This design comes from an exercise in tuning for small area, a short achievable clock period and few clock cycles on the open sky130 flow, not from production work.
RTL that was checked went through simulation tests only; none was proved equivalent to the original.
Not every run is shown, and edits may drop behaviour that the tests do not exercise.
Function not checked in runs 2 to 5, 14, 15 and 17: the RTL went through the layout flow alone.

Run 1, the whole layout, all layers:
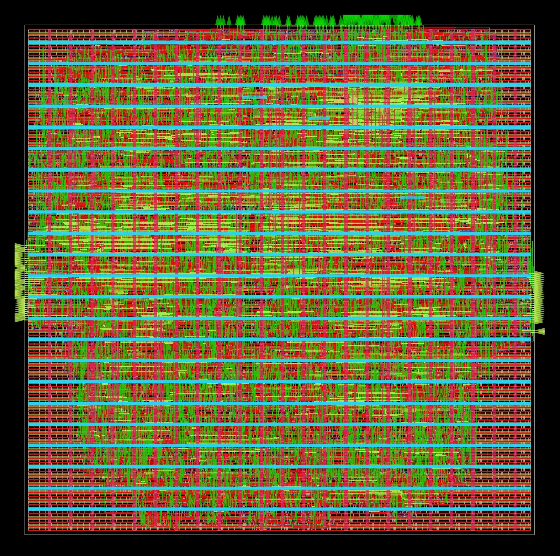
Run 1, the clock tree on the layout:
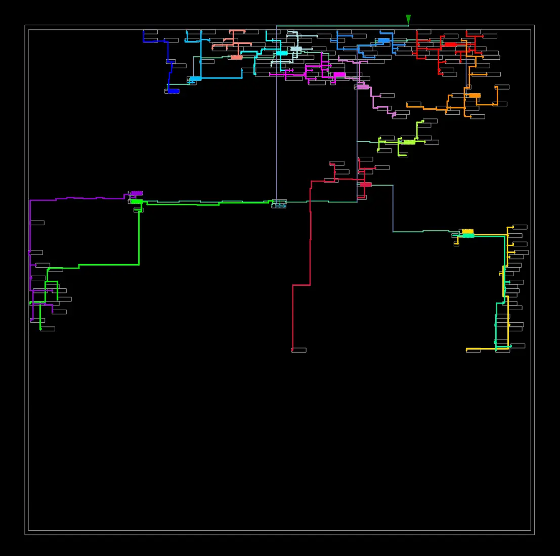
Run 1, metal layers overlaid:
Bar = 100 µm. Two of the layers only.
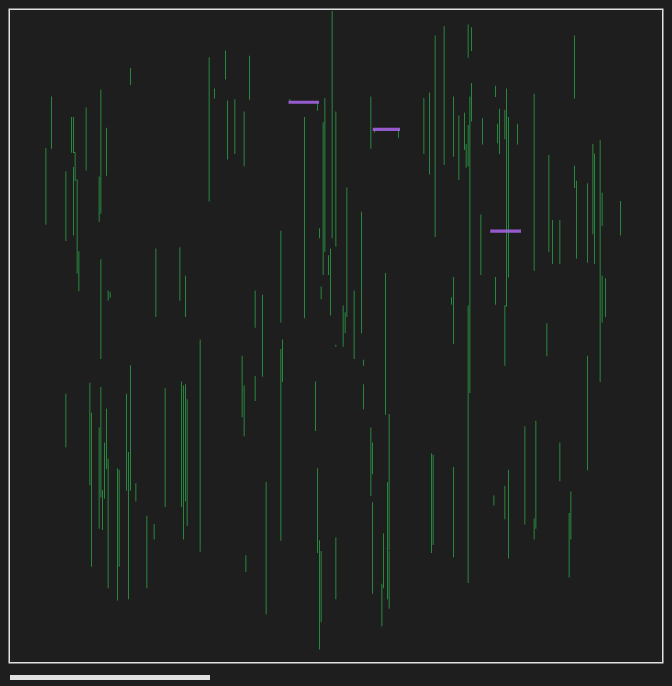
File: flow/run.sh
#!/bin/bash
# synth_recipe.tcl (not shown) runs the flow's synth.tcl, then flattens the netlist and writes it again
# the make line also repeats each setting of config.mk as NAME=value (left out here)
make -C /OpenROAD-flow-scripts/flow DESIGN_CONFIG=/design/flow/config.mk WORK_HOME=/design/flow/orfs CLKGATE_MAP_FILE= SYNTH_SCRIPT=/design/flow/synth_recipe.tcl finish
File: flow/config.mk
export PLATFORM = sky130hd
export DESIGN_NAME = divisor_clk
export DESIGN_NICKNAME = divisor_clk
export VERILOG_FILES = /design/flow/design.v
export SDC_FILE = /design/flow/constraint.sdc
export NUM_CORES = 4
export LEC_CHECK = 0
export CAP_MARGIN = 20
export CORE_MARGIN = 2
export CORE_UTILIZATION = 40
export PLACE_DENSITY = 0.6
export SLEW_MARGIN = 20
File: flow/constraint.sdc
create_clock -name core_clock -period 110.0 [get_ports {clk}]
set_input_delay 22.0000 -clock core_clock [delete_from_list [all_inputs] [get_ports {clk}]]
set_output_delay 22.0000 -clock core_clock [all_outputs]
set_load 0.01 [all_outputs]
File: flow/design.v
`timescale 1ns / 1ps
module divisor_clk #(parameter WIDTH = 24,
                 parameter WIDTHZ = (WIDTH*2)) 
(
    input logic clk,          
    input logic arst,         
    input logic start, 
    input logic [WIDTH-1:0] a, 
    input logic [WIDTH-1:0] b, 
    output logic done, 
    output logic div_by_zero,               
    output logic [WIDTH-1:0] q, 
    output logic [WIDTH-1:0] f,
    output logic [WIDTHZ-1:0] z
);
    typedef enum logic [1:0] {
        IDLE, COMPUTE_INT, COMPUTE_FRAC, DONE
    } state_t;
    state_t state, next_state;
    logic [WIDTH:0] part_r, next_part_r;
    logic [WIDTH:0] d, next_d;
    logic [WIDTH-1:0] q_i, next_q_i; 
    logic [WIDTH-1:0] next_q, next_f;
    logic [5:0] bit_counter, next_bit_counter;
    logic next_done, next_div_by_zero;
    logic [WIDTHZ-1:0] next_z;
    always_comb begin
        next_state = state;
        next_part_r = part_r;
        next_q_i = q_i;
        next_q = q;
        next_f = f;
        next_bit_counter = bit_counter;
        next_done = 0;
        next_div_by_zero = div_by_zero;
        next_d = d;
        next_z = z;
        case (state)
            IDLE: begin
                if (start) begin
                    next_div_by_zero = 0;
                    if (b == 0) begin
                        next_div_by_zero = 1;
                        next_q = 0;
                        next_f = 0;
                        next_state = DONE;
                    end else if (a < b) begin
                        next_q = 0;
                        next_part_r = {1'b0, a};
                        next_bit_counter = 0;
                        next_f = 0;
                        next_state = COMPUTE_FRAC;
                    end else begin
                        next_div_by_zero = 0;
                        next_part_r = 0;
                        next_q_i = 0;
                        next_bit_counter = WIDTH;
                        next_state = COMPUTE_INT;
                    end
                end
            end
            COMPUTE_INT: begin
                if (bit_counter > 0) begin
                    next_part_r = {part_r[WIDTH-1:0], a[bit_counter-1]};
                    next_d = next_part_r - {1'b0, b};
                    if (next_d[WIDTH] == 0) begin
                        next_q_i = {q_i[WIDTH-2:0], 1'b1};
                        next_part_r = next_d;
                    end else begin
                        next_q_i = {q_i[WIDTH-2:0], 1'b0};
                    end
                    next_bit_counter = bit_counter - 1;
                end else begin
                    next_q = q_i;
                    next_bit_counter = 0;
                    next_f = 0;
                    next_state = COMPUTE_FRAC;
                end
            end
            COMPUTE_FRAC: begin
                for (int i = 0; i < WIDTH; i = i + 1) begin
                    next_part_r = next_part_r << 1;
                    if (next_part_r >= {1'b0, b}) begin
                        next_part_r = next_part_r - {1'b0, b};
                        next_f = {next_f[WIDTH-2:0], 1'b1};
                    end else begin
                        next_f = {next_f[WIDTH-2:0], 1'b0};
                    end
                end
                next_state = DONE;
            end
            DONE: begin
                next_done = 1;
                next_z = {next_q, next_f};
                if (!start) begin  
                    next_state = IDLE;
                end
            end
        endcase
    end
    always_ff @(posedge clk or posedge arst) begin
        if (arst) begin
            q <= 0;
            f <= 0;
            part_r <= 0;
            div_by_zero <= 0;
            done <= 0;
            state <= IDLE;
            bit_counter <= 0;
            z <= 0;
        end else begin
            q <= next_q;
            f <= next_f;
            part_r <= next_part_r;
            div_by_zero <= next_div_by_zero;
            done <= next_done;
            state <= next_state;
            bit_counter <= next_bit_counter;
            q_i <= next_q_i;
            d <= next_d;
            z <= next_z;
        end
    end
endmodule
==> flow_summary.ini, run 1 <==
[clocking]
post-cts-setup-buffers = 1
cts_resized = 50
cts.sinks = 154
cts_tree = yes
path_clk_slew_ps = 90
cts_hold_buffers = 0
htree_levels = 4

[synth]
yosys.area_share.simple_pct = 19.1
synth_top_area_cell = ha_1
ys_seq_area_share_pct = 9.54
yosysWarnings = 1
synth_area_leaders = ha_1 (18%), mux2_2 (9.8%), dfrtp_1 (7.8%)
netlist_top_cells_count = ha_1 (584), nand2_1 (534), nor2_1 (501)
synth_area_per_cell_um2 = 7.50
synth_cells = 5558
synth_xor_area_share_pct = 8.18

[sta]
hold_viol = 0
tightest_slew_ps = 915
max_slew_margin_pct = 38.6

[worst_setup_path]
path_max_fanout = 14
crit_family = compound AO/OA/AOI/OAI gates
worst_setup_path_start_kind = input port
cp.required_ps = 110370
end_kind = register
slowest_stage = clkdlybuf4s50_1
path_class = input port to register
path_depth = 466

[place]
dpl.cell_count = 8522
gp_congestion = 1.01
placed_area_um2 = 56400

[cells_and_area]
final_common_cell = buf_4
multiInputCombCellCount = 4963
nNetsFinal = 7820
buffers = 1776
multi_input_area_share_pct = 63.4
area_delta_synth_final_pct = 38.7
drive_gt1_share_pct = 31.3
final_util_pct = 55.9
sh_seq_area_pct = 6.88
inverters = 271
fillers = 9902
register_area_um2 = 3970

[drt]
wl_met1_um = 83800
drtPass1Iterations = 6
ant_nets = 0
top_layer = met5

[global_routing]
grtUsageMet3_pct = 6.10
grt_pass1_vias = 47086
grt_max_degree = 72
antenna_found_initial = 6

[worst_hold_path]
hp-class = register to register

[die]
initial_utilization_pct = 40.3
boundaryPins = 149

[status]
outcome = no timing/DRC/antenna violations
Testbench counts for the RTL of run 1, summed over its fixed seeds: cycles 46,719.
About 'the whole layout, all layers':
DIE AREA: 107000 µm²
die width: 327 µm
final WL: 183000 µm
row count: 118
non-filler cells, final: 8579

About 'the clock tree on the layout':
CTS Root Cell: clkbuf_16
sequential cells: 154

About 'metal layers overlaid':
green -> M4  # wire length 5680 µm
purple -> M5  # wire length 39.6 µm
GR Util All Layers: 32.9%
WL/cell: 21.3 µm
via count: 49662

[run 1: state kept, by name, summed over array words and instances (netlist names)]
signal and cells:
bit_counter 6, div_by_zero 1, done 1, f 24, part_r 24, q 24, q_i 24, state 2
z 48
[run 1: final timing paths]
| kind | start | endpoint | slack, ps |
|---|---|---|---|
| worst max-delay path | b[18] | part_r[5]$_DFFE_PP0P_ | 5920 |
| worst min-delay path | div_by_zero$_DFFE_PP0P_ | div_by_zero$_DFFE_PP0P_ | 490 |
| worst max register to register | part_r[0]$_DFFE_PP0P_ | part_r[5]$_DFFE_PP0P_ | 27600 |
| worst min register to register | div_by_zero$_DFFE_PP0P_ | div_by_zero$_DFFE_PP0P_ | 490 |
| max in group asynchronous | arst | z[4]$_DFFE_PP0N_ | 86640 |
| min in group asynchronous | arst | done$_DFF_PP0_ | 22060 |
[run 1: per-stage QoR]
| step | setup slack (ps) | TNS, ps | hold slack (ps) |
|---|---|---|---|
| floorplan | 15.4 | 0 | 472 |
| global placement | -100 | -100 | 476 |
| detailed placement | -2470 | -55880 | 472 |
| CTS | 42.1 | 0 | 496 |
| global route | -250 | -2810 | 520 |
| finish | 5920 | 0 | 488 |
==> run 2: changes to the inputs <==
==> flow/design.v (replaced) <==
`timescale 1ns / 1ps
module divisor_clk #(parameter WIDTH = 24,
                 parameter WIDTHZ = (WIDTH*2))
(
    input logic clk,
    input logic arst,
    input logic start,
    input logic [WIDTH-1:0] a,
    input logic [WIDTH-1:0] b,
    output logic done,
    output logic div_by_zero,
    output logic [WIDTH-1:0] q,
    output logic [WIDTH-1:0] f,
    output logic [WIDTHZ-1:0] z
);
    localparam K = 6;
    logic             busy;
    logic [2:0]       cnt;         
    logic [WIDTH-1:0] rem;         
    logic [WIDTH-1:0] div;         
    logic [WIDTHZ-1:0] qd;         
    logic b_zero;
    logic [WIDTH-1:0]  rem_init;
    logic [WIDTHZ-1:0] qd_init;
    logic [2:0]       cnt_init;
    assign b_zero = (b == 0);
    logic ok18;
    assign ok18 = (a[23:6] < b);
    logic ok24;
    assign ok24 = (a < b);
    always_comb begin
        rem_init = '0;
        qd_init  = {a, 24'b0};
        cnt_init = 3'd7;
        if (ok18) begin
            rem_init = {18'b0, a[23:6]};
            qd_init  = {a[5:0], 42'b0};
            cnt_init = 3'd4;
        end
        if (ok24) begin
            rem_init = a;
            qd_init  = '0;
            cnt_init = 3'd3;
        end
    end
    logic [WIDTH-1:0]  r_s [0:K];
    logic [WIDTHZ-1:0] q_s [0:K];
    assign r_s[0] = rem;
    assign q_s[0] = qd;
    for (genvar i = 0; i < K; i++) begin : g_step
        logic [WIDTH:0] x, y, t;
        logic qb;
        assign x = {r_s[i], q_s[i][WIDTHZ-1]};
        assign y = {1'b0, div};
        logic [WIDTH+1:0] g, p;
        logic [WIDTH+2:0] bw;
        assign g = {1'b0, ~x & y};
        assign p = {1'b0, ~(x ^ y)};
        assign bw[0] = 1'b0;
        for (genvar j = 0; j <= WIDTH; j = j + 2) begin : g_grp
            logic gg, pp;
            assign gg = g[j+1] | (p[j+1] & g[j]);
            assign pp = p[j+1] & p[j];
            assign bw[j+1] = g[j] | (p[j] & bw[j]);
            assign bw[j+2] = gg | (pp & bw[j]);
        end
        assign t = x ^ y ^ bw[WIDTH:0];
        assign qb = ~t[WIDTH];
        assign r_s[i+1] = qb ? t[WIDTH-1:0] : x[WIDTH-1:0];
        assign q_s[i+1] = {q_s[i][WIDTHZ-2:0], qb};
    end
    always_ff @(posedge clk or posedge arst) begin
        if (arst) begin
            busy <= 1'b0;
            done <= 1'b0;
            cnt <= '0;
            div_by_zero <= 1'b0;
        end else begin
            done <= 1'b0;
            if (busy) begin
                if (cnt == 0) begin
                    busy <= 1'b0;
                    done <= 1'b1;
                end
                cnt <= cnt - 1'b1;
            end else if (start) begin
                div_by_zero <= b_zero;
                if (b_zero) begin
                    done <= 1'b1;
                end else begin
                    busy <= 1'b1;
                    cnt <= cnt_init;
                end
            end
        end
    end
    always_ff @(posedge clk) begin
        div <= b;
        if (busy) begin
            rem <= r_s[K];
            qd  <= q_s[K];
        end else if (b_zero) begin
            rem <= '0;
            qd  <= '0;
        end else begin
            rem <= rem_init;
            qd  <= qd_init;
        end
    end
    assign q = qd[WIDTHZ-1:WIDTH];
    assign f = qd[WIDTH-1:0];
    assign z = qd;
endmodule
==> run 2 against run 1 <==
Compared with the run above:
- via count is 78% lower
- register-to-register slack gained 62000 ps
- final cell count is 77% lower
- hold slack better by 13 ps
- worst setup slack improved by 76000 ps
- sequential share of layout area grew 7.2 points
- non-clock buffer count fell by 1617
- utilization is 9.2 points lower
- critical path depth fell by 438
- highest routed layer is now met4
==> flow_summary.ini, run 2 <==
[clocking]
cts_tree = yes
path_clk_slew_ps = 70
cts_root_buffer = clkbuf_16
cts_resized = 0
cts_hold_buffers = 0

[place]
dpl.cell_count = 1937
placed_area_um2 = 14400
gp_congestion = 0.886

[synth]
synth_area_per_cell_um2 = 8.76
synth_cells = 1462
synth_top_area_cell = ha_1
synth_area_leaders = ha_1 (18%), dfxtp_1 (15%), fa_1 (10%)
ys_seq_area_share_pct = 16.2
synth_xor_area_share_pct = 5.38

[cells_and_area]
drive_gt1_share_pct = 6.51
largest_reg_flops = 48
stdcell_count = 1953
nNetsFinal = 1846
fillers = 3035
reg_top3 = qd: 48 flops, div: 24 flops, rem: 24 flops
area_delta_synth_final_pct = 15.2
final_common_cell = ha_1

[worst_setup_path]
end_kind = register
path_max_fanout = 17
worst_setup_path_start_kind = input port
cp.required_ps = 110230
path_class = input port to register
slowest_stage = a21oi_1

[die]
boundaryPins = 149
die_x_um = 183
row_count = 65

[worst_hold_path]
hp-class = register to register

[drt]
dr_total_vias = 10903
ant_nets = 0

[sta]
whs_ps = 502
tightest_slew_ps = 1110
hold_viol = 0

[global_routing]
grt_max_degree = 71
grtUsageMet3_pct = 1.95

[status]
outcome = no timing/DRC/antenna violations
==> run 2: area by class of cell <==
class	instances	area, µm²	share of cell area (%)
timing repair buffer	159	1560	10.6
multi-input combinational	1158	9860	66.8
clock inverter	4	52.6	0.356
tap	402	503	3.41
sequential	102	2070	14.1
inverter	116	435	2.95
clock buffer	12	268	1.81
==> run 2: metal layers <==
layer,vias to the layer above,wire length [µm]
met1,5259,17100
met5,-,0
li1,5337,-
met2,272,17800
met3,35,1610
met4,0,720
==> run 2: path summary, 6_finish.rpt <==
kind,cells after the start,from,slack (ps),to
setup / recovery,28,b[1],82320,rem[13]$_DFF_P_
hold / removal,1,qd[16]$_SDFF_PN0_,500,qd[22]$_SDFF_PN0_
setup reg to reg,71,div[1]$_DFF_P_,89920,rem[6]$_DFF_P_
hold reg to reg,1,qd[16]$_SDFF_PN0_,500,qd[22]$_SDFF_PN0_
max in group asynchronous,2,arst,87900,busy$_DFF_PP0_
min in group asynchronous,2,arst,21870,cnt[0]$_DFFE_PP0P_
==> run 2: critical path, delay by kind of cell <==
kind,cells,cell delay (ps)
buf+inv,2,550
simple gates,1,230
fa+ha+maj,1,270
compound gates,24,4840
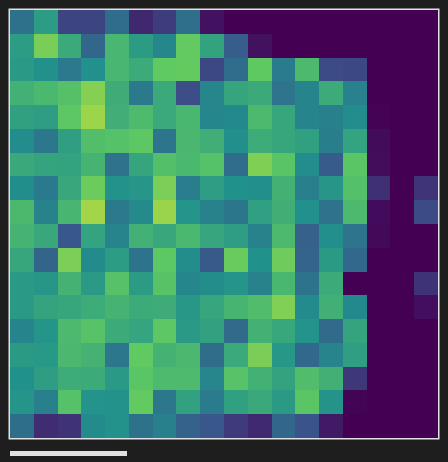
Run 2: cell area per tile
Bar = 50 µm. 18 x 18 tiles, from dark purple (low) to yellow (high), 0 to 100% covered.
emptiest ninth of the die = north-east
mean over tiles = 43%
tiles over 75% full = 5.9%
fullest tile = 86%
nearly empty tiles = 18%
post-layout util: 46.8%
Initial Utilization: 40.6%

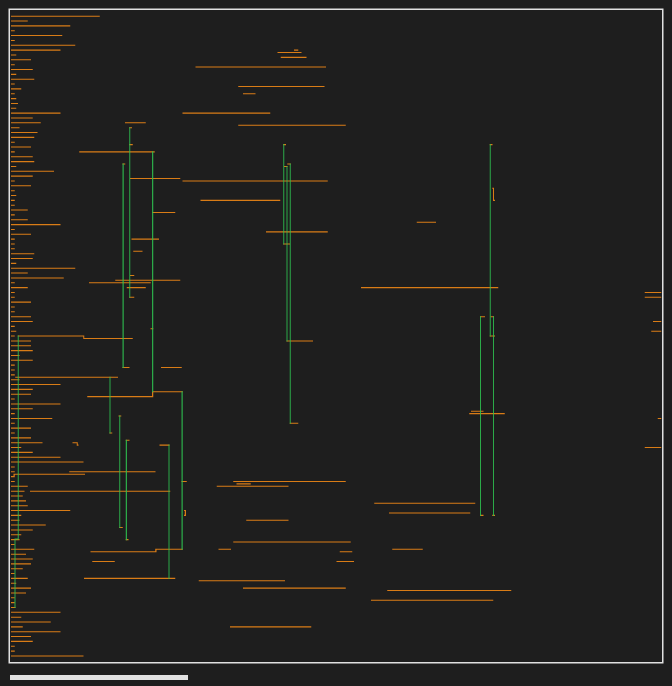
Run 2: metal layers overlaid
Bar = 50 µm. Two of the layers only.
green -> M4  # wire length 720 µm
orange -> M3  # wire length 1610 µm

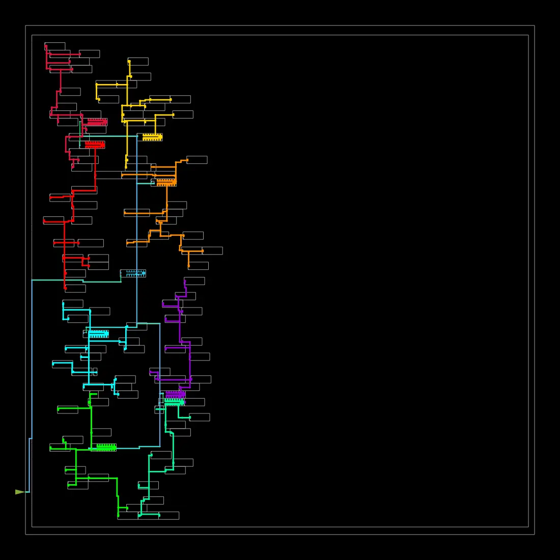
Run 2: the clock tree on the layout
sequential cells: 102
CTS sink cnt: 102
TritonCTS Buffers: 9
H-tree levels: 3

==> run 3: changes to the inputs <==
--- a/flow/design.v
+++ b/flow/design.v
@@ -15,3 +15,3 @@
 );
-    localparam K = 6;
+    localparam K = 7;
     logic             busy;
@@ -26,18 +26,18 @@
     assign b_zero = (b == 0);
-    logic ok18;
-    assign ok18 = (a[23:6] < b);
-    logic ok24;
-    assign ok24 = (a < b);
+    logic ok13;
+    assign ok13 = (|b[23:13]);
+    logic ok20;
+    assign ok20 = (|b[23:20]);
     always_comb begin
         rem_init = '0;
-        qd_init  = {a, 24'b0};
-        cnt_init = 3'd7;
-        if (ok18) begin
-            rem_init = {18'b0, a[23:6]};
-            qd_init  = {a[5:0], 42'b0};
+        qd_init  = {1'b0, a, 23'b0};
+        cnt_init = 3'd6;
+        if (ok13) begin
+            rem_init = {13'b0, a[23:11]};
+            qd_init  = {a[10:0], 37'b0};
             cnt_init = 3'd4;
         end
-        if (ok24) begin
-            rem_init = a;
-            qd_init  = '0;
+        if (ok20) begin
+            rem_init = {20'b0, a[23:4]};
+            qd_init  = {a[3:0], 44'b0};
             cnt_init = 3'd3;
==> run 3 against run 2 <==
Compared with the run above:
- utilization fell by 0.29 points
- worst setup slack improved by 2900 ps
- global-route usage rose by 2.5 points
- synthesized area rose by 5.4%
- die area rose by 5.3%
- first-iteration DRC count rose by 59%
==> flow_summary.ini, run 3 <==
[synth]
synth_area_per_cell_um2 = 8.70
yosys.area_share.simple_pct = 14.2
synthAdderAreaFrac_pct = 26.8
synth_edf_count = 0
netlist_top_cells_count = ha_1 (167), a21oi_1 (119), nand2_1 (106)
ys_seq_elements = 102
synth_most_common_cell = ha_1
synth_xor_area_share_pct = 5.90
synth_top_area_cell = ha_1
synthFlopType = dfxtp_1
synth_area_leaders = ha_1 (15%), dfxtp_1 (14%), fa_1 (11%)
async_reset_ff_share_pct = 5.88
yosysWarnings = 3
synth-compound-area-share_pct = 21.4
synth_nets = 1846
ys_seq_area_share_pct = 15.3
synth_cells = 1552
synth_top_family_by_area = adder cells

[clocking]
cts_root_buffer = clkbuf_16
cts_hold_buffers = 0
cts_resized = 0
numCtsBuffers = 9
clk_latency_ps = 360
cts_tree = yes
cts.path.max_buffers = 2
htree_levels = 3
post-cts-setup-buffers = 0
cts.sinks = 102
path_clk_slew_ps = 70

[die]
die_area_um2 = 35300
initial_utilization_pct = 40.5

[sta]
fin_crit_sh_pct = 22.6
report.final.slew_viol_count = 0
finalSetupTns_ps = 0
max_slew_margin_pct = 31.5
tightest_slew_ps = 1020
setup_viol = 0
min_period_ps = 24820
hold_viol = 0
fmax_ghz = 0.0403

[drt]
wire_per_inst_um = 21.2
wl_met2_um = 21000
top_layer = met4
drtPass1Iterations = 5
viasPerCell = 5.77
ant_nets = 0
wl_met1_um = 19300
dr_total_vias = 12022
wl_met3_um = 2510

[global_routing]
grt_pass1_wl_um = 69100
grt_pass1_vias = 12181
antenna_found_initial = 0
grtUsageMet3_pct = 3.48
globalRouteMet1Util_pct = 31.9
grt_max_degree = 55
grt_use_total_pct = 25.2
busiest_layer = met2

[worst_setup_path]
critPathLaunch = b[16]
path_class = input port to register
worst_setup_path_start_kind = input port
slowest_stage = nand3_1
critPathBufInv = 1
rrSetupSlack_ps = 85980
crit_chain = clkdlybuf4s50_1 -> nor4_1 -> nand3_1 -> nor2_1 -> or3_1 -> nor2_1 -> a22o_1
r2r_start = div[1]$_DFF_P_
cp-endpoint = qd[24]$_DFF_P_
path_max_fanout = 14
path_depth = 7
crit_family = simple AND/OR/NAND/NOR gates
cp.required_ps = 110250
rr_worst_depth = 82
r2r_end = rem[13]$_DFF_P_
cp.arrival_ps = 25060
end_kind = register

[cells_and_area]
drive_gt1_share_pct = 8.19
reg_top3 = qd: 48 flops, div: 24 flops, rem: 24 flops
final_common_cell = ha_1
top_register = qd
area_delta_synth_final_pct = 14.8
largest_reg_flops = 48
nNetsFinal = 1926
antenna_cells = 0
fillers = 3265

[worst_hold_path]
hp-start = qd[30]$_DFF_P_
hp-class = register to register
whs_path_depth = 2
hold_end = qd[37]$_DFF_P_

[place]
gp_congestion = 0.943
dp_hpwl_um = 36400

[status]
outcome = no timing/DRC/antenna violations
==> run 3: per-stage QoR <==
stage	cells	hold slack [ps]	setup slack (ps)	instance area [µm²]	utilization [%]
final	2085	495	85180	15500	46.5
after global routing	2085	516	84300	15500	46.5
after global placement	2069	480	84800	15200	45.4
after detailed placement	2069	476	84760	15200	45.4
after CTS	2085	497	85120	15500	46.4
after floorplan	1552	500	85810	13500	-
==> run 3: worst reg2reg max path: cells and delay by family, from the launching register on <==
family | cells | cell delay (ps)
AO/OA/AOI/OAI | 40 | 11180
multiplexers | 4 | 1610
AND/OR/NAND/NOR | 17 | 3900
XOR/XNOR | 4 | 780
buffers and inverters | 10 | 3310
adder cells (fa/ha/maj) | 7 | 2680
flip-flops | 1 | 470
==> run 3: cell type report <==
cell class,instances,area (µm²),share of cell area (%)
clock buffer,10,229,1.48
clock inverter,6,115,0.743
inverter,101,379,2.45
multi-input combinational,1251,10500,67.9
sequential,102,2070,13.4
tap,448,561,3.62
timing repair buffer,167,1620,10.5
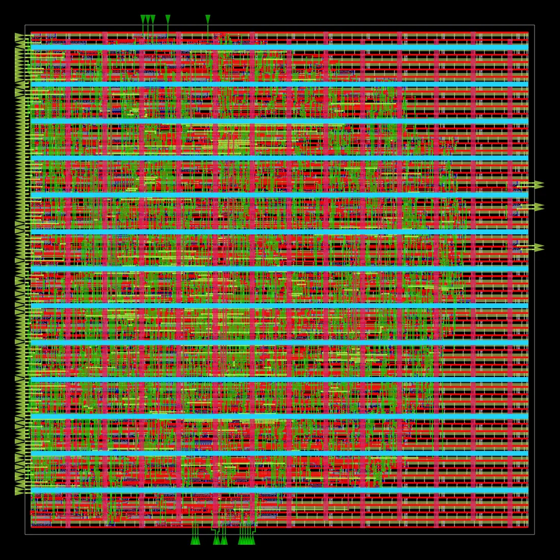
Run 3: the whole layout, all layers
row count: 67
IO Pins: 149
Die Y: 188 µm
final WL: 44200 µm

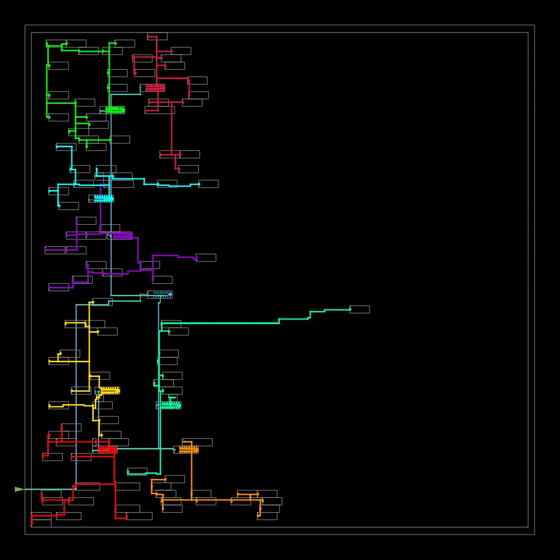
Run 3: the clock tree on the layout

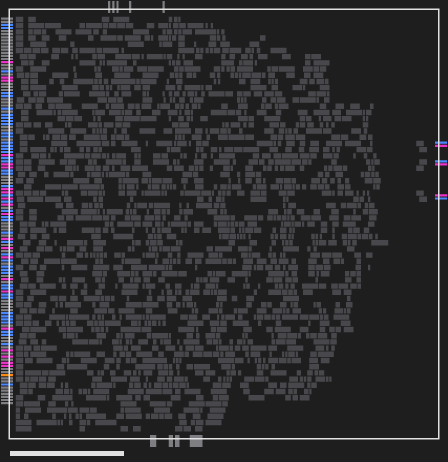
Run 3: I/O pins on the die edge
Bar = 50 µm. Pins as bars across the die edge, other pins in gray.
blue -> `z`  # pins 48, direction output, edge 45 west, 3 east
orange -> `arst`  # pins 1, direction input, edge west
magenta -> `q`  # pins 24, direction output, edge 21 west, 3 east
all pins by edge = 125 west, 13 south, 6 east, 5 north
die width: 188 µm
PortBufs: 148

==> run 4: changes to the inputs <==
--- a/flow/design.v
+++ b/flow/design.v
@@ -15,5 +15,5 @@
 );
-    localparam K = 7;
+    localparam K = 5;
     logic             busy;
-    logic [2:0]       cnt;         
+    logic [3:0]       cnt;         
     logic [WIDTH-1:0] rem;         
@@ -24,3 +24,3 @@
     logic [WIDTHZ-1:0] qd_init;
-    logic [2:0]       cnt_init;
+    logic [3:0]       cnt_init;
     assign b_zero = (b == 0);
@@ -28,8 +28,8 @@
     assign ok13 = (|b[23:13]);
-    logic ok20;
-    assign ok20 = (|b[23:20]);
+    logic ok23;
+    assign ok23 = b[23];
     always_comb begin
         rem_init = '0;
-        qd_init  = {1'b0, a, 23'b0};
-        cnt_init = 3'd6;
+        qd_init  = {2'b0, a, 22'b0};
+        cnt_init = 4'd9;
         if (ok13) begin
@@ -37,8 +37,8 @@
             qd_init  = {a[10:0], 37'b0};
-            cnt_init = 3'd4;
+            cnt_init = 4'd6;
         end
-        if (ok20) begin
-            rem_init = {20'b0, a[23:4]};
-            qd_init  = {a[3:0], 44'b0};
-            cnt_init = 3'd3;
+        if (ok23) begin
+            rem_init = {23'b0, a[23:1]};
+            qd_init  = {a[0:0], 47'b0};
+            cnt_init = 4'd4;
         end
==> run 4 against run 3 <==
Compared with the run above:
- critical path depth increased by 1
- count of clock-buffer cells in the layout fell by 1
==> flow_summary.ini, run 4 <==
[worst_setup_path]
path_max_fanout = 5
r2r_start = div[1]$_DFF_P_
worst_setup_path_start_kind = input port
cp-endpoint = cnt[1]$_DFFE_PP0P_
cp.arrival_ps = 24120
critPathLaunch = b[1]
rrSetupSlack_ps = 92080
end_kind = register
rr_worst_depth = 54

[worst_hold_path]
hp-start = qd[13]$_SDFF_PN0_
hp-class = register to register
hold_end = qd[18]$_SDFF_PN0_

[cells_and_area]
top_register = qd
drive_gt1_share_pct = 6.69
antenna_cells = 0
fillers = 2582
nNetsFinal = 1521
area_delta_synth_final_pct = 16.8
multiInputGateArea_um2 = 7700

[sta]
fin_crit_sh_pct = 21.7
finalSetupTns_ps = 0
setup_viol = 0
max_slew_margin_pct = 32.9
hold_viol = 0

[global_routing]
grtUsageMet3_pct = 2.33
busiest_layer = met2
grt_use_total_pct = 23.6
antenna_found_initial = 0
grt_pass1_wl_um = 51800
grt_pass1_vias = 8869

[synth]
synth_cells = 1216
synth_nets = 1441
async_reset_ff_share_pct = 6.80
ys_seq_elements = 103
synth_edf_count = 0
synthFlopType = dfxtp_1
synth_top_area_cell = dfxtp_1
yosysWarnings = 3
synth_area_leaders = dfxtp_1 (18%), ha_1 (14%), fa_1 (11%)

[place]
gp_congestion = 0.877
placed_area_um2 = 12100
post-place-ws_ps = 85760
io_buffers = 148

[drt]
ant_nets = 0
wl_met1_um = 15300
wl_um = 32600
drtPass1Iterations = 6

[clocking]
htree_levels = 3
cts_root_buffer = clkbuf_16
numCtsBuffers = 9
clk_latency_ps = 360
cts_tree = yes
cts.path.max_buffers = 2

[die]
die_area_um2 = 27900
boundaryPins = 149

[status]
outcome = no timing/DRC/antenna violations
-- run 4: layout make-up --
type                       instances  area share [%]
tap                              335            3.38
clock inverter                     7           0.777
timing repair buffer             158            12.6
clock buffer                       9            1.82
multi-input combinational        943            62.1
sequential                       103            16.9
inverter                          81            2.45
-- run 4: cell families after synthesis --
family	count (synthesis)	share of synthesized area (%)
AO/OA/AOI/OAI	325	20.6
XOR/XNOR	70	6.02
adder cells (fa/ha/maj)	175	24.6
buffers and inverters	170	7.90
flip-flops	103	19.8
multiplexers	80	8.07
AND/OR/NAND/NOR	293	13.1
-- run 4: through the flow --
stage                     instances  util, %  hold WS [ps]
after CTS                      1636     47.6           499
after global routing           1636     47.6           519
after global placement         1620     46.3           469
final                          1636     47.6           497
after detailed placement       1620     46.3           472
after floorplan                1216        -           480
-- run 4: worst max-delay path, stage by stage --
cell and delay, ps:
clkdlybuf4s50_1 450, nor4_1 340, nand4_1 320, nor2_1 410, nor2_1 160, mux2_2 300
nand2_1 60, o21ai_0 70
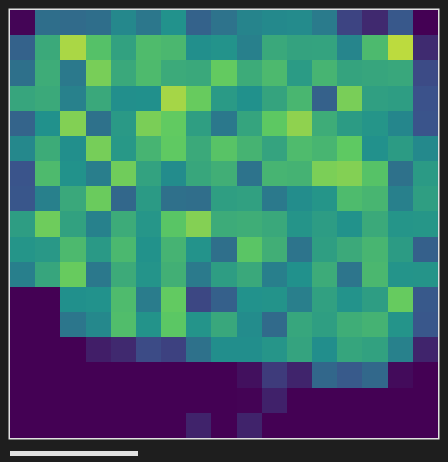
Run 4: cell area per tile
Bar = 50 µm. 17 x 17 tiles, from dark purple (low) to yellow (high), 0 to 100% covered.
fullest tile = 90%
nearly empty tiles = 17%
emptiest ninth of the die = south-west
tiles over 75% full = 8.0%
Initial Utilization: 40.7%
Core Box Area: 26100 µm²
post-layout util: 47.6%

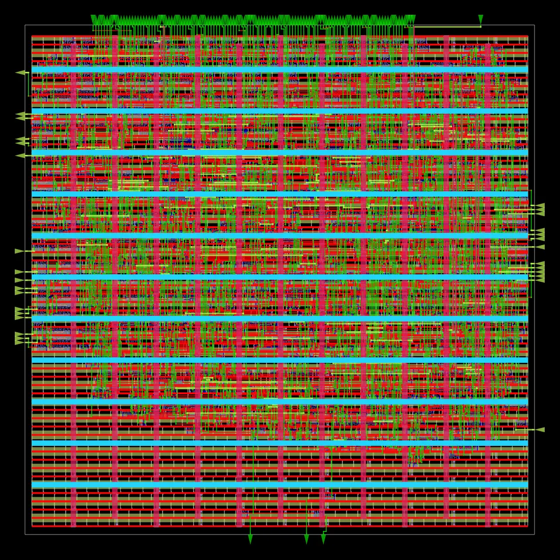
Run 4: the whole layout, all layers
die width: 167 µm
row count: 59
non-filler cells, final: 1636
Design Area, Final: 12400 µm²
Die Y: 167 µm

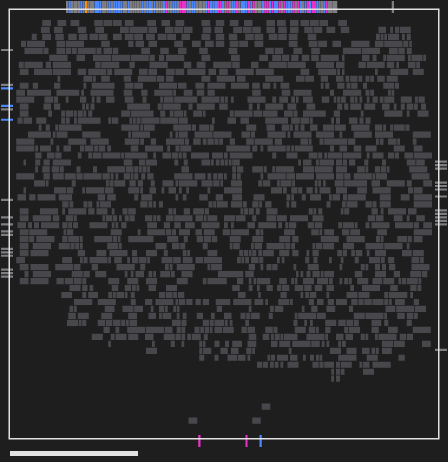
Run 4: I/O pins on the die edge
Bar = 50 µm. Pins as bars across the die edge, other pins in gray.

==> run 5: changes to the inputs <==
--- a/flow/design.v
+++ b/flow/design.v
@@ -21,3 +21,4 @@
     logic [WIDTHZ-1:0] qd;         
-    logic b_zero;
+    logic             dz;          
+    assign dz = (div == '0);
     logic [WIDTH-1:0]  rem_init;
@@ -25,7 +26,2 @@
     logic [3:0]       cnt_init;
-    assign b_zero = (b == 0);
-    logic ok13;
-    assign ok13 = (|b[23:13]);
-    logic ok23;
-    assign ok23 = b[23];
     always_comb begin
@@ -34,3 +30,3 @@
         cnt_init = 4'd9;
-        if (ok13) begin
+        if ((|b[23:13])) begin
             rem_init = {13'b0, a[23:11]};
@@ -39,3 +35,3 @@
         end
-        if (ok23) begin
+        if (b[23]) begin
             rem_init = {23'b0, a[23:1]};
@@ -80,3 +76,4 @@
             if (busy) begin
-                if (cnt == 0) begin
+                div_by_zero <= dz;
+                if (cnt == 0 || dz) begin
                     busy <= 1'b0;
@@ -86,9 +83,4 @@
             end else if (start) begin
-                div_by_zero <= b_zero;
-                if (b_zero) begin
-                    done <= 1'b1;
-                end else begin
-                    busy <= 1'b1;
-                    cnt <= cnt_init;
-                end
+                busy <= 1'b1;
+                cnt <= cnt_init;
             end
@@ -100,6 +92,3 @@
             rem <= r_s[K];
-            qd  <= q_s[K];
-        end else if (b_zero) begin
-            rem <= '0;
-            qd  <= '0;
+            qd  <= dz ? '0 : q_s[K];
         end else begin
--- a/flow/config.mk
+++ b/flow/config.mk
@@ -7,2 +7,3 @@
 export LEC_CHECK = 0
+export ABC_AREA = 1
 export CAP_MARGIN = 20
==> run 5 against run 4 <==
Compared with the run above:
- still clean on timing, DRC and antenna
- global-route usage down 1.2 points
- synthesized cell count up 8.4%
- wire length down 12%
- fmax down 3.7%
- first-iteration DRC count down 46%
- count of clock-buffer cells in the layout unchanged
- sequential share of layout area up 0.86 points
- die area down 3.7%
- worst setup slack worse by 920 ps
- sequential cell count unchanged
- clock skew down 3.1 ps
- largest cell class unchanged
==> flow_summary.ini, run 5 <==
[cells_and_area]
reg_top3 = qd: 48 flops, div: 24 flops, rem: 24 flops
largest_reg_flops = 48
area_delta_synth_final_pct = 15.5
top_register = qd
drive_gt1_share_pct = 10.9
final_common_cell = nand2_1
final_cell_area_um2 = 11800

[global_routing]
globalRouteMet1Util_pct = 29.9
grt_use_total_pct = 22.4
grt_pass1_vias = 8585
grt_pass1_wl_um = 46500
grtUsageMet3_pct = 3.01
antenna_found_initial = 0
busiest_layer = met2

[die]
boundaryPins = 149
die_x_um = 164

[worst_hold_path]
whs_path_depth = 2
hp-start = qd[8]$_SDFF_PP0_
hp-class = register to register
hold_end = qd[13]$_SDFF_PP0_

[worst_setup_path]
crit_chain = clkdlybuf4s50_1 -> or4_1 -> nor4_1 -> nand2_1 -> inv_1 -> nor2_1 -> a22oi_1 -> nand2_1
rrSetupSlack_ps = 93090
cp-endpoint = rem[2]$_DFF_P_
slowest_stage = or4_1
r2r_end = rem[10]$_DFF_P_
crit_family = simple AND/OR/NAND/NOR gates
cp.arrival_ps = 25050
rr_worst_depth = 140
critPathBufInv = 2
critPathMaxStageDelay_ps = 620
path_max_fanout = 16
cp.required_ps = 110260
worst_setup_path_start_kind = input port
critPathLaunch = b[23]
r2r_start = div[0]$_DFF_P_

[clocking]
cts.sinks = 103
post-cts-setup-buffers = 0
path_clk_slew_ps = 80
cts_tree = yes
htree_levels = 3
numCtsBuffers = 9
cts_hold_buffers = 0
cts.path.max_buffers = 2

[synth]
netlist_top_cells_count = nand2_1 (298), inv_1 (176), ha_1 (118)
synthFlopType = dfxtp_1
synth_most_common_cell = nand2_1
ys_seq_area_share_pct = 20.5
synth_edf_count = 0
synth_area_leaders = dfxtp_1 (19%), ha_1 (14%), fa_1 (11%)
synth_nets = 1543
synth_top_area_cell = dfxtp_1

[sta]
finalSetupTns_ps = 0
max_slew_margin_pct = 43.8
whs_ps = 461
min_period_ps = 24800
fin_crit_sh_pct = 22.5
tightest_slew_ps = 839
setup_slack_ps = 85200
setup_viol = 0
fmax_ghz = 0.0403

[drt]
drtPass1Iterations = 5
wl_met1_um = 13500
wl_met2_um = 13400
viasPerCell = 4.94
ant_nets = 0
wire_per_inst_um = 16.5
dr_total_vias = 8563
wl_met3_um = 1180

[place]
gp_congestion = 0.910
dp_hpwl_um = 22700
io_buffers = 148
post-place-ws_ps = 84840
placed_area_um2 = 11500

[status]
outcome = no timing/DRC/antenna violations
## run 5: cell families after synthesis
group / after synthesis / synth area share (%)
AO/OA/AOI/OAI: 167 / 9.34
XOR/XNOR: 57 / 4.89
adder cells (fa/ha/maj): 174 / 25.4
buffers and inverters: 285 / 13.8
flip-flops: 103 / 20.5
multiplexers: 13 / 1.41
AND/OR/NAND/NOR: 519 / 24.6
## run 5: final cells by class
| cell class | count | area (µm²) | share of cell area [%] |
|---|---|---|---|
| clock inverter | 7 | 77.6 | 0.658 |
| clock buffer | 9 | 225 | 1.91 |
| timing repair buffer | 153 | 1520 | 12.9 |
| sequential | 103 | 2100 | 17.8 |
| inverter | 201 | 756 | 6.41 |
| tap | 330 | 413 | 3.50 |
| multi-input combinational | 930 | 6700 | 56.8 |
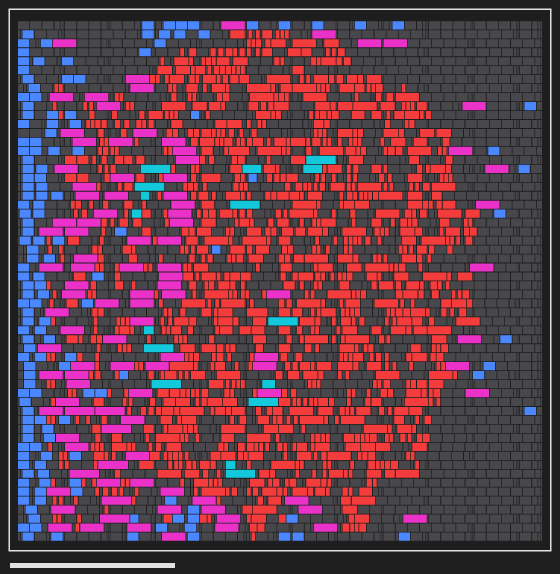
Run 5: cells colored by class
Bar = 50 µm. Fill, decap, tap and diode cells in gray.
red -> remaining logic cells  # cells 1131, share of their area 66%
cyan -> clock drivers and dummy loads  # cells 16, share of their area 2.7%
blue -> remaining buffers and delay cells  # cells 153, share of their area 13%
magenta -> sequential cells  # cells 103, share of their area 18%

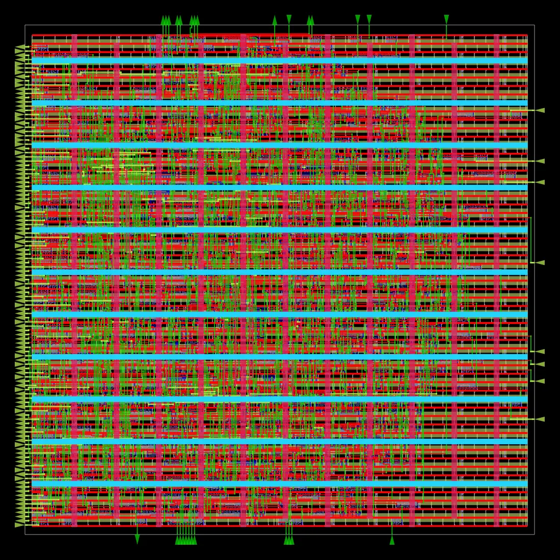
Run 5: the whole layout, all layers
final WL: 28700 µm
post-layout util: 47.0%
non-filler cells, final: 1733
Die Y: 164 µm
row count: 58

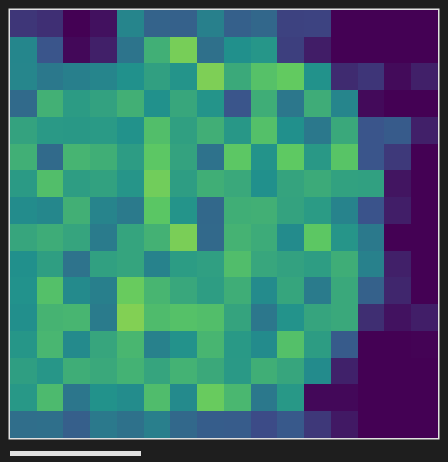
Run 5: cell area per tile
Bar = 50 µm. 16 x 16 tiles, from dark purple (low) to yellow (high), 0 to 100% covered.
Core Box Area: 25100 µm²
Initial Utilization: 40.7%

==> run 6: changes to the inputs <==
--- a/flow/design.v
+++ b/flow/design.v
@@ -15,5 +15,5 @@
 );
-    localparam K = 5;
+    localparam K = 7;
     logic             busy;
-    logic [3:0]       cnt;         
+    logic [2:0]       cnt;         
     logic [WIDTH-1:0] rem;         
@@ -25,7 +25,7 @@
     logic [WIDTHZ-1:0] qd_init;
-    logic [3:0]       cnt_init;
+    logic [2:0]       cnt_init;
     always_comb begin
         rem_init = '0;
-        qd_init  = {2'b0, a, 22'b0};
-        cnt_init = 4'd9;
+        qd_init  = {1'b0, a, 23'b0};
+        cnt_init = 3'd6;
         if ((|b[23:13])) begin
@@ -33,8 +33,8 @@
             qd_init  = {a[10:0], 37'b0};
-            cnt_init = 4'd6;
+            cnt_init = 3'd4;
         end
-        if (b[23]) begin
-            rem_init = {23'b0, a[23:1]};
-            qd_init  = {a[0:0], 47'b0};
-            cnt_init = 4'd4;
+        if ((|b[23:20])) begin
+            rem_init = {20'b0, a[23:4]};
+            qd_init  = {a[3:0], 44'b0};
+            cnt_init = 3'd3;
         end
==> run 6 against run 5 <==
Compared with the run above:
- still clean on timing, DRC and antenna
- via count is 26% higher
- design area is 20% higher
- register-to-register slack worse by 6300 ps
- worst setup slack better by 890 ps
- non-clock buffer count is 5 higher
- global-route usage is 0.40 points lower
- count of clock-buffer cells in the layout is 2 higher
- utilization is 0.68 points lower
- die area is 22% higher
==> flow_summary.ini, run 6 <==
[status]
outcome = no timing/DRC/antenna violations

[synth]
ys_seq_area_share_pct = 16.6
ys_seq_elements = 102
synth_cells = 1700
synth_xor_area_share_pct = 5.68
synth_nets = 1994
netlist_top_cells_count = nand2_1 (437), inv_1 (234), ha_1 (167)

[place]
post-place-ws_ps = 85710
io_buffers = 148
gp_congestion = 0.873

[cells_and_area]
antenna_cells = 0
top_register = qd
area_delta_synth_final_pct = 13.6

[drt]
dr_total_vias = 10796
wire_per_inst_um = 16.3
top_layer = met4
wl_met1_um = 16300
ant_nets = 0

[clocking]
post-cts-setup-buffers = 0
path_clk_slew_ps = 80
cts_tree = yes
cts_resized = 0
htree_levels = 3

[worst_setup_path]
critPathBufInv = 4
critPathMaxStageDelay_ps = 610
path_depth = 10
cp-endpoint = rem[5]$_DFF_P_
worst_setup_path_start_kind = input port
cp_common_cell = inv_1
critPathLaunch = b[19]

[sta]
hold_viol = 0
fin_crit_sh_pct = 21.7
setup_viol = 0
min_period_ps = 23900

[worst_hold_path]
hp-class = register to register
hold_end = qd[11]$_SDFF_PP0_

[global_routing]
grt_use_total_pct = 22.1

[die]
core_um2 = 30700
Testbench counts for the RTL of run 6, summed over its fixed seeds: cycles 16,768.
-- run 6: changes by cell type in the layout (fill, tap and decap cells not counted), sizes merged, moves of 8 or more --
cell   delta
nand2   +157
inv      +59
ha       +49
o21ai    +21
a21oi    +20
fa       +20
xnor2    +20
o22ai    +10
a22oi     -9
a32o      -8
nand3     +8
-- run 6: final cells by class --
type / count / area, µm² / share of cell area (%)
inverter: 267 / 1000 / 7.07
sequential: 102 / 2070 / 14.6
clock buffer: 11 / 253 / 1.78
timing repair buffer: 158 / 1560 / 11.0
tap: 396 / 495 / 3.49
clock inverter: 5 / 46.3 / 0.326
multi-input combinational: 1238 / 8770 / 61.8
-- run 6: per-layer routing --
layer,GRT usage (%),vias to the layer above
li1,-,5490
met1,28.8,4992
met2,37.7,267
met3,3.04,47
met4,6.84,0
met5,0,-
-- run 6: per-stage QoR --
step	cells	instance area [µm²]
finish	2177	14200
global route	2177	14200
CTS	2177	14200
detailed placement	2161	13900
global placement	2161	13900
floorplan	1700	12500
-- run 6: worst min-delay path: stages, from the launching register on --
cell	delay (ps)
dfxtp_1	330
inv_1	50
nor2_1	30
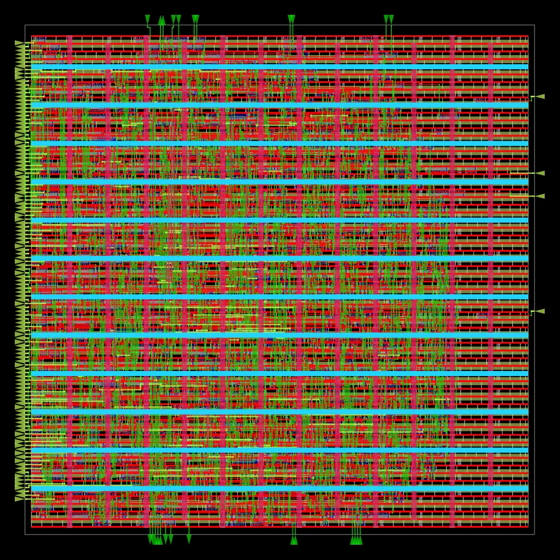
Run 6: the whole layout, all layers
final WL: 35400 µm
die width: 181 µm
Die Y: 181 µm
DIE AREA: 32700 µm²

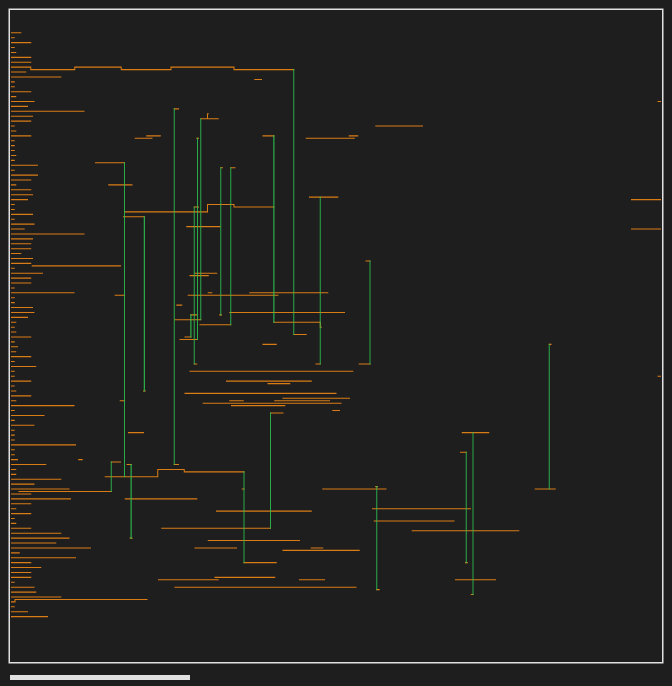
Run 6: metal layers overlaid
Bar = 50 µm. Two of the layers only.
orange -> M3  # wire length 1680 µm
green -> M4  # wire length 909 µm

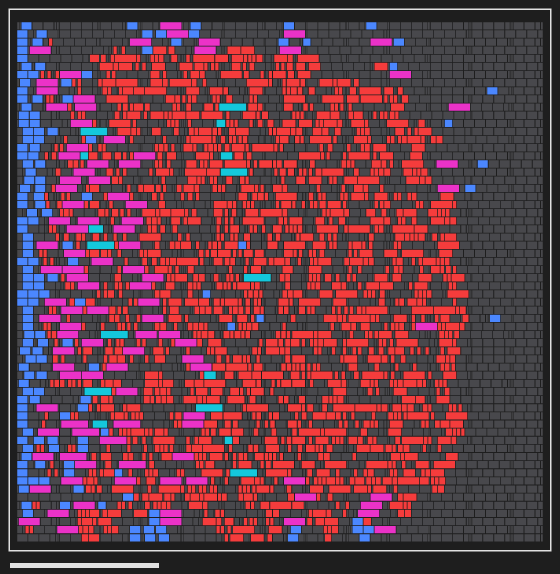
Run 6: cells colored by class
Bar = 50 µm. Fill, decap, tap and diode cells in gray.
blue -> remaining buffers and delay cells  # cells 158, share of their area 11%
red -> remaining logic cells  # cells 1505, share of their area 71%
magenta -> sequential cells  # cells 102, share of their area 15%
cyan -> clock drivers and dummy loads  # cells 16, share of their area 2.2%
post-layout util: 46.3%
row count: 64
Design Area, Final: 14200 µm²

==> run 7: changes to the inputs <==
==> flow/flow/run.sh (new file) <==
#!/bin/bash
set -euo pipefail
export BUFFER_PORTS_ARGS="-buffer_cell sky130_fd_sc_hd__buf_1"
bash standard.sh > standard.log 2>&1
==> flow/standard.sh (new file) <==
#!/bin/bash
# synth_recipe.tcl (not shown) runs the flow's synth.tcl, then flattens the netlist and writes it again
# the make line also repeats each setting of config.mk as NAME=value (left out here)
make -C /OpenROAD-flow-scripts/flow DESIGN_CONFIG=/design/flow/config.mk WORK_HOME=/design/flow/orfs CLKGATE_MAP_FILE= SYNTH_SCRIPT=/design/flow/synth_recipe.tcl "${@:-finish}"
--- a/flow/config.mk
+++ b/flow/config.mk
@@ -11,2 +11,3 @@
 export CORE_UTILIZATION = 40
+export CTS_BUF_LIST = sky130_fd_sc_hd__clkbuf_8
 export PLACE_DENSITY = 0.6
removed: flow/run.sh
==> run 7 against run 6 <==
Compared with the run above:
- worst setup slack better by 340 ps
- final cell count down 0.14%
- non-clock buffer count is 3 lower
- critical path depth did not move
- die area is the same
- utilization fell by 3.4 points
- global-route usage shrank 0.94 points
- sequential cell count unchanged
- largest cell class unchanged
- sequential share of layout area is 1.1 points higher
- design area decreased by 7.3%
- fmax rose by 1.4%
- highest routed layer unchanged
==> flow_summary.ini, run 7 <==
[die]
initial_utilization_pct = 40.7
boundaryPins = 149
row_count = 64
core_um2 = 30700
die_area_um2 = 32700
die_x_um = 181
die_y_um = 181

[drt]
drtPass1Iterations = 6
viasPerCell = 4.91

[sta]
hold_viol = 0
fin_crit_sh_pct = 21.4
setup_viol = 0
whs_ps = 450
setup_slack_ps = 86440
report.final.slew_viol_count = 0
max_slew_margin_pct = 37.9
min_period_ps = 23560
tightest_slew_ps = 929
fmax_ghz = 0.0424
finalSetupTns_ps = 0

[status]
outcome = no timing/DRC/antenna violations

[synth]
async_reset_ff_share_pct = 5.88
synth_xor_area_share_pct = 5.68
synthMuxAreaShare_pct = 1.06
ys_seq_area_share_pct = 16.6
synthFlopType = dfxtp_1
netlist_top_cells_count = nand2_1 (437), inv_1 (234), ha_1 (167)
synth_nets = 1994
ys_seq_elements = 102
synth_cells = 1700
synth_most_common_cell = nand2_1
synth_edf_count = 0
synthAdderAreaFrac_pct = 28.9
synth-compound-area-share_pct = 9.25
synth_area_leaders = ha_1 (17%), dfxtp_1 (15%), nand2_1 (13%)
synth_top_family_by_area = adder cells
yosysWarnings = 3
yosys.area_share.simple_pct = 25.3
synth_area_per_cell_um2 = 7.35

[clocking]
cts_resized = 0
cts_hold_buffers = 0
numCtsBuffers = 9
cts_root_buffer = clkbuf_8
post-cts-setup-buffers = 0
clk_latency_ps = 400

[worst_hold_path]
hold_end = qd[15]$_SDFF_PP0_
whs_path_depth = 2
hp-class = register to register
hp-start = qd[8]$_SDFF_PP0_

[place]
placed_area_um2 = 12900
gp_congestion = 0.868
dp_hpwl_um = 27500

[cells_and_area]
fillers = 3148
stdcell_count = 2174
nNetsFinal = 2067
reg_top3 = qd: 48 flops, div: 24 flops, rem: 24 flops
top_register = qd
final_common_cell = nand2_1
largest_reg_flops = 48

[worst_setup_path]
path_class = input port to register
r2r_start = div[1]$_DFF_P_
cp-endpoint = rem[7]$_DFF_P_
critPathLaunch = b[19]
r2r_end = rem[11]$_DFF_P_
rr_worst_depth = 197

[global_routing]
grt_pass1_vias = 10464
grt_pass1_wl_um = 55000
grtUsageMet3_pct = 2.86
busiest_layer = met2
globalRouteMet1Util_pct = 27.3
grt_max_degree = 47
## run 7: cell count changes in the layout (fill, tap and decap cells not counted), sizes merged
cell | previous run | this run
clkdlybuf4s50 | 148 | 0
inv | 251 | 250
buf | 10 | 155
bufinv | 0 | 1
## run 7: critical path, stage by stage
cell and delay, ps:
buf_1 80, or4_1 590, nor2_1 120, nand2_1 110
inv_1 90, nor2_1 90, inv_1 490, o22ai_1 150
inv_1 90, nand2_1 50
## run 7: routing by layer
metal / up-vias / share of wire [%]
li1: 5483 / -
met1: 4871 / 46
met2: 275 / 47
met3: 55 / 4.6
met4: 0 / 2.7
met5: - / 0
## run 7: area by class of cell
cell class / count / area, µm² / share of cell area, %
multi-input combinational: 1238 / 8770 / 66.6
sequential: 102 / 2070 / 15.7
inverter: 267 / 1000 / 7.62
timing repair buffer: 155 / 608 / 4.62
tap: 396 / 495 / 3.76
clock buffer: 11 / 151 / 1.15
clock inverter: 5 / 65.1 / 0.494
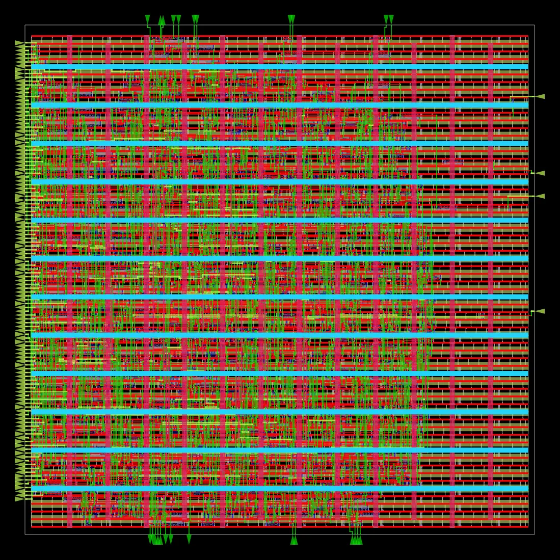
Run 7: the whole layout, all layers
Design Area, Final: 13200 µm²
post-layout util: 42.9%

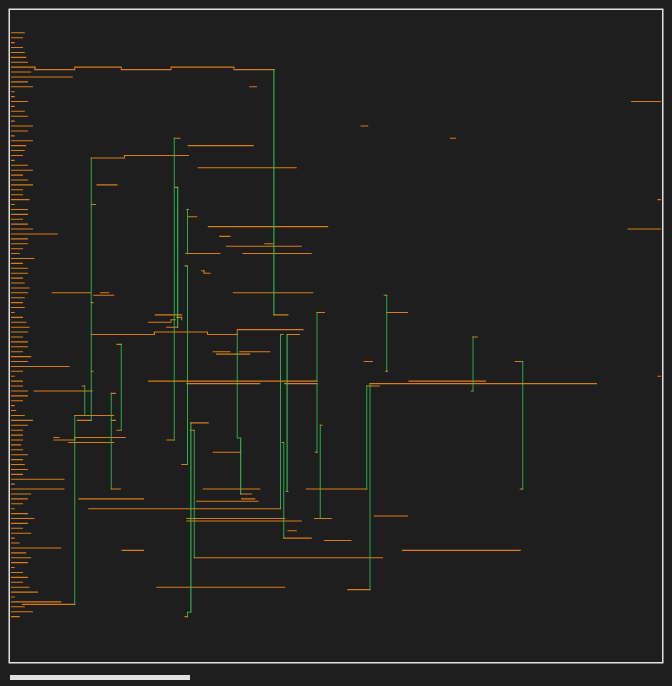
Run 7: metal layers overlaid
Bar = 50 µm. Two of the layers only.
via count: 10684
WL/cell: 15.6 µm
GR Util All Layers: 21.1%
final WL: 33900 µm

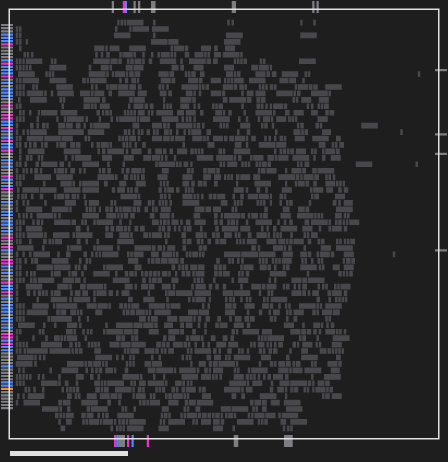
Run 7: I/O pins on the die edge
Bar = 50 µm. Pins as bars across the die edge, other pins in gray.
blue -> `z`  # pins 48, direction output, edge 45 west, 2 south, 1 north
orange -> `arst`  # pins 1, direction input, edge west
magenta -> `q`  # pins 24, direction output, edge 20 west, 3 south, 1 north
all pins by edge = 120 west, 14 south, 11 north, 4 east

==> run 8: changes to the inputs <==
--- a/flow/config.mk
+++ b/flow/config.mk
@@ -11,3 +11,2 @@
 export CORE_UTILIZATION = 40
-export CTS_BUF_LIST = sky130_fd_sc_hd__clkbuf_8
 export PLACE_DENSITY = 0.6
==> run 8 against run 7 <==
Compared with the run above:
- still clean on timing, DRC and antenna
- hold slack got worse by 7.7 ps
- utilization rose by 0.33 points
- worst setup slack got worse by 16 ps
- final cell count did not move
- sequential share of layout area fell by 0.12 points
- largest cell class unchanged
- highest routed layer unchanged
==> flow_summary.ini, run 8 <==
[status]
outcome = no timing/DRC/antenna violations

[drt]
drtPass1Iterations = 7
wl_met1_um = 15500
viasPerCell = 4.95

[cells_and_area]
final_common_cell = nand2_1
area_delta_synth_final_pct = 6.14
final_cell_area_um2 = 13300
multiInputGateArea_um2 = 8770

[sta]
min_period_ps = 23580
hold_viol = 0
setup_slack_ps = 86420
fin_crit_sh_pct = 21.4

[die]
die_area_um2 = 32700
initial_utilization_pct = 40.7
die_y_um = 181
row_count = 64
core_um2 = 30700

[clocking]
cts.path.max_buffers = 2
cts_tree = yes
cts_root_buffer = clkbuf_16
clk_latency_ps = 370

[worst_setup_path]
cp_common_cell = inv_1
worst_setup_path_start_kind = input port
slowest_stage = or4_1
path_max_fanout = 21
path_class = input port to register
r2r_start = div[1]$_DFF_P_
crit_family = simple AND/OR/NAND/NOR gates

[global_routing]
busiest_layer = met2
grt_pass1_wl_um = 55100
antenna_found_initial = 0

[place]
dpl.cell_count = 2158
post-place-ws_ps = 86030

[synth]
synth_top_area_cell = ha_1
synth_area_leaders = ha_1 (17%), dfxtp_1 (15%), nand2_1 (13%)
ys_seq_elements = 102

[worst_hold_path]
hold_end = qd[15]$_SDFF_PP0_
run 8: cell counts after synthesis:
No cell type changed its count.
run 8: worst max-delay path by stage:
stage	from	to	slack, ps	cells past startpoint
floorplan	b[19]	rem[1]$_DFF_P_	86580	10
global placement	b[19]	rem[9]$_DFF_P_	86070	10
detailed placement	b[19]	rem[7]$_DFF_P_	86030	10
CTS	b[19]	rem[7]$_DFF_P_	86420	10
global route	div[1]$_DFF_P_	rem[11]$_DFF_P_	84470	198
finish	b[19]	rem[7]$_DFF_P_	86420	10
run 8: area by class of cell:
cell class,count,share of cell area [%]
Clock buffer,11,1.91
Multi-Input combinational cell,1238,66.1
Sequential cell,102,15.6
Inverter,267,7.57
Tap cell,396,3.74
Timing Repair Buffer,155,4.58
Clock inverter,5,0.491
run 8: kinds of logic (layout without fill, tap and decap cells):
| kind of cell | Yosys count | in the layout | synth area share [%] |
|---|---|---|---|
| adders and majority gates | 243 | 243 | 28.9 |
| muxes | 12 | 12 | 1.06 |
| AOI/OAI and AO/OA | 210 | 210 | 9.25 |
| DFF | 102 | 102 | 16.6 |
| buffers and inverters | 360 | 438 | 13.3 |
| xor gates and xnor gates | 81 | 81 | 5.68 |
| and+or+nand+nor | 692 | 692 | 25.3 |
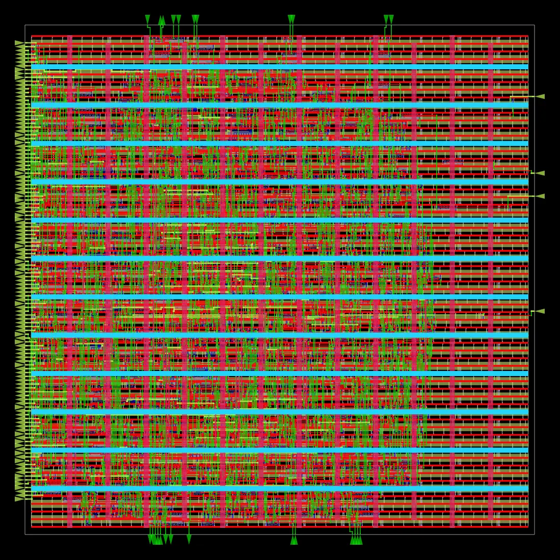
Run 8: the whole layout, all layers
non-filler cells, final: 2174
final WL: 34000 µm
post-layout util: 43.2%

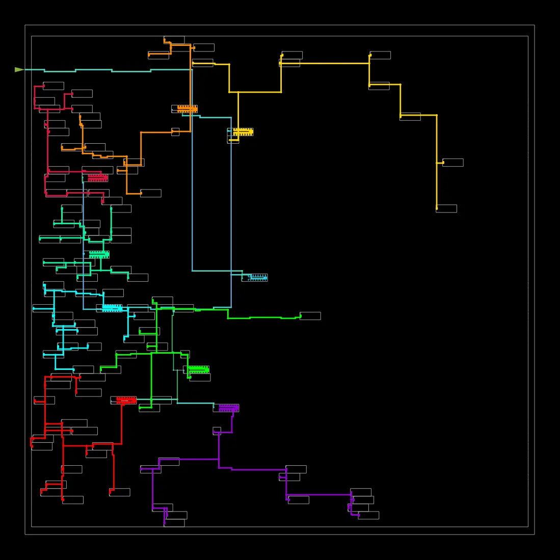
Run 8: the clock tree on the layout

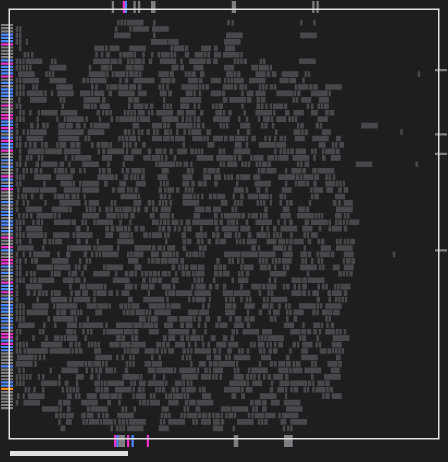
Run 8: I/O pins on the die edge
Bar = 50 µm. Pins as bars across the die edge, other pins in gray.

==> run 9: changes to the inputs <==
--- a/flow/config.mk
+++ b/flow/config.mk
@@ -7,3 +7,3 @@
 export LEC_CHECK = 0
-export ABC_AREA = 1
+export ABC_AREA = 0
 export CAP_MARGIN = 20
==> run 9 against run 8 <==
Compared with the run above:
- still clean on timing, DRC and antenna
- synthesized cell count is 15% lower
- wire length rose by 17%
- final cell count is 10% lower
- clock skew rose by 1.4 ps
- count of clock-buffer cells in the layout is 2 lower
- register-to-register slack gained 260 ps
- critical path depth decreased by 4
- worst setup slack lost 530 ps
- hold slack better by 47 ps
- critical endpoint is now qd[36]$_DFF_P_
- highest routed layer unchanged
==> flow_summary.ini, run 9 <==
[status]
outcome = no timing/DRC/antenna violations

[clocking]
numCtsBuffers = 9
cts.path.max_buffers = 2
cts_tree = yes
cts.sinks = 102

[drt]
wl_um = 39800
top_layer = met4
dr_total_vias = 11044
viasPerCell = 5.67

[worst_hold_path]
hp-class = register to register
hold_end = cnt[0]$_DFFE_PP0P_

[synth]
synth_top_family_by_area = adder cells
synth_most_common_cell = ha_1
synth_edf_count = 0
synth_area_per_cell_um2 = 8.86
synthFlopType = dfxtp_1
synthMuxAreaShare_pct = 10.5
ys_seq_area_share_pct = 16.1
synth_xor_area_share_pct = 5.84

[place]
placed_area_um2 = 13600
io_buffers = 148
dpl.cell_count = 1933

[cells_and_area]
nNetsFinal = 1836
antenna_cells = 0
drive_gt1_share_pct = 7.50
top_register = qd

[global_routing]
globalRouteMet1Util_pct = 31.0
antenna_found_initial = 0
grt_pass1_vias = 10915

[worst_setup_path]
critPathBufInv = 2
r2r_end = rem[7]$_DFF_P_
end_kind = register
crit_chain = buf_1 -> nor4_2 -> buf_4 -> nand3_1 -> nor2_1 -> a22o_1
path_max_fanout = 14
critPathMaxStageDelay_ps = 1000

[sta]
finalSetupTns_ps = 0
tightest_slew_ps = 1060
setup_viol = 0
==> run 9: worst max path at each step <==
stage,start,to,slack (ps),cells past startpoint
4_1_cts,b[23],rem[4]$_DFF_P_,85880,8
6_report,b[23],qd[36]$_DFF_P_,85900,6
5_1_grt,div[1]$_DFF_P_,rem[7]$_DFF_P_,85390,95
3_5_place_dp,b[23],rem[4]$_DFF_P_,85510,8
2_1_floorplan,b[23],rem[3]$_DFF_P_,86030,6
3_3_place_gp,b[23],qd[36]$_DFF_P_,85480,6
==> run 9: area by class of cell <==
type / count / area [µm²] / share of cell area (%)
Timing Repair Buffer: 168 / 706 / 5.09
Tap cell: 402 / 503 / 3.63
Clock buffer: 9 / 225 / 1.62
Multi-Input combinational cell: 1167 / 9940 / 71.7
Inverter: 94 / 353 / 2.54
Clock inverter: 7 / 73.8 / 0.532
Sequential cell: 102 / 2070 / 14.9
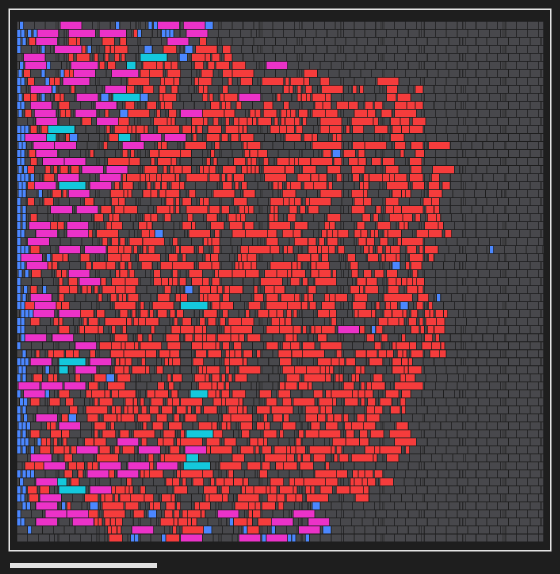
Run 9: cells colored by class
Bar = 50 µm. Fill, decap, tap and diode cells in gray.
Core Box Area: 31600 µm²
row count: 65
Design Area, Final: 13900 µm²
Seq/total area: 14.9%
post-layout util: 43.9%

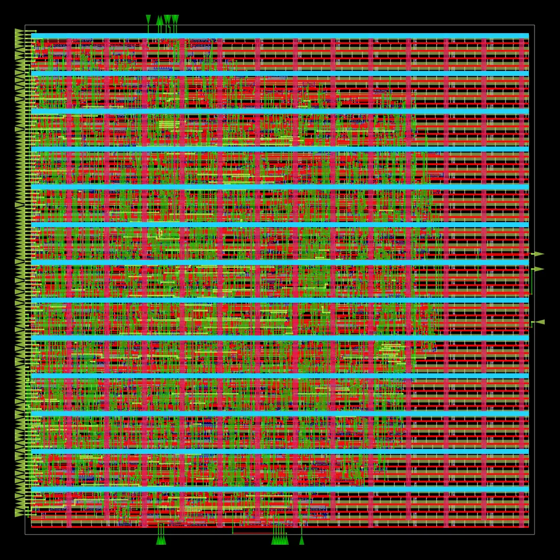
Run 9: the whole layout, all layers
non-filler cells, final: 1949
DIE AREA: 33600 µm²
Die Y: 183 µm
die width: 183 µm

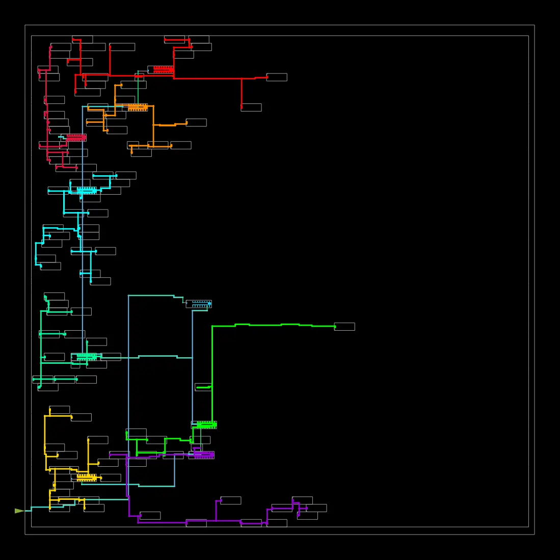
Run 9: the clock tree on the layout

==> run 10: changes to the inputs <==
--- a/flow/config.mk
+++ b/flow/config.mk
@@ -7,4 +7,4 @@
 export LEC_CHECK = 0
-export ABC_AREA = 0
-export CAP_MARGIN = 20
+export ABC_AREA = 1
+export CAP_MARGIN = 5
 export CORE_MARGIN = 2
@@ -12,2 +12,2 @@
 export PLACE_DENSITY = 0.6
-export SLEW_MARGIN = 20
+export SLEW_MARGIN = 5
==> run 10 against run 9 <==
Compared with the run above:
- count of clock-buffer cells in the layout increased by 2
- die area fell by 2.8%
- synthesized cell count increased by 17%
- sequential cell count unchanged
- fmax up 2.2%
- wire length shrank 14%
- first-iteration DRC count up 1.7%
==> flow_summary.ini, run 10 <==
[cells_and_area]
final_common_cell = nand2_1
final_util_pct = 43.2
register_area_um2 = 2070
area_delta_synth_final_pct = 6.14
reg_top3 = qd: 48 flops, div: 24 flops, rem: 24 flops
multiInputGateArea_um2 = 8770
antenna_cells = 0
nNetsFinal = 2067
top_register = qd
largest_reg_flops = 48
final_cell_area_um2 = 13300
drive_gt1_share_pct = 9.45

[worst_setup_path]
r2r_start = div[1]$_DFF_P_
cp.required_ps = 110260
rr_worst_depth = 197
path_max_fanout = 21
cp-endpoint = rem[7]$_DFF_P_
end_kind = register
cp.arrival_ps = 23840
critPathLaunch = b[19]
worst_setup_path_start_kind = input port

[synth]
yosysWarnings = 3
synth_most_common_cell = nand2_1
ys_seq_area_share_pct = 16.6
ys_seq_elements = 102
synth_area_per_cell_um2 = 7.35
synth_area_leaders = ha_1 (17%), dfxtp_1 (15%), nand2_1 (13%)
synthFlopType = dfxtp_1
netlist_top_cells_count = nand2_1 (437), inv_1 (234), ha_1 (167)

[global_routing]
grt_pass1_vias = 10448
grtUsageMet3_pct = 2.88
grt_pass1_wl_um = 55100
grt_max_degree = 47
globalRouteMet1Util_pct = 27.4
antenna_found_initial = 0

[drt]
wl_um = 34000
viasPerCell = 4.95

[clocking]
numCtsBuffers = 9
htree_levels = 3
cts_root_buffer = clkbuf_16
cts_tree = yes
cts_resized = 0
cts.sinks = 102
cts.path.max_buffers = 2

[status]
outcome = no timing/DRC/antenna violations

[sta]
report.final.slew_viol_count = 0
hold_viol = 0
setup_slack_ps = 86420
whs_ps = 443
fmax_ghz = 0.0424
fin_crit_sh_pct = 21.4
tightest_slew_ps = 938

[die]
die_area_um2 = 32700
boundaryPins = 149
initial_utilization_pct = 40.7
core_um2 = 30700
die_x_um = 181

[worst_hold_path]
whs_path_depth = 2
hold_end = qd[15]$_SDFF_PP0_

[place]
dp_hpwl_um = 27500
dpl.cell_count = 2158
-- run 10: metal layers --
| metal | vias up | part of all wire [%] |
|---|---|---|
| met5 | - | 0 |
| met4 | 0 | 2.7 |
| met3 | 55 | 4.7 |
| met2 | 270 | 47 |
| met1 | 4946 | 46 |
| li1 | 5484 | - |
-- run 10: logic make-up after synthesis --
logic type	after synthesis	synth area share [%]
fa+ha+maj	243	28.9
buf+inv	360	13.3
compound gates	210	9.25
mux	12	1.06
flops	102	16.6
xor+xnor	81	5.68
simple gates	692	25.3
-- run 10: layout make-up --
class	instances	share of cell area (%)
multi-input cells	1238	66.1
clock inverters	5	0.491
inverters	267	7.57
well taps	396	3.74
repair buffers	155	4.58
clock buffers	11	1.91
flip-flops and latches	102	15.6
-- run 10: critical path, stage by stage --
cell and delay (ps):
buf_1 80, or4_1 590, nor2_1 120, nand2_1 110, inv_1 90, nor2_1 90, inv_1 480, o22ai_1 150
inv_1 90, nand2_1 50
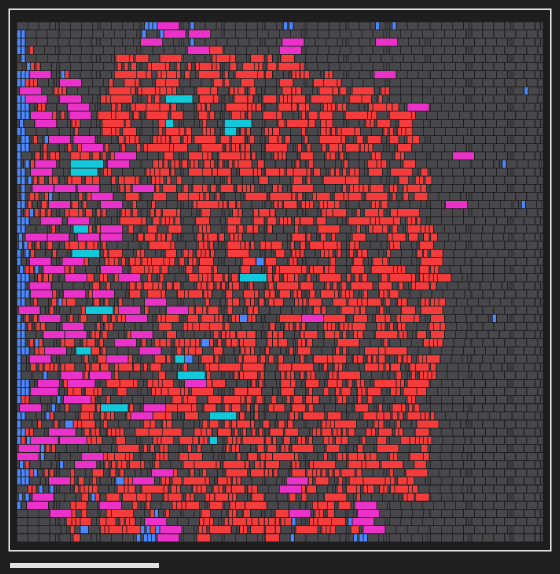
Run 10: cells colored by class
Bar = 50 µm. Fill, decap, tap and diode cells in gray.
red -> remaining logic cells  # cells 1505, share of their area 77%
blue -> remaining buffers and delay cells  # cells 155, share of their area 4.8%
cyan -> clock drivers and dummy loads  # cells 16, share of their area 2.5%
magenta -> sequential cells  # cells 102, share of their area 16%

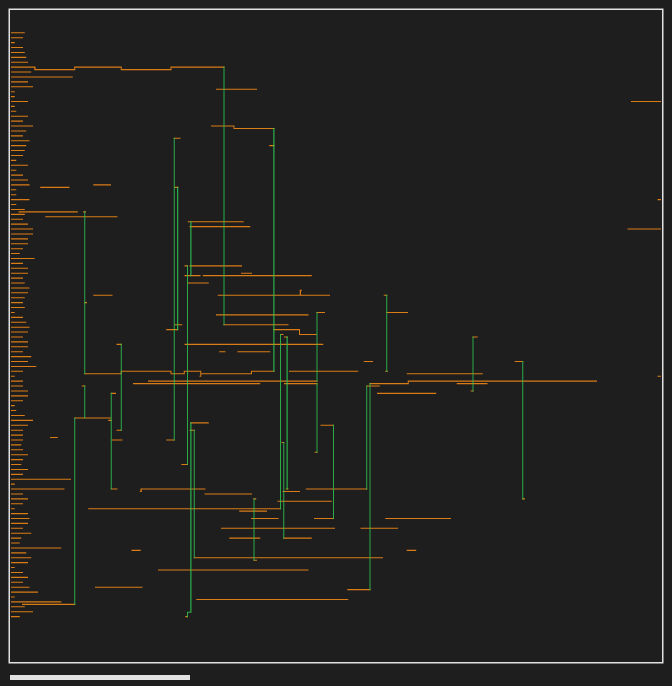
Run 10: metal layers overlaid
Bar = 50 µm. Two of the layers only.
green -> M4  # wire length 935 µm
orange -> M3  # wire length 1580 µm
GR Util All Layers: 21.3%
WL/cell: 15.7 µm
via count: 10755

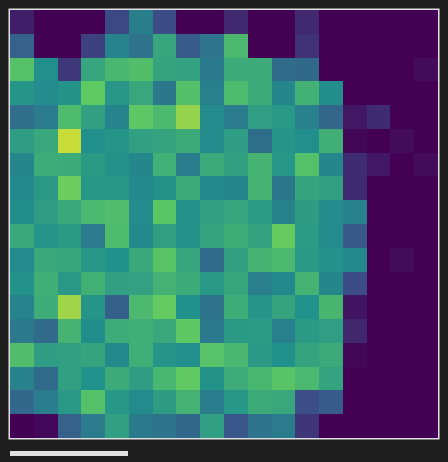
Run 10: cell area per tile
Bar = 50 µm. 18 x 18 tiles, from dark purple (low) to yellow (high), 0 to 100% covered.
tiles over 75% full = 2.5%
emptiest ninth of the die = north-east
nearly empty tiles = 23%
fullest tile = 92%

==> run 11: changes to the inputs <==
--- a/flow/config.mk
+++ b/flow/config.mk
@@ -8,6 +8,8 @@
 export ABC_AREA = 1
-export CAP_MARGIN = 5
+export CAP_MARGIN = 20
 export CORE_MARGIN = 2
 export CORE_UTILIZATION = 40
+export CTS_CLUSTER_DIAMETER = 200
+export CTS_CLUSTER_SIZE = 40
 export PLACE_DENSITY = 0.6
-export SLEW_MARGIN = 5
+export SLEW_MARGIN = 20
==> run 11 against run 10 <==
Compared with the run above:
- sequential share of layout area unchanged
- wire length unchanged
- count of clock-buffer cells in the layout unchanged
- design area unchanged
- sequential cell count unchanged
- via count unchanged
- clock skew unchanged
- critical path type unchanged
- highest routed layer unchanged
==> flow_summary.ini, run 11 <==
[sta]
setup_slack_ps = 86420
fmax_ghz = 0.0424
min_period_ps = 23580
whs_ps = 443
fin_crit_sh_pct = 21.4
setup_viol = 0
finalSetupTns_ps = 0

[worst_setup_path]
cp.arrival_ps = 23840
r2r_start = div[1]$_DFF_P_
rrSetupSlack_ps = 86820
rr_worst_depth = 197
end_kind = register
critPathMaxStageDelay_ps = 590
crit_family = simple AND/OR/NAND/NOR gates
cp.required_ps = 110260
path_class = input port to register
cp_common_cell = inv_1
slowest_stage = or4_1
crit_chain = buf_1 -> or4_1 -> nor2_1 -> nand2_1 -> inv_1 -> nor2_1 -> inv_1 -> o22ai_1 -> inv_1 -> nand2_1

[cells_and_area]
final_common_cell = nand2_1
largest_reg_flops = 48
final_util_pct = 43.2
antenna_cells = 0
area_delta_synth_final_pct = 6.14
drive_gt1_share_pct = 9.45
reg_top3 = qd: 48 flops, div: 24 flops, rem: 24 flops
top_register = qd

[worst_hold_path]
hp-class = register to register
whs_path_depth = 2
hp-start = qd[8]$_SDFF_PP0_
hold_end = qd[15]$_SDFF_PP0_

[drt]
drtPass1Iterations = 7
wire_per_inst_um = 15.7
ant_nets = 0

[die]
row_count = 64
die_area_um2 = 32700
die_x_um = 181
core_um2 = 30700

[status]
outcome = no timing/DRC/antenna violations

[synth]
async_reset_ff_share_pct = 5.88
synth_area_per_cell_um2 = 7.35
netlist_top_cells_count = nand2_1 (437), inv_1 (234), ha_1 (167)
synthFlopType = dfxtp_1
synth_edf_count = 0
synth_area_leaders = ha_1 (17%), dfxtp_1 (15%), nand2_1 (13%)
ys_seq_elements = 102
synth_nets = 1994
synth_top_area_cell = ha_1

[global_routing]
grt_pass1_wl_um = 55100
grt_max_degree = 47
grt_pass1_vias = 10448
antenna_found_initial = 0

[place]
dp_hpwl_um = 27500
dpl.cell_count = 2158
post-place-ws_ps = 86030
io_buffers = 148
gp_congestion = 0.868

[clocking]
cts_resized = 0
post-cts-setup-buffers = 0
numCtsBuffers = 9
cts_hold_buffers = 0
==> run 11: per-layer routing <==
layer  vias up  global-route usage (%)  part of all wire [%]
met4         0                    6.84                   2.7
met3        55                    2.88                   4.7
li1       5484                       -                     -
met5         -                       0                     0
met1      4946                    27.4                    46
met2       270                    36.7                    47
==> run 11: area by class of cell <==
cell class	instances	area [µm²]
well taps	396	495
flip-flops and latches	102	2070
clock buffers	11	253
clock inverters	5	65.1
inverters	267	1000
repair buffers	155	608
multi-input cells	1238	8770
fillers	3131	17400
==> run 11: kinds of logic (layout without fill, tap and decap cells) <==
logic type	after synthesis	in the layout	share of synthesized area, %
buf+inv	360	438	13.3
xor+xnor	81	81	5.68
compound gates	210	210	9.25
flops	102	102	16.6
mux	12	12	1.06
fa+ha+maj	243	243	28.9
simple gates	692	692	25.3
==> run 11: worst max-delay path by stage <==
stage / from / end / slack, ps
after floorplan: b[19] / rem[1]$_DFF_P_ / 86580
after global routing: div[1]$_DFF_P_ / rem[11]$_DFF_P_ / 84470
after CTS: b[19] / rem[7]$_DFF_P_ / 86420
after global placement: b[19] / rem[9]$_DFF_P_ / 86070
after detailed placement: b[19] / rem[7]$_DFF_P_ / 86030
final: b[19] / rem[7]$_DFF_P_ / 86420
==> run 12: changes to the inputs <==
--- a/flow/config.mk
+++ b/flow/config.mk
@@ -10,6 +10,5 @@
 export CORE_MARGIN = 2
-export CORE_UTILIZATION = 40
-export CTS_CLUSTER_DIAMETER = 200
-export CTS_CLUSTER_SIZE = 40
-export PLACE_DENSITY = 0.6
+export CORE_UTILIZATION = 60
+export CTS_BUF_LIST = sky130_fd_sc_hd__clkbuf_8
+export PLACE_DENSITY = 0.75
 export SLEW_MARGIN = 20
==> run 12 against run 11 <==
Compared with the run above:
- largest cell class unchanged
- sequential cell count is the same
- fmax shrank 2.0%
- global-route usage grew 8.9 points
- design area shrank 1.7%
- sequential share of layout area grew 0.28 points
- final cell count shrank 5.7%
- synthesized area is the same
- critical path type is now register to register
- count of clock-buffer cells in the layout shrank 2
- critical path depth grew 190
- clock skew shrank 2.3 ps
==> flow_summary.ini, run 12 <==
[worst_setup_path]
path_class = register to register
path_max_fanout = 46
slowest_stage = dfxtp_1

[worst_hold_path]
hp-start = qd[3]$_SDFF_PP0_

[synth]
ys_seq_area_share_pct = 16.6
synth_area_leaders = ha_1 (17%), dfxtp_1 (15%), nand2_1 (13%)
netlist_top_cells_count = nand2_1 (437), inv_1 (234), ha_1 (167)
synth_edf_count = 0
synth_nets = 1994
synth_top_area_cell = ha_1
synth_cells = 1700
synth_xor_area_share_pct = 5.68

[drt]
viasPerCell = 5.34
top_layer = met4
wl_met1_um = 14000
drtPass1Iterations = 5
wire_per_inst_um = 15.9

[global_routing]
use_met2_pct = 52.9
busiest_layer = met2

[cells_and_area]
antenna_cells = 0
fillers = 1861
largest_reg_flops = 48
top_register = qd

[clocking]
numCtsBuffers = 9
cts_hold_buffers = 0
cts.path.max_buffers = 2
cts_tree = yes

[die]
die_x_um = 148
boundaryPins = 149

[sta]
setup_viol = 0
whs_ps = 450

[place]
dp_hpwl_um = 26200

[status]
outcome = no timing/DRC/antenna violations
-- run 12: cell counts after synthesis --
No cell type changed its count.
-- run 12: worst max-delay path by stage --
stage	startpoint	to	slack (ps)	depth (start not counted)
after global routing	div[1]$_DFF_P_	rem[10]$_DFF_P_	83520	200
final	div[1]$_DFF_P_	rem[9]$_DFF_P_	85940	200
after detailed placement	div[1]$_DFF_P_	rem[9]$_DFF_P_	85900	200
after CTS	div[1]$_DFF_P_	rem[9]$_DFF_P_	85810	200
after floorplan	b[19]	rem[1]$_DFF_P_	86580	10
after global placement	b[19]	rem[2]$_DFF_P_	86170	10
-- run 12: layout make-up --
class	count	area, µm²	area share (%)
clock inverters	7	114	0.874
well taps	270	338	2.59
repair buffers	156	616	4.72
inverters	267	1000	7.70
clock buffers	9	124	0.950
multi-input cells	1238	8770	67.3
flip-flops and latches	102	2070	15.9
-- run 12: stage by stage --
step	instances	utilization (%)	area, µm²
5_1_grt	2049	64.0	13000
6_report	2049	64.0	13000
3_3_place_gp	2033	62.8	12800
2_1_floorplan	1700	-	12500
3_5_place_dp	2033	62.8	12800
4_1_cts	2049	64.0	13000
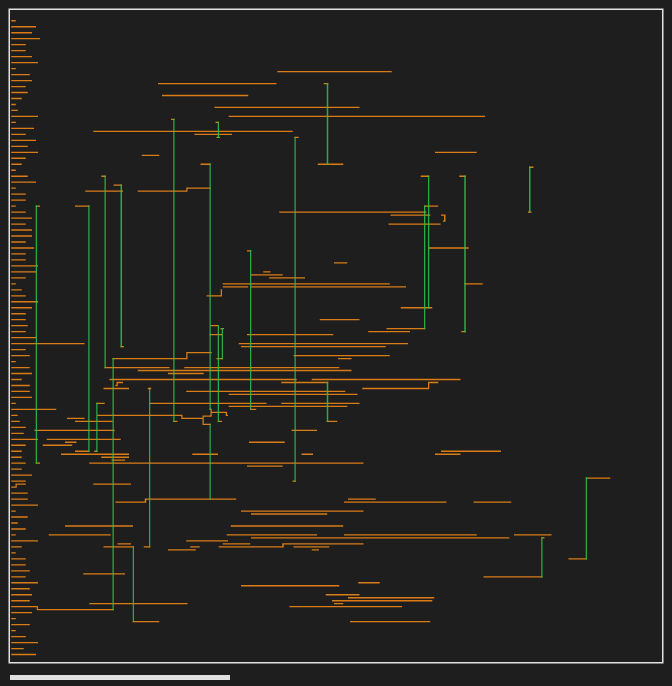
Run 12: metal layers overlaid
Bar = 50 µm. Two of the layers only.
GR Util All Layers: 30.1%
via count: 10945

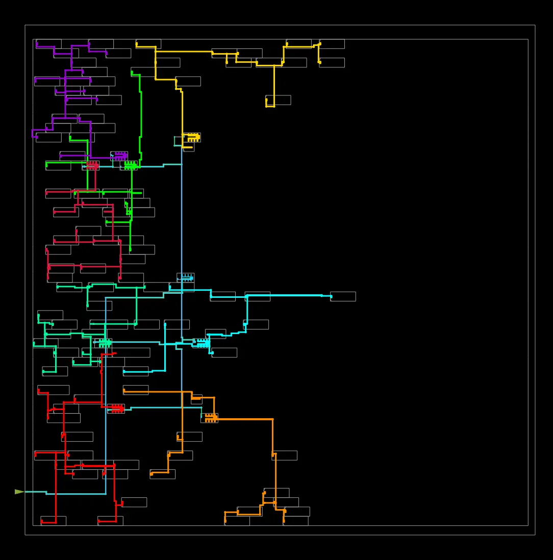
Run 12: the clock tree on the layout
CTS Root Cell: clkbuf_8

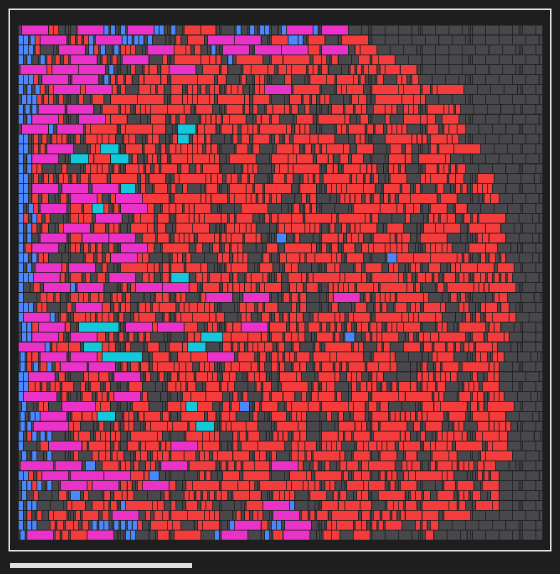
Run 12: cells colored by class
Bar = 50 µm. Fill, decap, tap and diode cells in gray.
blue -> remaining buffers and delay cells  # cells 156, share of their area 4.8%
cyan -> clock drivers and dummy loads  # cells 16, share of their area 1.9%
magenta -> sequential cells  # cells 102, share of their area 16%
red -> remaining logic cells  # cells 1505, share of their area 77%
Core Box Area: 20400 µm²
post-layout util: 64.0%
Seq/total area: 15.9%

==> run 13: changes to the inputs <==
--- a/flow/config.mk
+++ b/flow/config.mk
@@ -10,5 +10,5 @@
 export CORE_MARGIN = 2
-export CORE_UTILIZATION = 60
+export CORE_UTILIZATION = 75
 export CTS_BUF_LIST = sky130_fd_sc_hd__clkbuf_8
-export PLACE_DENSITY = 0.75
+export PLACE_DENSITY = 0.85
 export SLEW_MARGIN = 20
==> run 13 against run 12 <==
Compared with the run above:
- first-iteration DRC count grew 31%
- non-clock buffer count rose by 3
- still clean
- fmax is 0.42% lower
- design area decreased by 0.61%
- final cell count decreased by 2.3%
- count of clock-buffer cells in the layout stayed put
==> flow_summary.ini, run 13 <==
[synth]
synthMuxAreaShare_pct = 1.06
synth_area_per_cell_um2 = 7.35
synth_xor_area_share_pct = 5.68
synth_edf_count = 0
synthFlopType = dfxtp_1
synth_nets = 1994
netlist_top_cells_count = nand2_1 (437), inv_1 (234), ha_1 (167)
ys_seq_area_share_pct = 16.6
synthAdderAreaFrac_pct = 28.9
synth-compound-area-share_pct = 9.25
ys_seq_elements = 102
synth_area_leaders = ha_1 (17%), dfxtp_1 (15%), nand2_1 (13%)
synth_top_family_by_area = adder cells
synth_cells = 1700
yosysWarnings = 3

[clocking]
cts_hold_buffers = 0
path_clk_slew_ps = 120
cts_root_buffer = clkbuf_8
htree_levels = 3
cts_resized = 0
cts.sinks = 102
cts.path.max_buffers = 2
cts_tree = yes
post-cts-setup-buffers = 0

[worst_setup_path]
rr_worst_depth = 205
rrSetupSlack_ps = 85830
cp_common_cell = nand2_1
path_class = register to register
end_kind = register
path_max_fanout = 46
cp.required_ps = 110280
cp.arrival_ps = 24440
worst_setup_path_start_kind = register
critPathBufInv = 17
path_depth = 205
cp-endpoint = rem[10]$_DFF_P_
crit_family = simple AND/OR/NAND/NOR gates
slowest_stage = dfxtp_1

[global_routing]
grt_max_degree = 47
antenna_found_initial = 0
grt_pass1_vias = 10772
grt_pass1_wl_um = 53000
grt_use_total_pct = 37.7

[place]
io_buffers = 148
placed_area_um2 = 12800
dp_hpwl_um = 26300
gp_congestion = 0.935

[drt]
top_layer = met4
wl_met3_um = 2340
ant_nets = 0
dr_total_vias = 11301
wl_met2_um = 15600
drtPass1Iterations = 7
wl_met1_um = 13700

[cells_and_area]
stdcell_count = 2002
largest_reg_flops = 48
nNetsFinal = 2071
area_delta_synth_final_pct = 3.66
antenna_cells = 0
final_common_cell = nand2_1
drive_gt1_share_pct = 9.65

[worst_hold_path]
whs_path_depth = 2
hp-start = qd[14]$_SDFF_PP0_
hold_end = qd[21]$_SDFF_PP0_

[status]
outcome = no timing/DRC/antenna violations

[sta]
setup_viol = 0
tightest_slew_ps = 880
finalSetupTns_ps = 0
fin_crit_sh_pct = 22.0
min_period_ps = 24170
max_slew_margin_pct = 41.3
report.final.slew_viol_count = 0

[die]
boundaryPins = 149
die_area_um2 = 17700
initial_utilization_pct = 76.2
-- run 13: cell counts after synthesis --
No cell type changed its count.
-- run 13: logic make-up (layout without fill, tap and decap cells) --
family	Yosys count	after routing
adder cells (fa/ha/maj)	243	243
AO/OA/AOI/OAI	210	210
buffers and inverters	360	442
multiplexers	12	12
AND/OR/NAND/NOR	692	692
flip-flops	102	102
XOR/XNOR	81	81
-- run 13: metal layers --
metal / track usage (%) / vias up
met5: 0 / -
met4: 16.8 / 0
met3: 5.21 / 100
met2: 64.3 / 456
met1: 47.7 / 5248
li1: - / 5497
-- run 13: metrics by stage --
step	worst slack (ps)	hold slack, ps
6_report	85830	455
5_1_grt	83870	469
4_1_cts	86170	449
3_5_place_dp	86190	430
3_3_place_gp	86230	434
2_1_floorplan	86580	465
-- run 13: layout make-up --
class | instances | area (µm²)
clock buffers | 9 | 124
clock inverters | 7 | 75.1
fillers | 1242 | 3450
inverters | 267 | 1000
multi-input cells | 1238 | 8770
flip-flops and latches | 102 | 2070
well taps | 220 | 275
repair buffers | 159 | 638
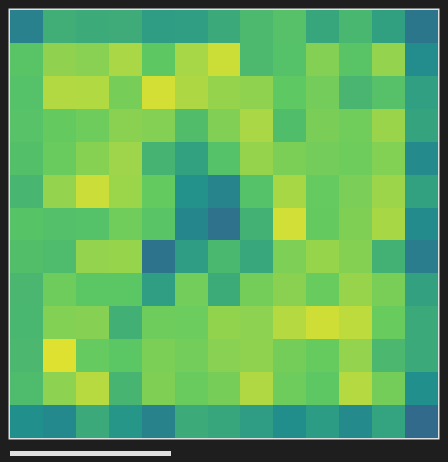
Run 13: cell area per tile
Bar = 50 µm. 13 x 13 tiles, from dark purple (low) to yellow (high), 0 to 100% covered.
fullest tile = 95%
mean over tiles = 72%
tiles over 75% full = 50%

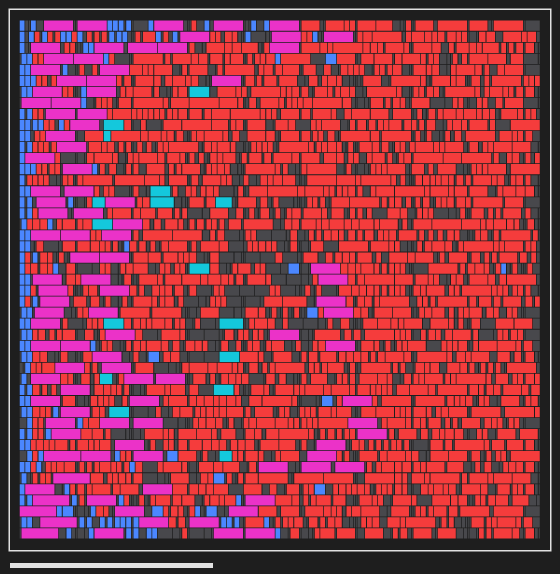
Run 13: cells colored by class
Bar = 50 µm. Fill, decap, tap and diode cells in gray.
cyan -> clock drivers and dummy loads  # cells 16, share of their area 1.6%
blue -> remaining buffers and delay cells  # cells 159, share of their area 5.0%
red -> remaining logic cells  # cells 1505, share of their area 77%
magenta -> sequential cells  # cells 102, share of their area 16%
Design Area, Final: 13000 µm²
row count: 47
Core Box Area: 16400 µm²

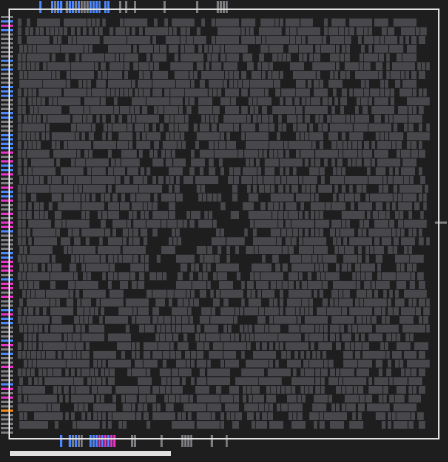
Run 13: I/O pins on the die edge
Bar = 50 µm. Pins as bars across the die edge, other pins in gray.
blue -> `z`  # pins 48, direction output, edge 27 west, 13 north, 8 south
magenta -> `q`  # pins 24, direction output, edge 20 west, 4 south
orange -> `arst`  # pins 1, direction input, edge west
die width: 133 µm
Die Y: 133 µm

==> run 14: changes to the inputs <==
--- a/flow/design.v
+++ b/flow/design.v
@@ -39,2 +39,12 @@
             cnt_init = 3'd3;
+        end
+        if ((b[23] & ~|a[23:20])) begin
+            rem_init = {a[20:0], 3'b0};
+            qd_init  = '0;
+            cnt_init = 3'd2;
+        end
+        if ((b[23] & ~|a[23:13])) begin
+            rem_init = {a[13:0], 10'b0};
+            qd_init  = '0;
+            cnt_init = 3'd1;
         end
--- a/flow/config.mk
+++ b/flow/config.mk
@@ -10,5 +10,4 @@
 export CORE_MARGIN = 2
-export CORE_UTILIZATION = 75
-export CTS_BUF_LIST = sky130_fd_sc_hd__clkbuf_8
-export PLACE_DENSITY = 0.85
+export CORE_UTILIZATION = 40
+export PLACE_DENSITY = 0.6
 export SLEW_MARGIN = 20
==> run 14 against run 13 <==
Compared with the run above:
- critical path depth unchanged
- sequential share of layout area is 1.1 points lower
- synthesized cell count increased by 5.7%
- highest routed layer unchanged
- hold slack lost 8.4 ps
- critical path type unchanged
- die area grew 93%
- register-to-register slack worse by 160 ps
==> flow_summary.ini, run 14 <==
[worst_setup_path]
path_depth = 205
worst_setup_path_start_kind = register
cp.required_ps = 110280
cp-endpoint = rem[23]$_DFF_P_
critPathBufInv = 18
cp.arrival_ps = 24600
slowest_stage = dfxtp_1
crit_family = simple AND/OR/NAND/NOR gates
rr_worst_depth = 205
rrSetupSlack_ps = 85680
path_max_fanout = 46
r2r_start = div[1]$_DFF_P_
path_class = register to register

[cells_and_area]
fillers = 3392
top_register = qd
largest_reg_flops = 48
reg_top3 = qd: 48 flops, div: 24 flops, rem: 24 flops
multiInputGateArea_um2 = 9360
register_area_um2 = 2070
nNetsFinal = 2158

[global_routing]
grt_pass1_wl_um = 61700
grt_use_total_pct = 23.5
grt_pass1_vias = 11069
antenna_found_initial = 0
grt_max_degree = 47

[synth]
yosysWarnings = 3
synth_most_common_cell = nand2_1
synth_edf_count = 0
synth_top_family_by_area = adder cells
netlist_top_cells_count = nand2_1 (450), inv_1 (227), ha_1 (167)
synth_top_area_cell = ha_1
synth_xor_area_share_pct = 5.41
synth_nets = 2091
synthMuxAreaShare_pct = 0.153
synth_cells = 1797
synthAdderAreaFrac_pct = 27.5

[die]
row_count = 66
die_x_um = 185
boundaryPins = 149

[clocking]
cts_root_buffer = clkbuf_16
numCtsBuffers = 9
cts.path.max_buffers = 2
cts_hold_buffers = 0
path_clk_slew_ps = 80
cts.sinks = 102
cts_resized = 0

[sta]
fmax_ghz = 0.0411
setup_slack_ps = 85680
finalSetupTns_ps = 0
setup_viol = 0
max_slew_margin_pct = 42.1
report.final.slew_viol_count = 0
whs_ps = 446
tightest_slew_ps = 868
fin_crit_sh_pct = 22.1
hold_viol = 0

[place]
placed_area_um2 = 13600
io_buffers = 148
dpl.cell_count = 2295

[status]
outcome = no timing/DRC/antenna violations

[worst_hold_path]
hold_end = qd[20]$_SDFF_PP0_
hp-class = register to register

[drt]
dr_total_vias = 11620
wire_per_inst_um = 17.1
-- run 14: cell count changes after synthesis, sizes merged, moves of 4 or more --
cell    before  now
o221ai       8    1
nand2      523  544
o22ai       10   18
nand3      110  135
clkbuf      27   35
clkinv      18   14
nor2        42   55
o21ai      103  123
a32o         0   11
mux2        10    0
-- run 14: cell type report --
| class | instances | area share [%] |
|---|---|---|
| clock buffers | 9 | 1.62 |
| clock inverters | 7 | 0.612 |
| repair buffers | 158 | 4.53 |
| multi-input cells | 1330 | 67.3 |
| well taps | 442 | 3.98 |
| flip-flops and latches | 102 | 14.9 |
| inverters | 263 | 7.10 |
-- run 14: routing by layer --
layer / vias to the layer above / wire length [µm] / GRT usage (%)
met4: 0 / 1540 / 9.46
met1: 5449 / 17700 / 29.2
met5: - / 0 / 0
met2: 269 / 19200 / 42.1
li1: 5840 / - / -
met3: 62 / 1150 / 1.61
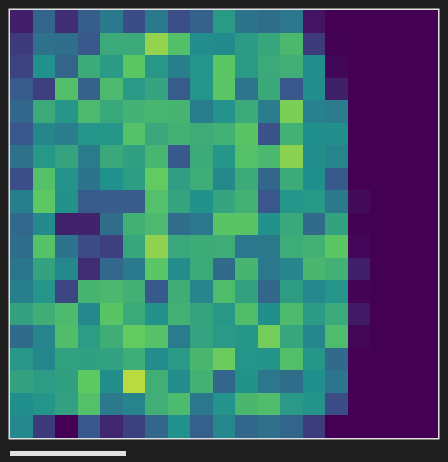
Run 14: cell area per tile
Bar = 50 µm. 19 x 19 tiles, from dark purple (low) to yellow (high), 0 to 100% covered.
nearly empty tiles = 22%
mean over tiles = 39%
fullest tile = 90%
tiles over 75% full = 2.8%
emptiest ninth of the die = north-east

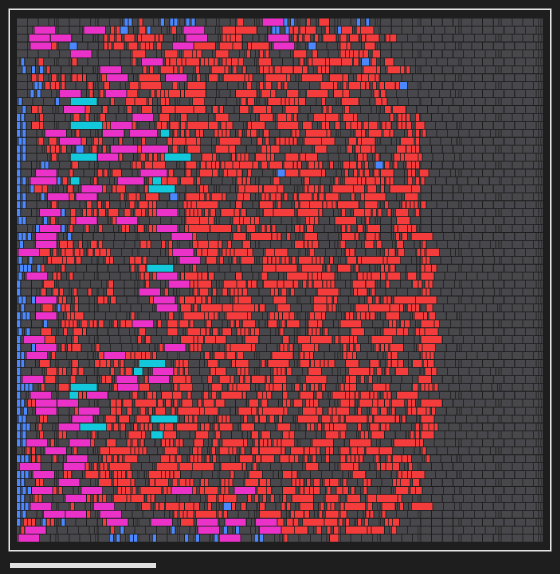
Run 14: cells colored by class
Bar = 50 µm. Fill, decap, tap and diode cells in gray.
red -> remaining logic cells  # cells 1593, share of their area 77%
cyan -> clock drivers and dummy loads  # cells 16, share of their area 2.3%
magenta -> sequential cells  # cells 102, share of their area 16%
blue -> remaining buffers and delay cells  # cells 158, share of their area 4.7%
Core Box Area: 32400 µm²
Design Area, Final: 13900 µm²

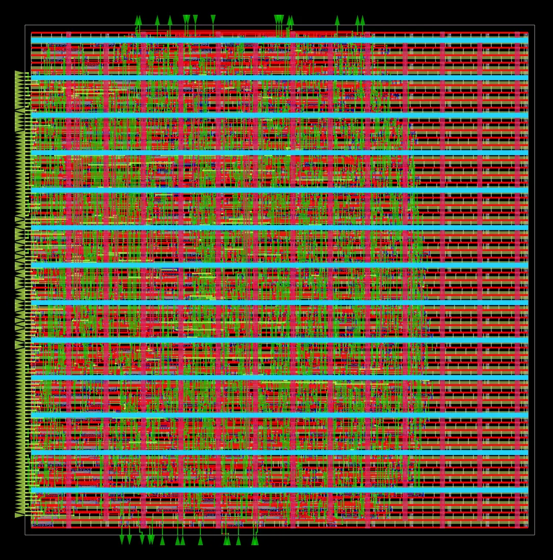
Run 14: the whole layout, all layers
final WL: 39600 µm
non-filler cells, final: 2311
Die Y: 185 µm
post-layout util: 43.0%
DIE AREA: 34200 µm²

==> run 15: changes to the inputs <==
--- a/flow/design.v
+++ b/flow/design.v
@@ -31,3 +31,3 @@
         if ((|b[23:13])) begin
-            rem_init = {13'b0, a[23:11]};
+            rem_init = a >> 11;
             qd_init  = {a[10:0], 37'b0};
@@ -36,3 +36,3 @@
         if ((|b[23:20])) begin
-            rem_init = {20'b0, a[23:4]};
+            rem_init = a >> 4;
             qd_init  = {a[3:0], 44'b0};
@@ -41,10 +41,5 @@
         if ((b[23] & ~|a[23:20])) begin
-            rem_init = {a[20:0], 3'b0};
+            rem_init = a << 3;
             qd_init  = '0;
             cnt_init = 3'd2;
-        end
-        if ((b[23] & ~|a[23:13])) begin
-            rem_init = {a[13:0], 10'b0};
-            qd_init  = '0;
-            cnt_init = 3'd1;
         end
==> run 15 against run 14 <==
Compared with the run above:
- still clean
- fmax rose by 1.3%
- design area shrank 2.3%
==> flow_summary.ini, run 15 <==
[cells_and_area]
final_cell_area_um2 = 13600
nNetsFinal = 2137
drive_gt1_share_pct = 9.63
area_delta_synth_final_pct = 6.00
final_common_cell = nand2_1
top_register = qd
reg_top3 = qd: 48 flops, div: 24 flops, rem: 24 flops

[clocking]
cts_tree = yes
cts.path.max_buffers = 2
cts_resized = 0
htree_levels = 3
cts.sinks = 102
cts_hold_buffers = 0
numCtsBuffers = 9

[status]
outcome = no timing/DRC/antenna violations

[synth]
netlist_top_cells_count = nand2_1 (457), inv_1 (228), ha_1 (167)
synth_area_leaders = ha_1 (16%), dfxtp_1 (15%), nand2_1 (13%)
synth_nets = 2063
async_reset_ff_share_pct = 5.88
synth_area_per_cell_um2 = 7.25
synth_top_area_cell = ha_1
synth_edf_count = 0

[global_routing]
grt_max_degree = 58
grt_use_total_pct = 23.4

[drt]
top_layer = met4
wl_met1_um = 16700
wl_met3_um = 1780

[worst_setup_path]
r2r_start = div[1]$_DFF_P_
rr_worst_depth = 207
critPathLaunch = b[23]
cp.required_ps = 110280
end_kind = register
cp.arrival_ps = 24300
r2r_end = rem[9]$_DFF_P_

[worst_hold_path]
hold_end = qd[17]$_SDFF_PP0_
hp-class = register to register

[place]
post-place-ws_ps = 85650
dpl.cell_count = 2234

[sta]
hold_viol = 0
report.final.slew_viol_count = 0
max_slew_margin_pct = 41.0
-- run 15: cell types whose count changed in the layout (fill, tap and decap cells not counted), sizes merged, moves of 5 or more --
cell	change
nand3	+6
a32oi	+5
nand2	-6
inv	-7
a32o	-10
-- run 15: cell type report --
cell class	instances	area (µm²)	share of cell area, %
clock inverters	6	68.8	0.506
well taps	402	503	3.70
multi-input cells	1308	9070	66.7
inverters	260	991	7.29
flip-flops and latches	102	2070	15.2
repair buffers	162	661	4.86
clock buffers	10	229	1.68
-- run 15: kinds of logic after synthesis --
family / share of synthesized area [%]
AOI/OAI and AO/OA: 10.0
xor gates and xnor gates: 5.53
adders and majority gates: 28.2
buffers and inverters: 13.1
DFF: 16.2
muxes: 0.156
and+or+nand+nor: 26.8
-- run 15: per-layer routing --
layer / global-route usage (%) / vias to the layer above
li1: - / 5750
met1: 29.7 / 5406
met2: 41.9 / 332
met3: 1.91 / 61
met4: 7.42 / 0
met5: 0 / -
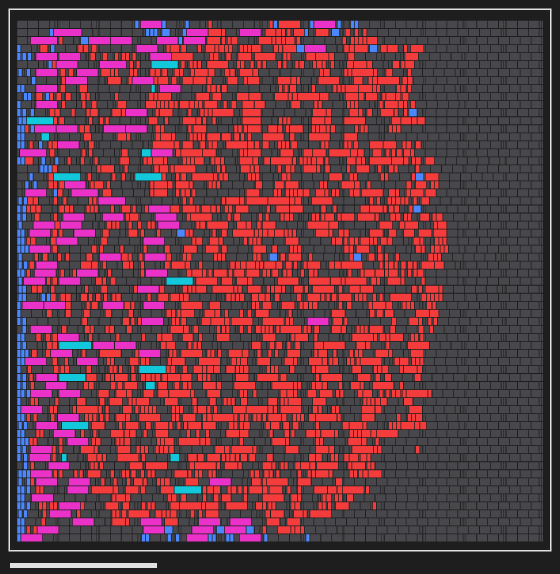
Run 15: cells colored by class
Bar = 50 µm. Fill, decap, tap and diode cells in gray.
Core Box Area: 31600 µm²
post-layout util: 43.1%
row count: 65

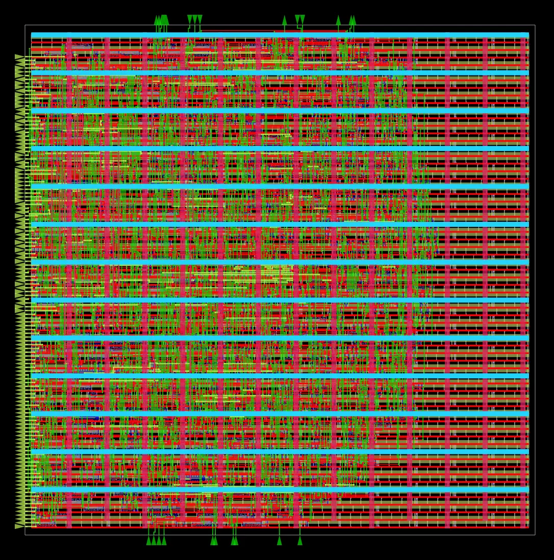
Run 15: the whole layout, all layers
non-filler cells, final: 2250
Die Y: 183 µm
final WL: 38200 µm

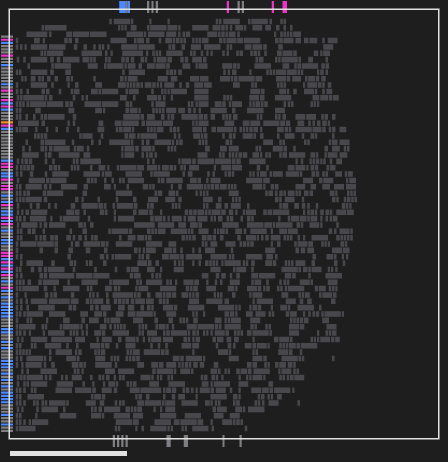
Run 15: I/O pins on the die edge
Bar = 50 µm. Pins as bars across the die edge, other pins in gray.
die width: 183 µm

==> run 16: changes to the inputs <==
--- a/flow/design.v
+++ b/flow/design.v
@@ -39,7 +39,2 @@
             cnt_init = 3'd3;
-        end
-        if ((b[23] & ~|a[23:20])) begin
-            rem_init = a << 3;
-            qd_init  = '0;
-            cnt_init = 3'd2;
         end
==> run 16 against run 15 <==
Compared with the run above:
- still clean
- synthesized cell count decreased by 3.9%
- utilization increased by 0.16 points
- count of clock-buffer cells in the layout increased by 1
- clock skew decreased by 1.6 ps
- first-iteration DRC count decreased by 4.0%
- fmax increased by 1.9%
- worst setup slack improved by 440 ps
- final cell count decreased by 3.4%
- wire length decreased by 11%
- sequential cell count unchanged
- non-clock buffer count decreased by 7
- highest routed layer unchanged
==> flow_summary.ini, run 16 <==
[global_routing]
antenna_found_initial = 0
grt_use_total_pct = 21.3
busiest_layer = met2
grt_max_degree = 47
grt_pass1_vias = 10448
globalRouteMet1Util_pct = 27.4
grt_pass1_wl_um = 55100

[synth]
async_reset_ff_share_pct = 5.88
synth_top_family_by_area = adder cells
synth_xor_area_share_pct = 5.68
synth_most_common_cell = nand2_1
synth_cells = 1700
yosys.area_share.simple_pct = 25.3
netlist_top_cells_count = nand2_1 (437), inv_1 (234), ha_1 (167)
synth-compound-area-share_pct = 9.25
synth_nets = 1994
synthMuxAreaShare_pct = 1.06
synthAdderAreaFrac_pct = 28.9

[place]
dp_hpwl_um = 27500
post-place-ws_ps = 86030
io_buffers = 148

[drt]
wire_per_inst_um = 15.7
wl_met3_um = 1580
top_layer = met4
ant_nets = 0
wl_um = 34000

[die]
core_um2 = 30700
die_x_um = 181
row_count = 64
die_y_um = 181
boundaryPins = 149
die_area_um2 = 32700

[sta]
setup_viol = 0
setup_slack_ps = 86420
fmax_ghz = 0.0424
min_period_ps = 23580

[clocking]
clk_latency_ps = 370
cts.sinks = 102
cts.path.max_buffers = 2
htree_levels = 3
post-cts-setup-buffers = 0
numCtsBuffers = 9
cts_root_buffer = clkbuf_16

[status]
outcome = no timing/DRC/antenna violations

[worst_setup_path]
slowest_stage = or4_1
critPathMaxStageDelay_ps = 590
rrSetupSlack_ps = 86820
crit_chain = buf_1 -> or4_1 -> nor2_1 -> nand2_1 -> inv_1 -> nor2_1 -> inv_1 -> o22ai_1 -> inv_1 -> nand2_1
r2r_end = rem[11]$_DFF_P_
cp.arrival_ps = 23840
worst_setup_path_start_kind = input port
path_class = input port to register
end_kind = register
cp_common_cell = inv_1
r2r_start = div[1]$_DFF_P_
path_max_fanout = 21
crit_family = simple AND/OR/NAND/NOR gates

[worst_hold_path]
whs_path_depth = 2
hp-class = register to register

[cells_and_area]
final_common_cell = nand2_1
reg_top3 = qd: 48 flops, div: 24 flops, rem: 24 flops
largest_reg_flops = 48
stdcell_count = 2174
antenna_cells = 0
Testbench counts for the RTL of run 16, summed over its fixed seeds: cycles 16,768.
-- run 16: changes by cell type in the layout (fill, tap and decap cells not counted), moves of 6 or more --
cell and delta:
nor2_1 -10, nand2_1 -20, o21ai_0 -22, clkinv_1 +6, nand3_2 -9, nand3_1 -22, inv_1 +6, buf_4 -7
mux2_2 +10
-- run 16: cells by family (layout without fill, tap and decap cells) --
| kind of cell | count (synthesis) | in the layout |
|---|---|---|
| and+or+nand+nor | 692 | 692 |
| DFF | 102 | 102 |
| buffers and inverters | 360 | 438 |
| muxes | 12 | 12 |
| adders and majority gates | 243 | 243 |
| AOI/OAI and AO/OA | 210 | 210 |
| xor gates and xnor gates | 81 | 81 |
-- run 16: final cells by class --
type	instances	area, µm²
fill	3131	17400
multi-input combinational	1238	8770
tap	396	495
clock inverter	5	65.1
timing repair buffer	155	608
sequential	102	2070
clock buffer	11	253
inverter	267	1000
-- run 16: stage by stage --
| step | area [µm²] |
|---|---|
| 5_1_grt | 13300 |
| 2_1_floorplan | 12500 |
| 3_3_place_gp | 12900 |
| 4_1_cts | 13300 |
| 3_5_place_dp | 12900 |
| 6_report | 13300 |
==> run 17: changes to the inputs <==
--- a/flow/design.v
+++ b/flow/design.v
@@ -31,3 +31,3 @@
         if ((|b[23:13])) begin
-            rem_init = a >> 11;
+            rem_init = {13'b0, a[23:11]};
             qd_init  = {a[10:0], 37'b0};
@@ -36,3 +36,3 @@
         if ((|b[23:20])) begin
-            rem_init = a >> 4;
+            rem_init = {20'b0, a[23:4]};
             qd_init  = {a[3:0], 44'b0};
@@ -50,15 +50,3 @@
         assign y = {1'b0, div};
-        logic [WIDTH+1:0] g, p;
-        logic [WIDTH+2:0] bw;
-        assign g = {1'b0, ~x & y};
-        assign p = {1'b0, ~(x ^ y)};
-        assign bw[0] = 1'b0;
-        for (genvar j = 0; j <= WIDTH; j = j + 2) begin : g_grp
-            logic gg, pp;
-            assign gg = g[j+1] | (p[j+1] & g[j]);
-            assign pp = p[j+1] & p[j];
-            assign bw[j+1] = g[j] | (p[j] & bw[j]);
-            assign bw[j+2] = gg | (pp & bw[j]);
-        end
-        assign t = x ^ y ^ bw[WIDTH:0];
+        assign t = x - y;
         assign qb = ~t[WIDTH];
==> flow/run.sh (new file) <==
#!/bin/bash
# synth_recipe.tcl (not shown) runs the flow's synth.tcl, then flattens the netlist and writes it again
# the make line also repeats each setting of config.mk as NAME=value (left out here)
make -C /OpenROAD-flow-scripts/flow DESIGN_CONFIG=/design/flow/config.mk WORK_HOME=/design/flow/orfs CLKGATE_MAP_FILE= SYNTH_SCRIPT=/design/flow/synth_recipe.tcl finish
removed: flow/flow/run.sh
removed: flow/standard.sh
==> run 17 against run 16 <==
Compared with the run above:
- still clean on timing, DRC and antenna
- synthesized area rose by 10%
- fmax fell by 3.7%
- design area rose by 18%
- die area rose by 10%
- global-route usage rose by 5.1 points
- synthesized cell count rose by 27%
- worst setup slack got worse by 890 ps
- non-clock buffer count rose by 4
- final cell count rose by 24%
- critical path type unchanged
- critical endpoint is now rem[2]$_DFF_P_
- largest cell class unchanged
- highest routed layer unchanged
==> flow_summary.ini, run 17 <==
[status]
outcome = no timing/DRC/antenna violations

[synth]
synth_xor_area_share_pct = 9.46
ys_seq_elements = 102
synth_nets = 2386
synth-compound-area-share_pct = 20.2
synth_area_leaders = ha_1 (15%), nand2_1 (14%), dfxtp_1 (14%)
ys_seq_area_share_pct = 15.0
synth_top_area_cell = ha_1
synthFlopType = dfxtp_1
synthAdderAreaFrac_pct = 16.4
netlist_top_cells_count = nand2_1 (519), inv_1 (264), a21oi_1 (185)
yosysWarnings = 3

[cells_and_area]
stdcell_count = 2697
largest_reg_flops = 48
clock_tree_area_fraction_pct = 2.03
final_cell_area_um2 = 15700
area_dominant_class = multi-input combinational cells
buffers = 159
nFlopsAndLatches = 102
inverters = 268
multiInputCombCellCount = 1697
multiInputGateArea_um2 = 10100
final_common_cell = nand2_1
area_delta_synth_final_pct = 13.5
nonClkBufAreaFrac_pct = 9.99
nClkBuffers = 9
nNetsFinal = 2465
fillers = 3608

[worst_setup_path]
cp.arrival_ps = 24770
critPathMaxStageDelay_ps = 730
end_kind = register
path_class = input port to register
crit_chain = clkdlybuf4s50_1 -> nor4_1 -> nand2_1 -> nor2_1 -> inv_1 -> o22ai_1 -> inv_1 -> nand2_1
worst_setup_path_start_kind = input port
cp.required_ps = 110300

[clocking]
cts.path.max_buffers = 2
htree_levels = 3
numCtsBuffers = 9
cts_resized = 0
cts_tree = yes
path_clk_slew_ps = 80
post-cts-setup-buffers = 0
cts_hold_buffers = 0

[drt]
drtPass1Iterations = 6
wl_um = 48300
dr_total_vias = 14423
ant_nets = 0

[global_routing]
antenna_found_initial = 0
grt_max_degree = 51

[sta]
fin_crit_sh_pct = 22.2
finalSetupTns_ps = 0
report.final.slew_viol_count = 0
setup_slack_ps = 85530
tightest_slew_ps = 1110

[worst_hold_path]
hp-class = register to register

[place]
io_buffers = 148
dp_hpwl_um = 39400
gp_congestion = 0.924
dpl.cell_count = 2681
post-place-ws_ps = 85240
placed_area_um2 = 15300

[die]
die_area_um2 = 36000
initial_utilization_pct = 40.2
tap_cells = 455
## run 17: per-layer routing
layer | vias to the layer above | GRT usage (%) | part of all wire (%)
met5 | - | 0 | 0
met3 | 68 | 3.17 | 5.7
met2 | 406 | 44.9 | 46
met4 | 0 | 6.80 | 2.4
li1 | 7361 | - | -
met1 | 6588 | 35.3 | 46
## run 17: worst paths after layout
kind | startpoint | end | cells past startpoint
setup / recovery | b[20] | rem[2]$_DFF_P_ | 8
hold / removal | qd[1]$_SDFF_PP0_ | qd[8]$_SDFF_PP0_ | 2
setup reg to reg | div[1]$_DFF_P_ | rem[23]$_SDFF_PN0_ | 93
hold reg to reg | qd[1]$_SDFF_PP0_ | qd[8]$_SDFF_PP0_ | 2
max in group asynchronous | arst | cnt[2]$_DFFE_PP0P_ | 2
min in group asynchronous | arst | cnt[1]$_DFFE_PP0P_ | 2
## run 17: critical path, delay by kind of cell
kind,cells,cell delay [ps]
AO/OA/AOI/OAI,1,220
AND/OR/NAND/NOR,4,1640
buffers and inverters,3,890
## run 17: logic make-up (layout without fill, tap and decap cells)
logic type,Yosys count,after routing
compound gates,500,500
xor+xnor,149,149
fa+ha+maj,177,177
buf+inv,359,443
flops,102,102
simple gates,871,871
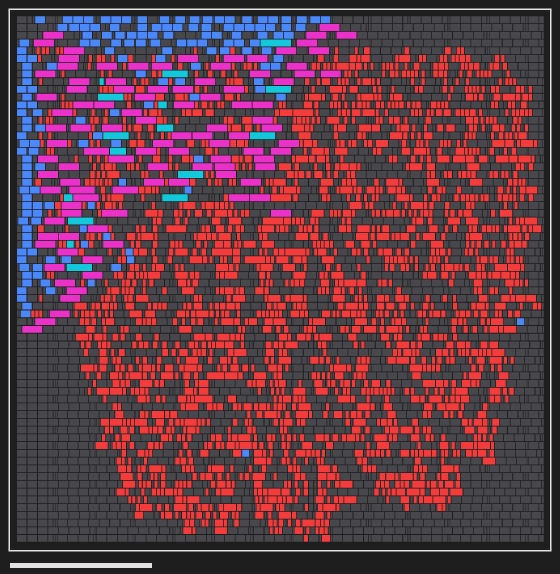
Run 17: cells colored by class
Bar = 50 µm. Fill, decap, tap and diode cells in gray.
blue -> remaining buffers and delay cells  # cells 159, share of their area 10%
magenta -> sequential cells  # cells 102, share of their area 14%
cyan -> clock drivers and dummy loads  # cells 16, share of their area 2.1%
red -> remaining logic cells  # cells 1965, share of their area 74%
row count: 68
Core Box Area: 34300 µm²
Seq/total area: 13.2%
post-layout util: 45.7%

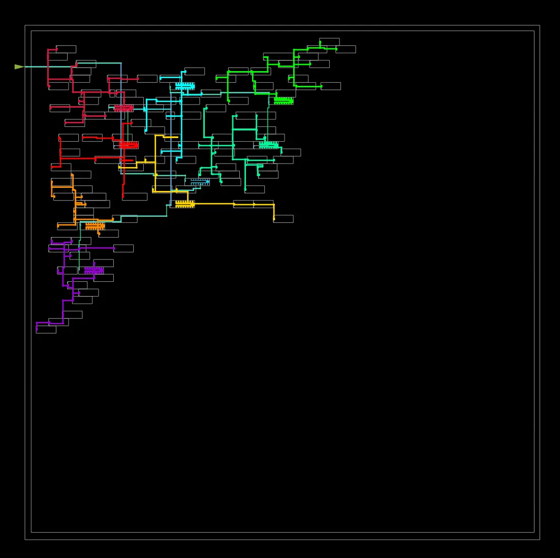
Run 17: the clock tree on the layout
CTS Root Cell: clkbuf_16

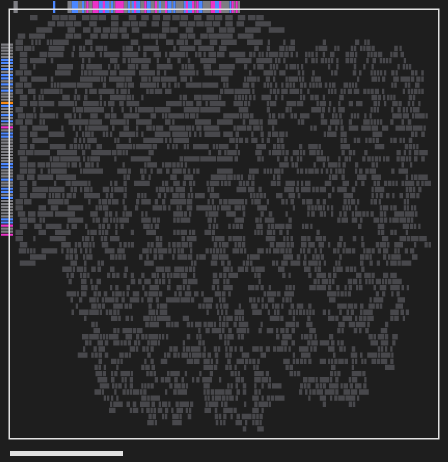
Run 17: I/O pins on the die edge
Bar = 50 µm. Pins as bars across the die edge, other pins in gray.
Die Y: 190 µm
die width: 190 µm


## Gallery

Cells colored by class.
Plate I
Bar = 50 µm. Fill, decap, tap and diode cells in gray.
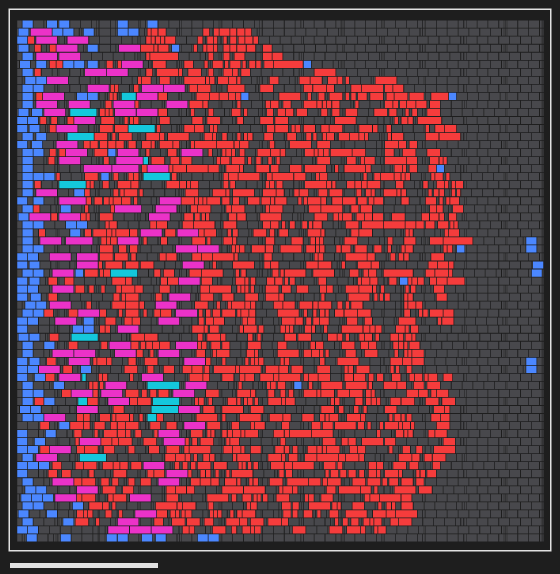
Plate II
Bar = 50 µm. Fill, decap, tap and diode cells in gray.
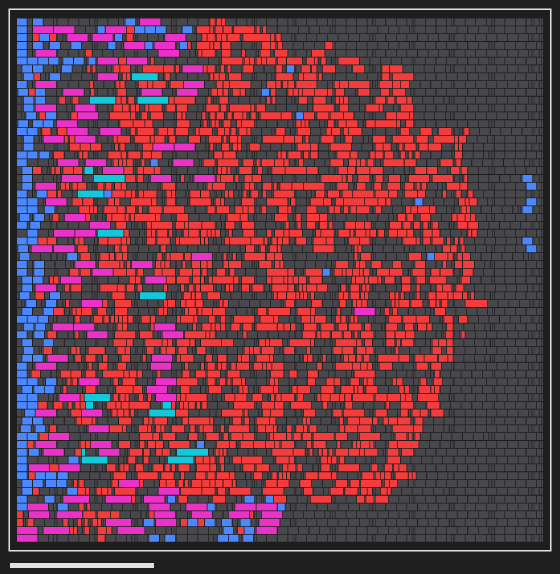
Plate III
Bar = 50 µm. Fill, decap, tap and diode cells in gray.
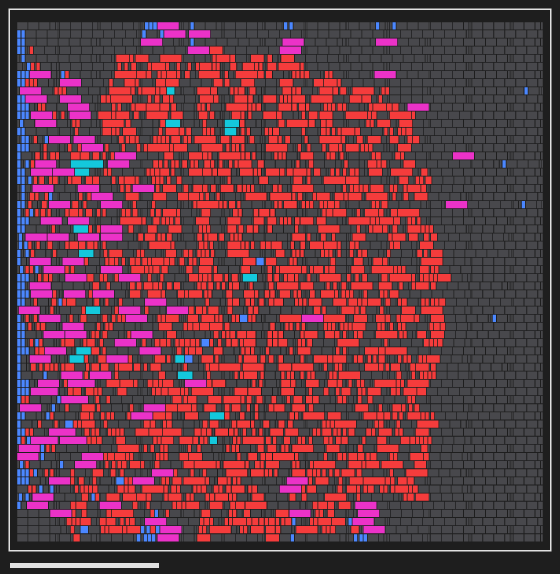
Plate IV
Bar = 100 µm. Fill, decap, tap and diode cells in gray.
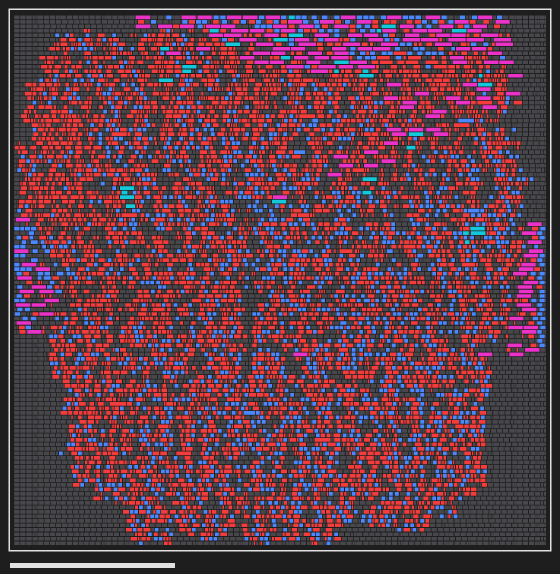
Plate V
Bar = 50 µm. Fill, decap, tap and diode cells in gray.
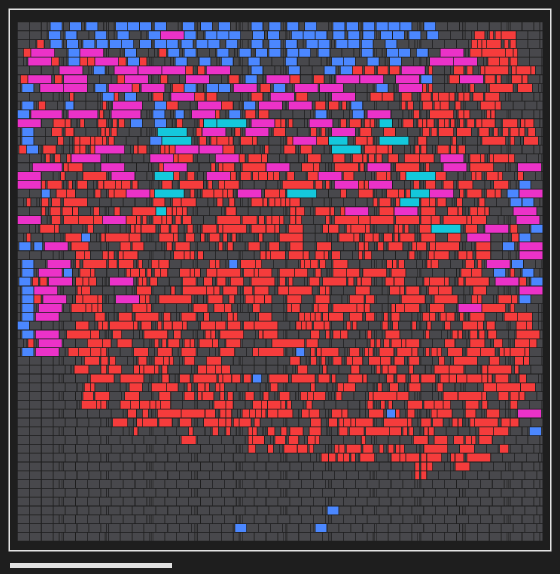
- Plate III = run 7
- Plate II = run 3
- Plate V = run 4
- Plate IV = run 1
- Plate I = run 2

Key to Plate IV:
blue -> remaining buffers and delay cells  # cells 1776, share of their area 25%
red -> remaining logic cells  # cells 5234, share of their area 67%
magenta -> sequential cells  # cells 154, share of their area 7.1%
cyan -> clock drivers and dummy loads  # cells 32, share of their area 1.1%


==> notes/layouts.md <==
Pictures saved along the way, in no particular order.

The whole layout, all layers.
picture 1
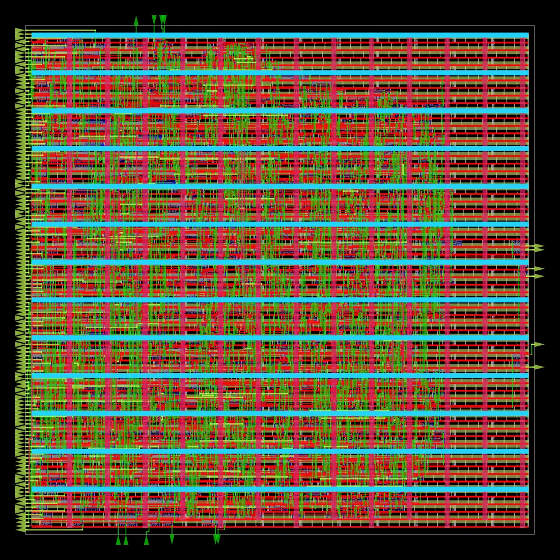
picture 2
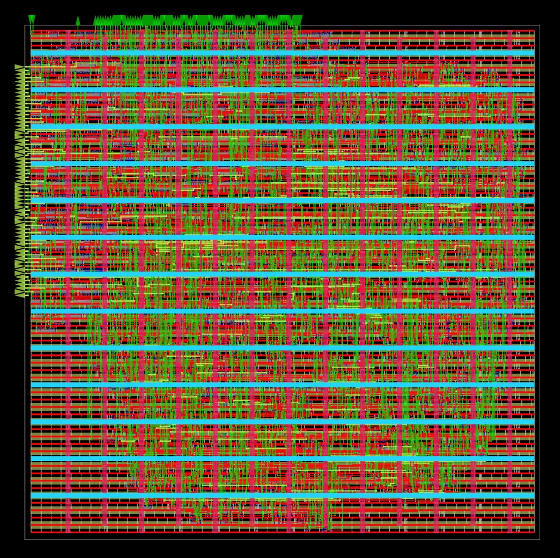
picture 3
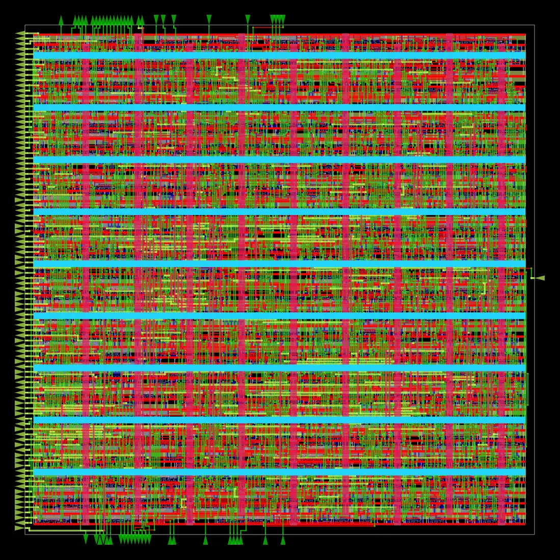
- most wire: picture 2
- run 17 = picture 2
- run 2 = picture 1
- run 13 = picture 3

-- re-timing with driven ports --
The results above use ideal ports. As a check the final layouts listed here were re-extracted and re-timed, cells and wires unchanged. Step 1, drivers: a clkbuf_16 drives clk and a buf_2 each remaining input, both assumed. Step 2, shift: input delay + t, output delay - t, t = (earliest + latest rising clock arrival at the registers) / 2. This alone moves slack from input paths to output paths. Three values: no drivers, after step 1, after step 2; two values: the first two.
run	t, ns	setup WS [ns]	worst setup path at the end	latest minus earliest clock arrival (ns)	worst data-port slew with drivers (ns)
run 1	0.552	5.923 / 5.936 / 5.384	input to register	0.024 / 0.024	0.12
run 2	0.385	82.324 / 82.335 / 81.950	input to register	0.006 / 0.005	0.05
run 3	0.398	85.185 / 85.203 / 84.805	input to register	0.011 / 0.010	0.05
run 4	0.399	86.122 / 86.144 / 85.745	input to register	0.017 / 0.016	0.06
run 5	0.410	85.204 / 85.223 / 84.812	input to register	0.011 / 0.011	0.05
run 6	0.423	86.099 / 86.128 / 85.705	input to register	0.014 / 0.013	0.05
run 7	0.440	86.437 / 86.463 / 86.023	input to register	0.014 / 0.014	0.04
run 8	0.412	86.422 / 86.451 / 86.039	input to register	0.012 / 0.012	0.04
run 9	0.417	85.895 / 85.920 / 85.503	input to register	0.013 / 0.013	0.06
run 10	0.412	86.422 / 86.451 / 86.039	input to register	0.012 / 0.012	0.04
run 11	0.412	86.422 / 86.451 / 86.039	input to register	0.012 / 0.012	0.04
run 12	0.419	85.936 / 85.936 / 85.936	register to register	0.010 / 0.010	0.04
run 13	0.419	85.835 / 85.835 / 85.835	register to register	0.017 / 0.017	0.05
run 14	0.394	85.676 / 85.676 / 85.400	input to register	0.014 / 0.014	0.06
run 15	0.412	85.981 / 86.004 / 85.592	input to register	0.014 / 0.014	0.06
run 16	0.412	86.422 / 86.451 / 86.039	input to register	0.012 / 0.012	0.04
run 17	0.387	85.527 / 85.547 / 85.160	input to register	0.014 / 0.014	0.06
After both steps every run listed still meets setup and hold. The setup slack of run 1, which loses most, moves by +0.013 ns with the drivers and by -0.539 ns with both steps.
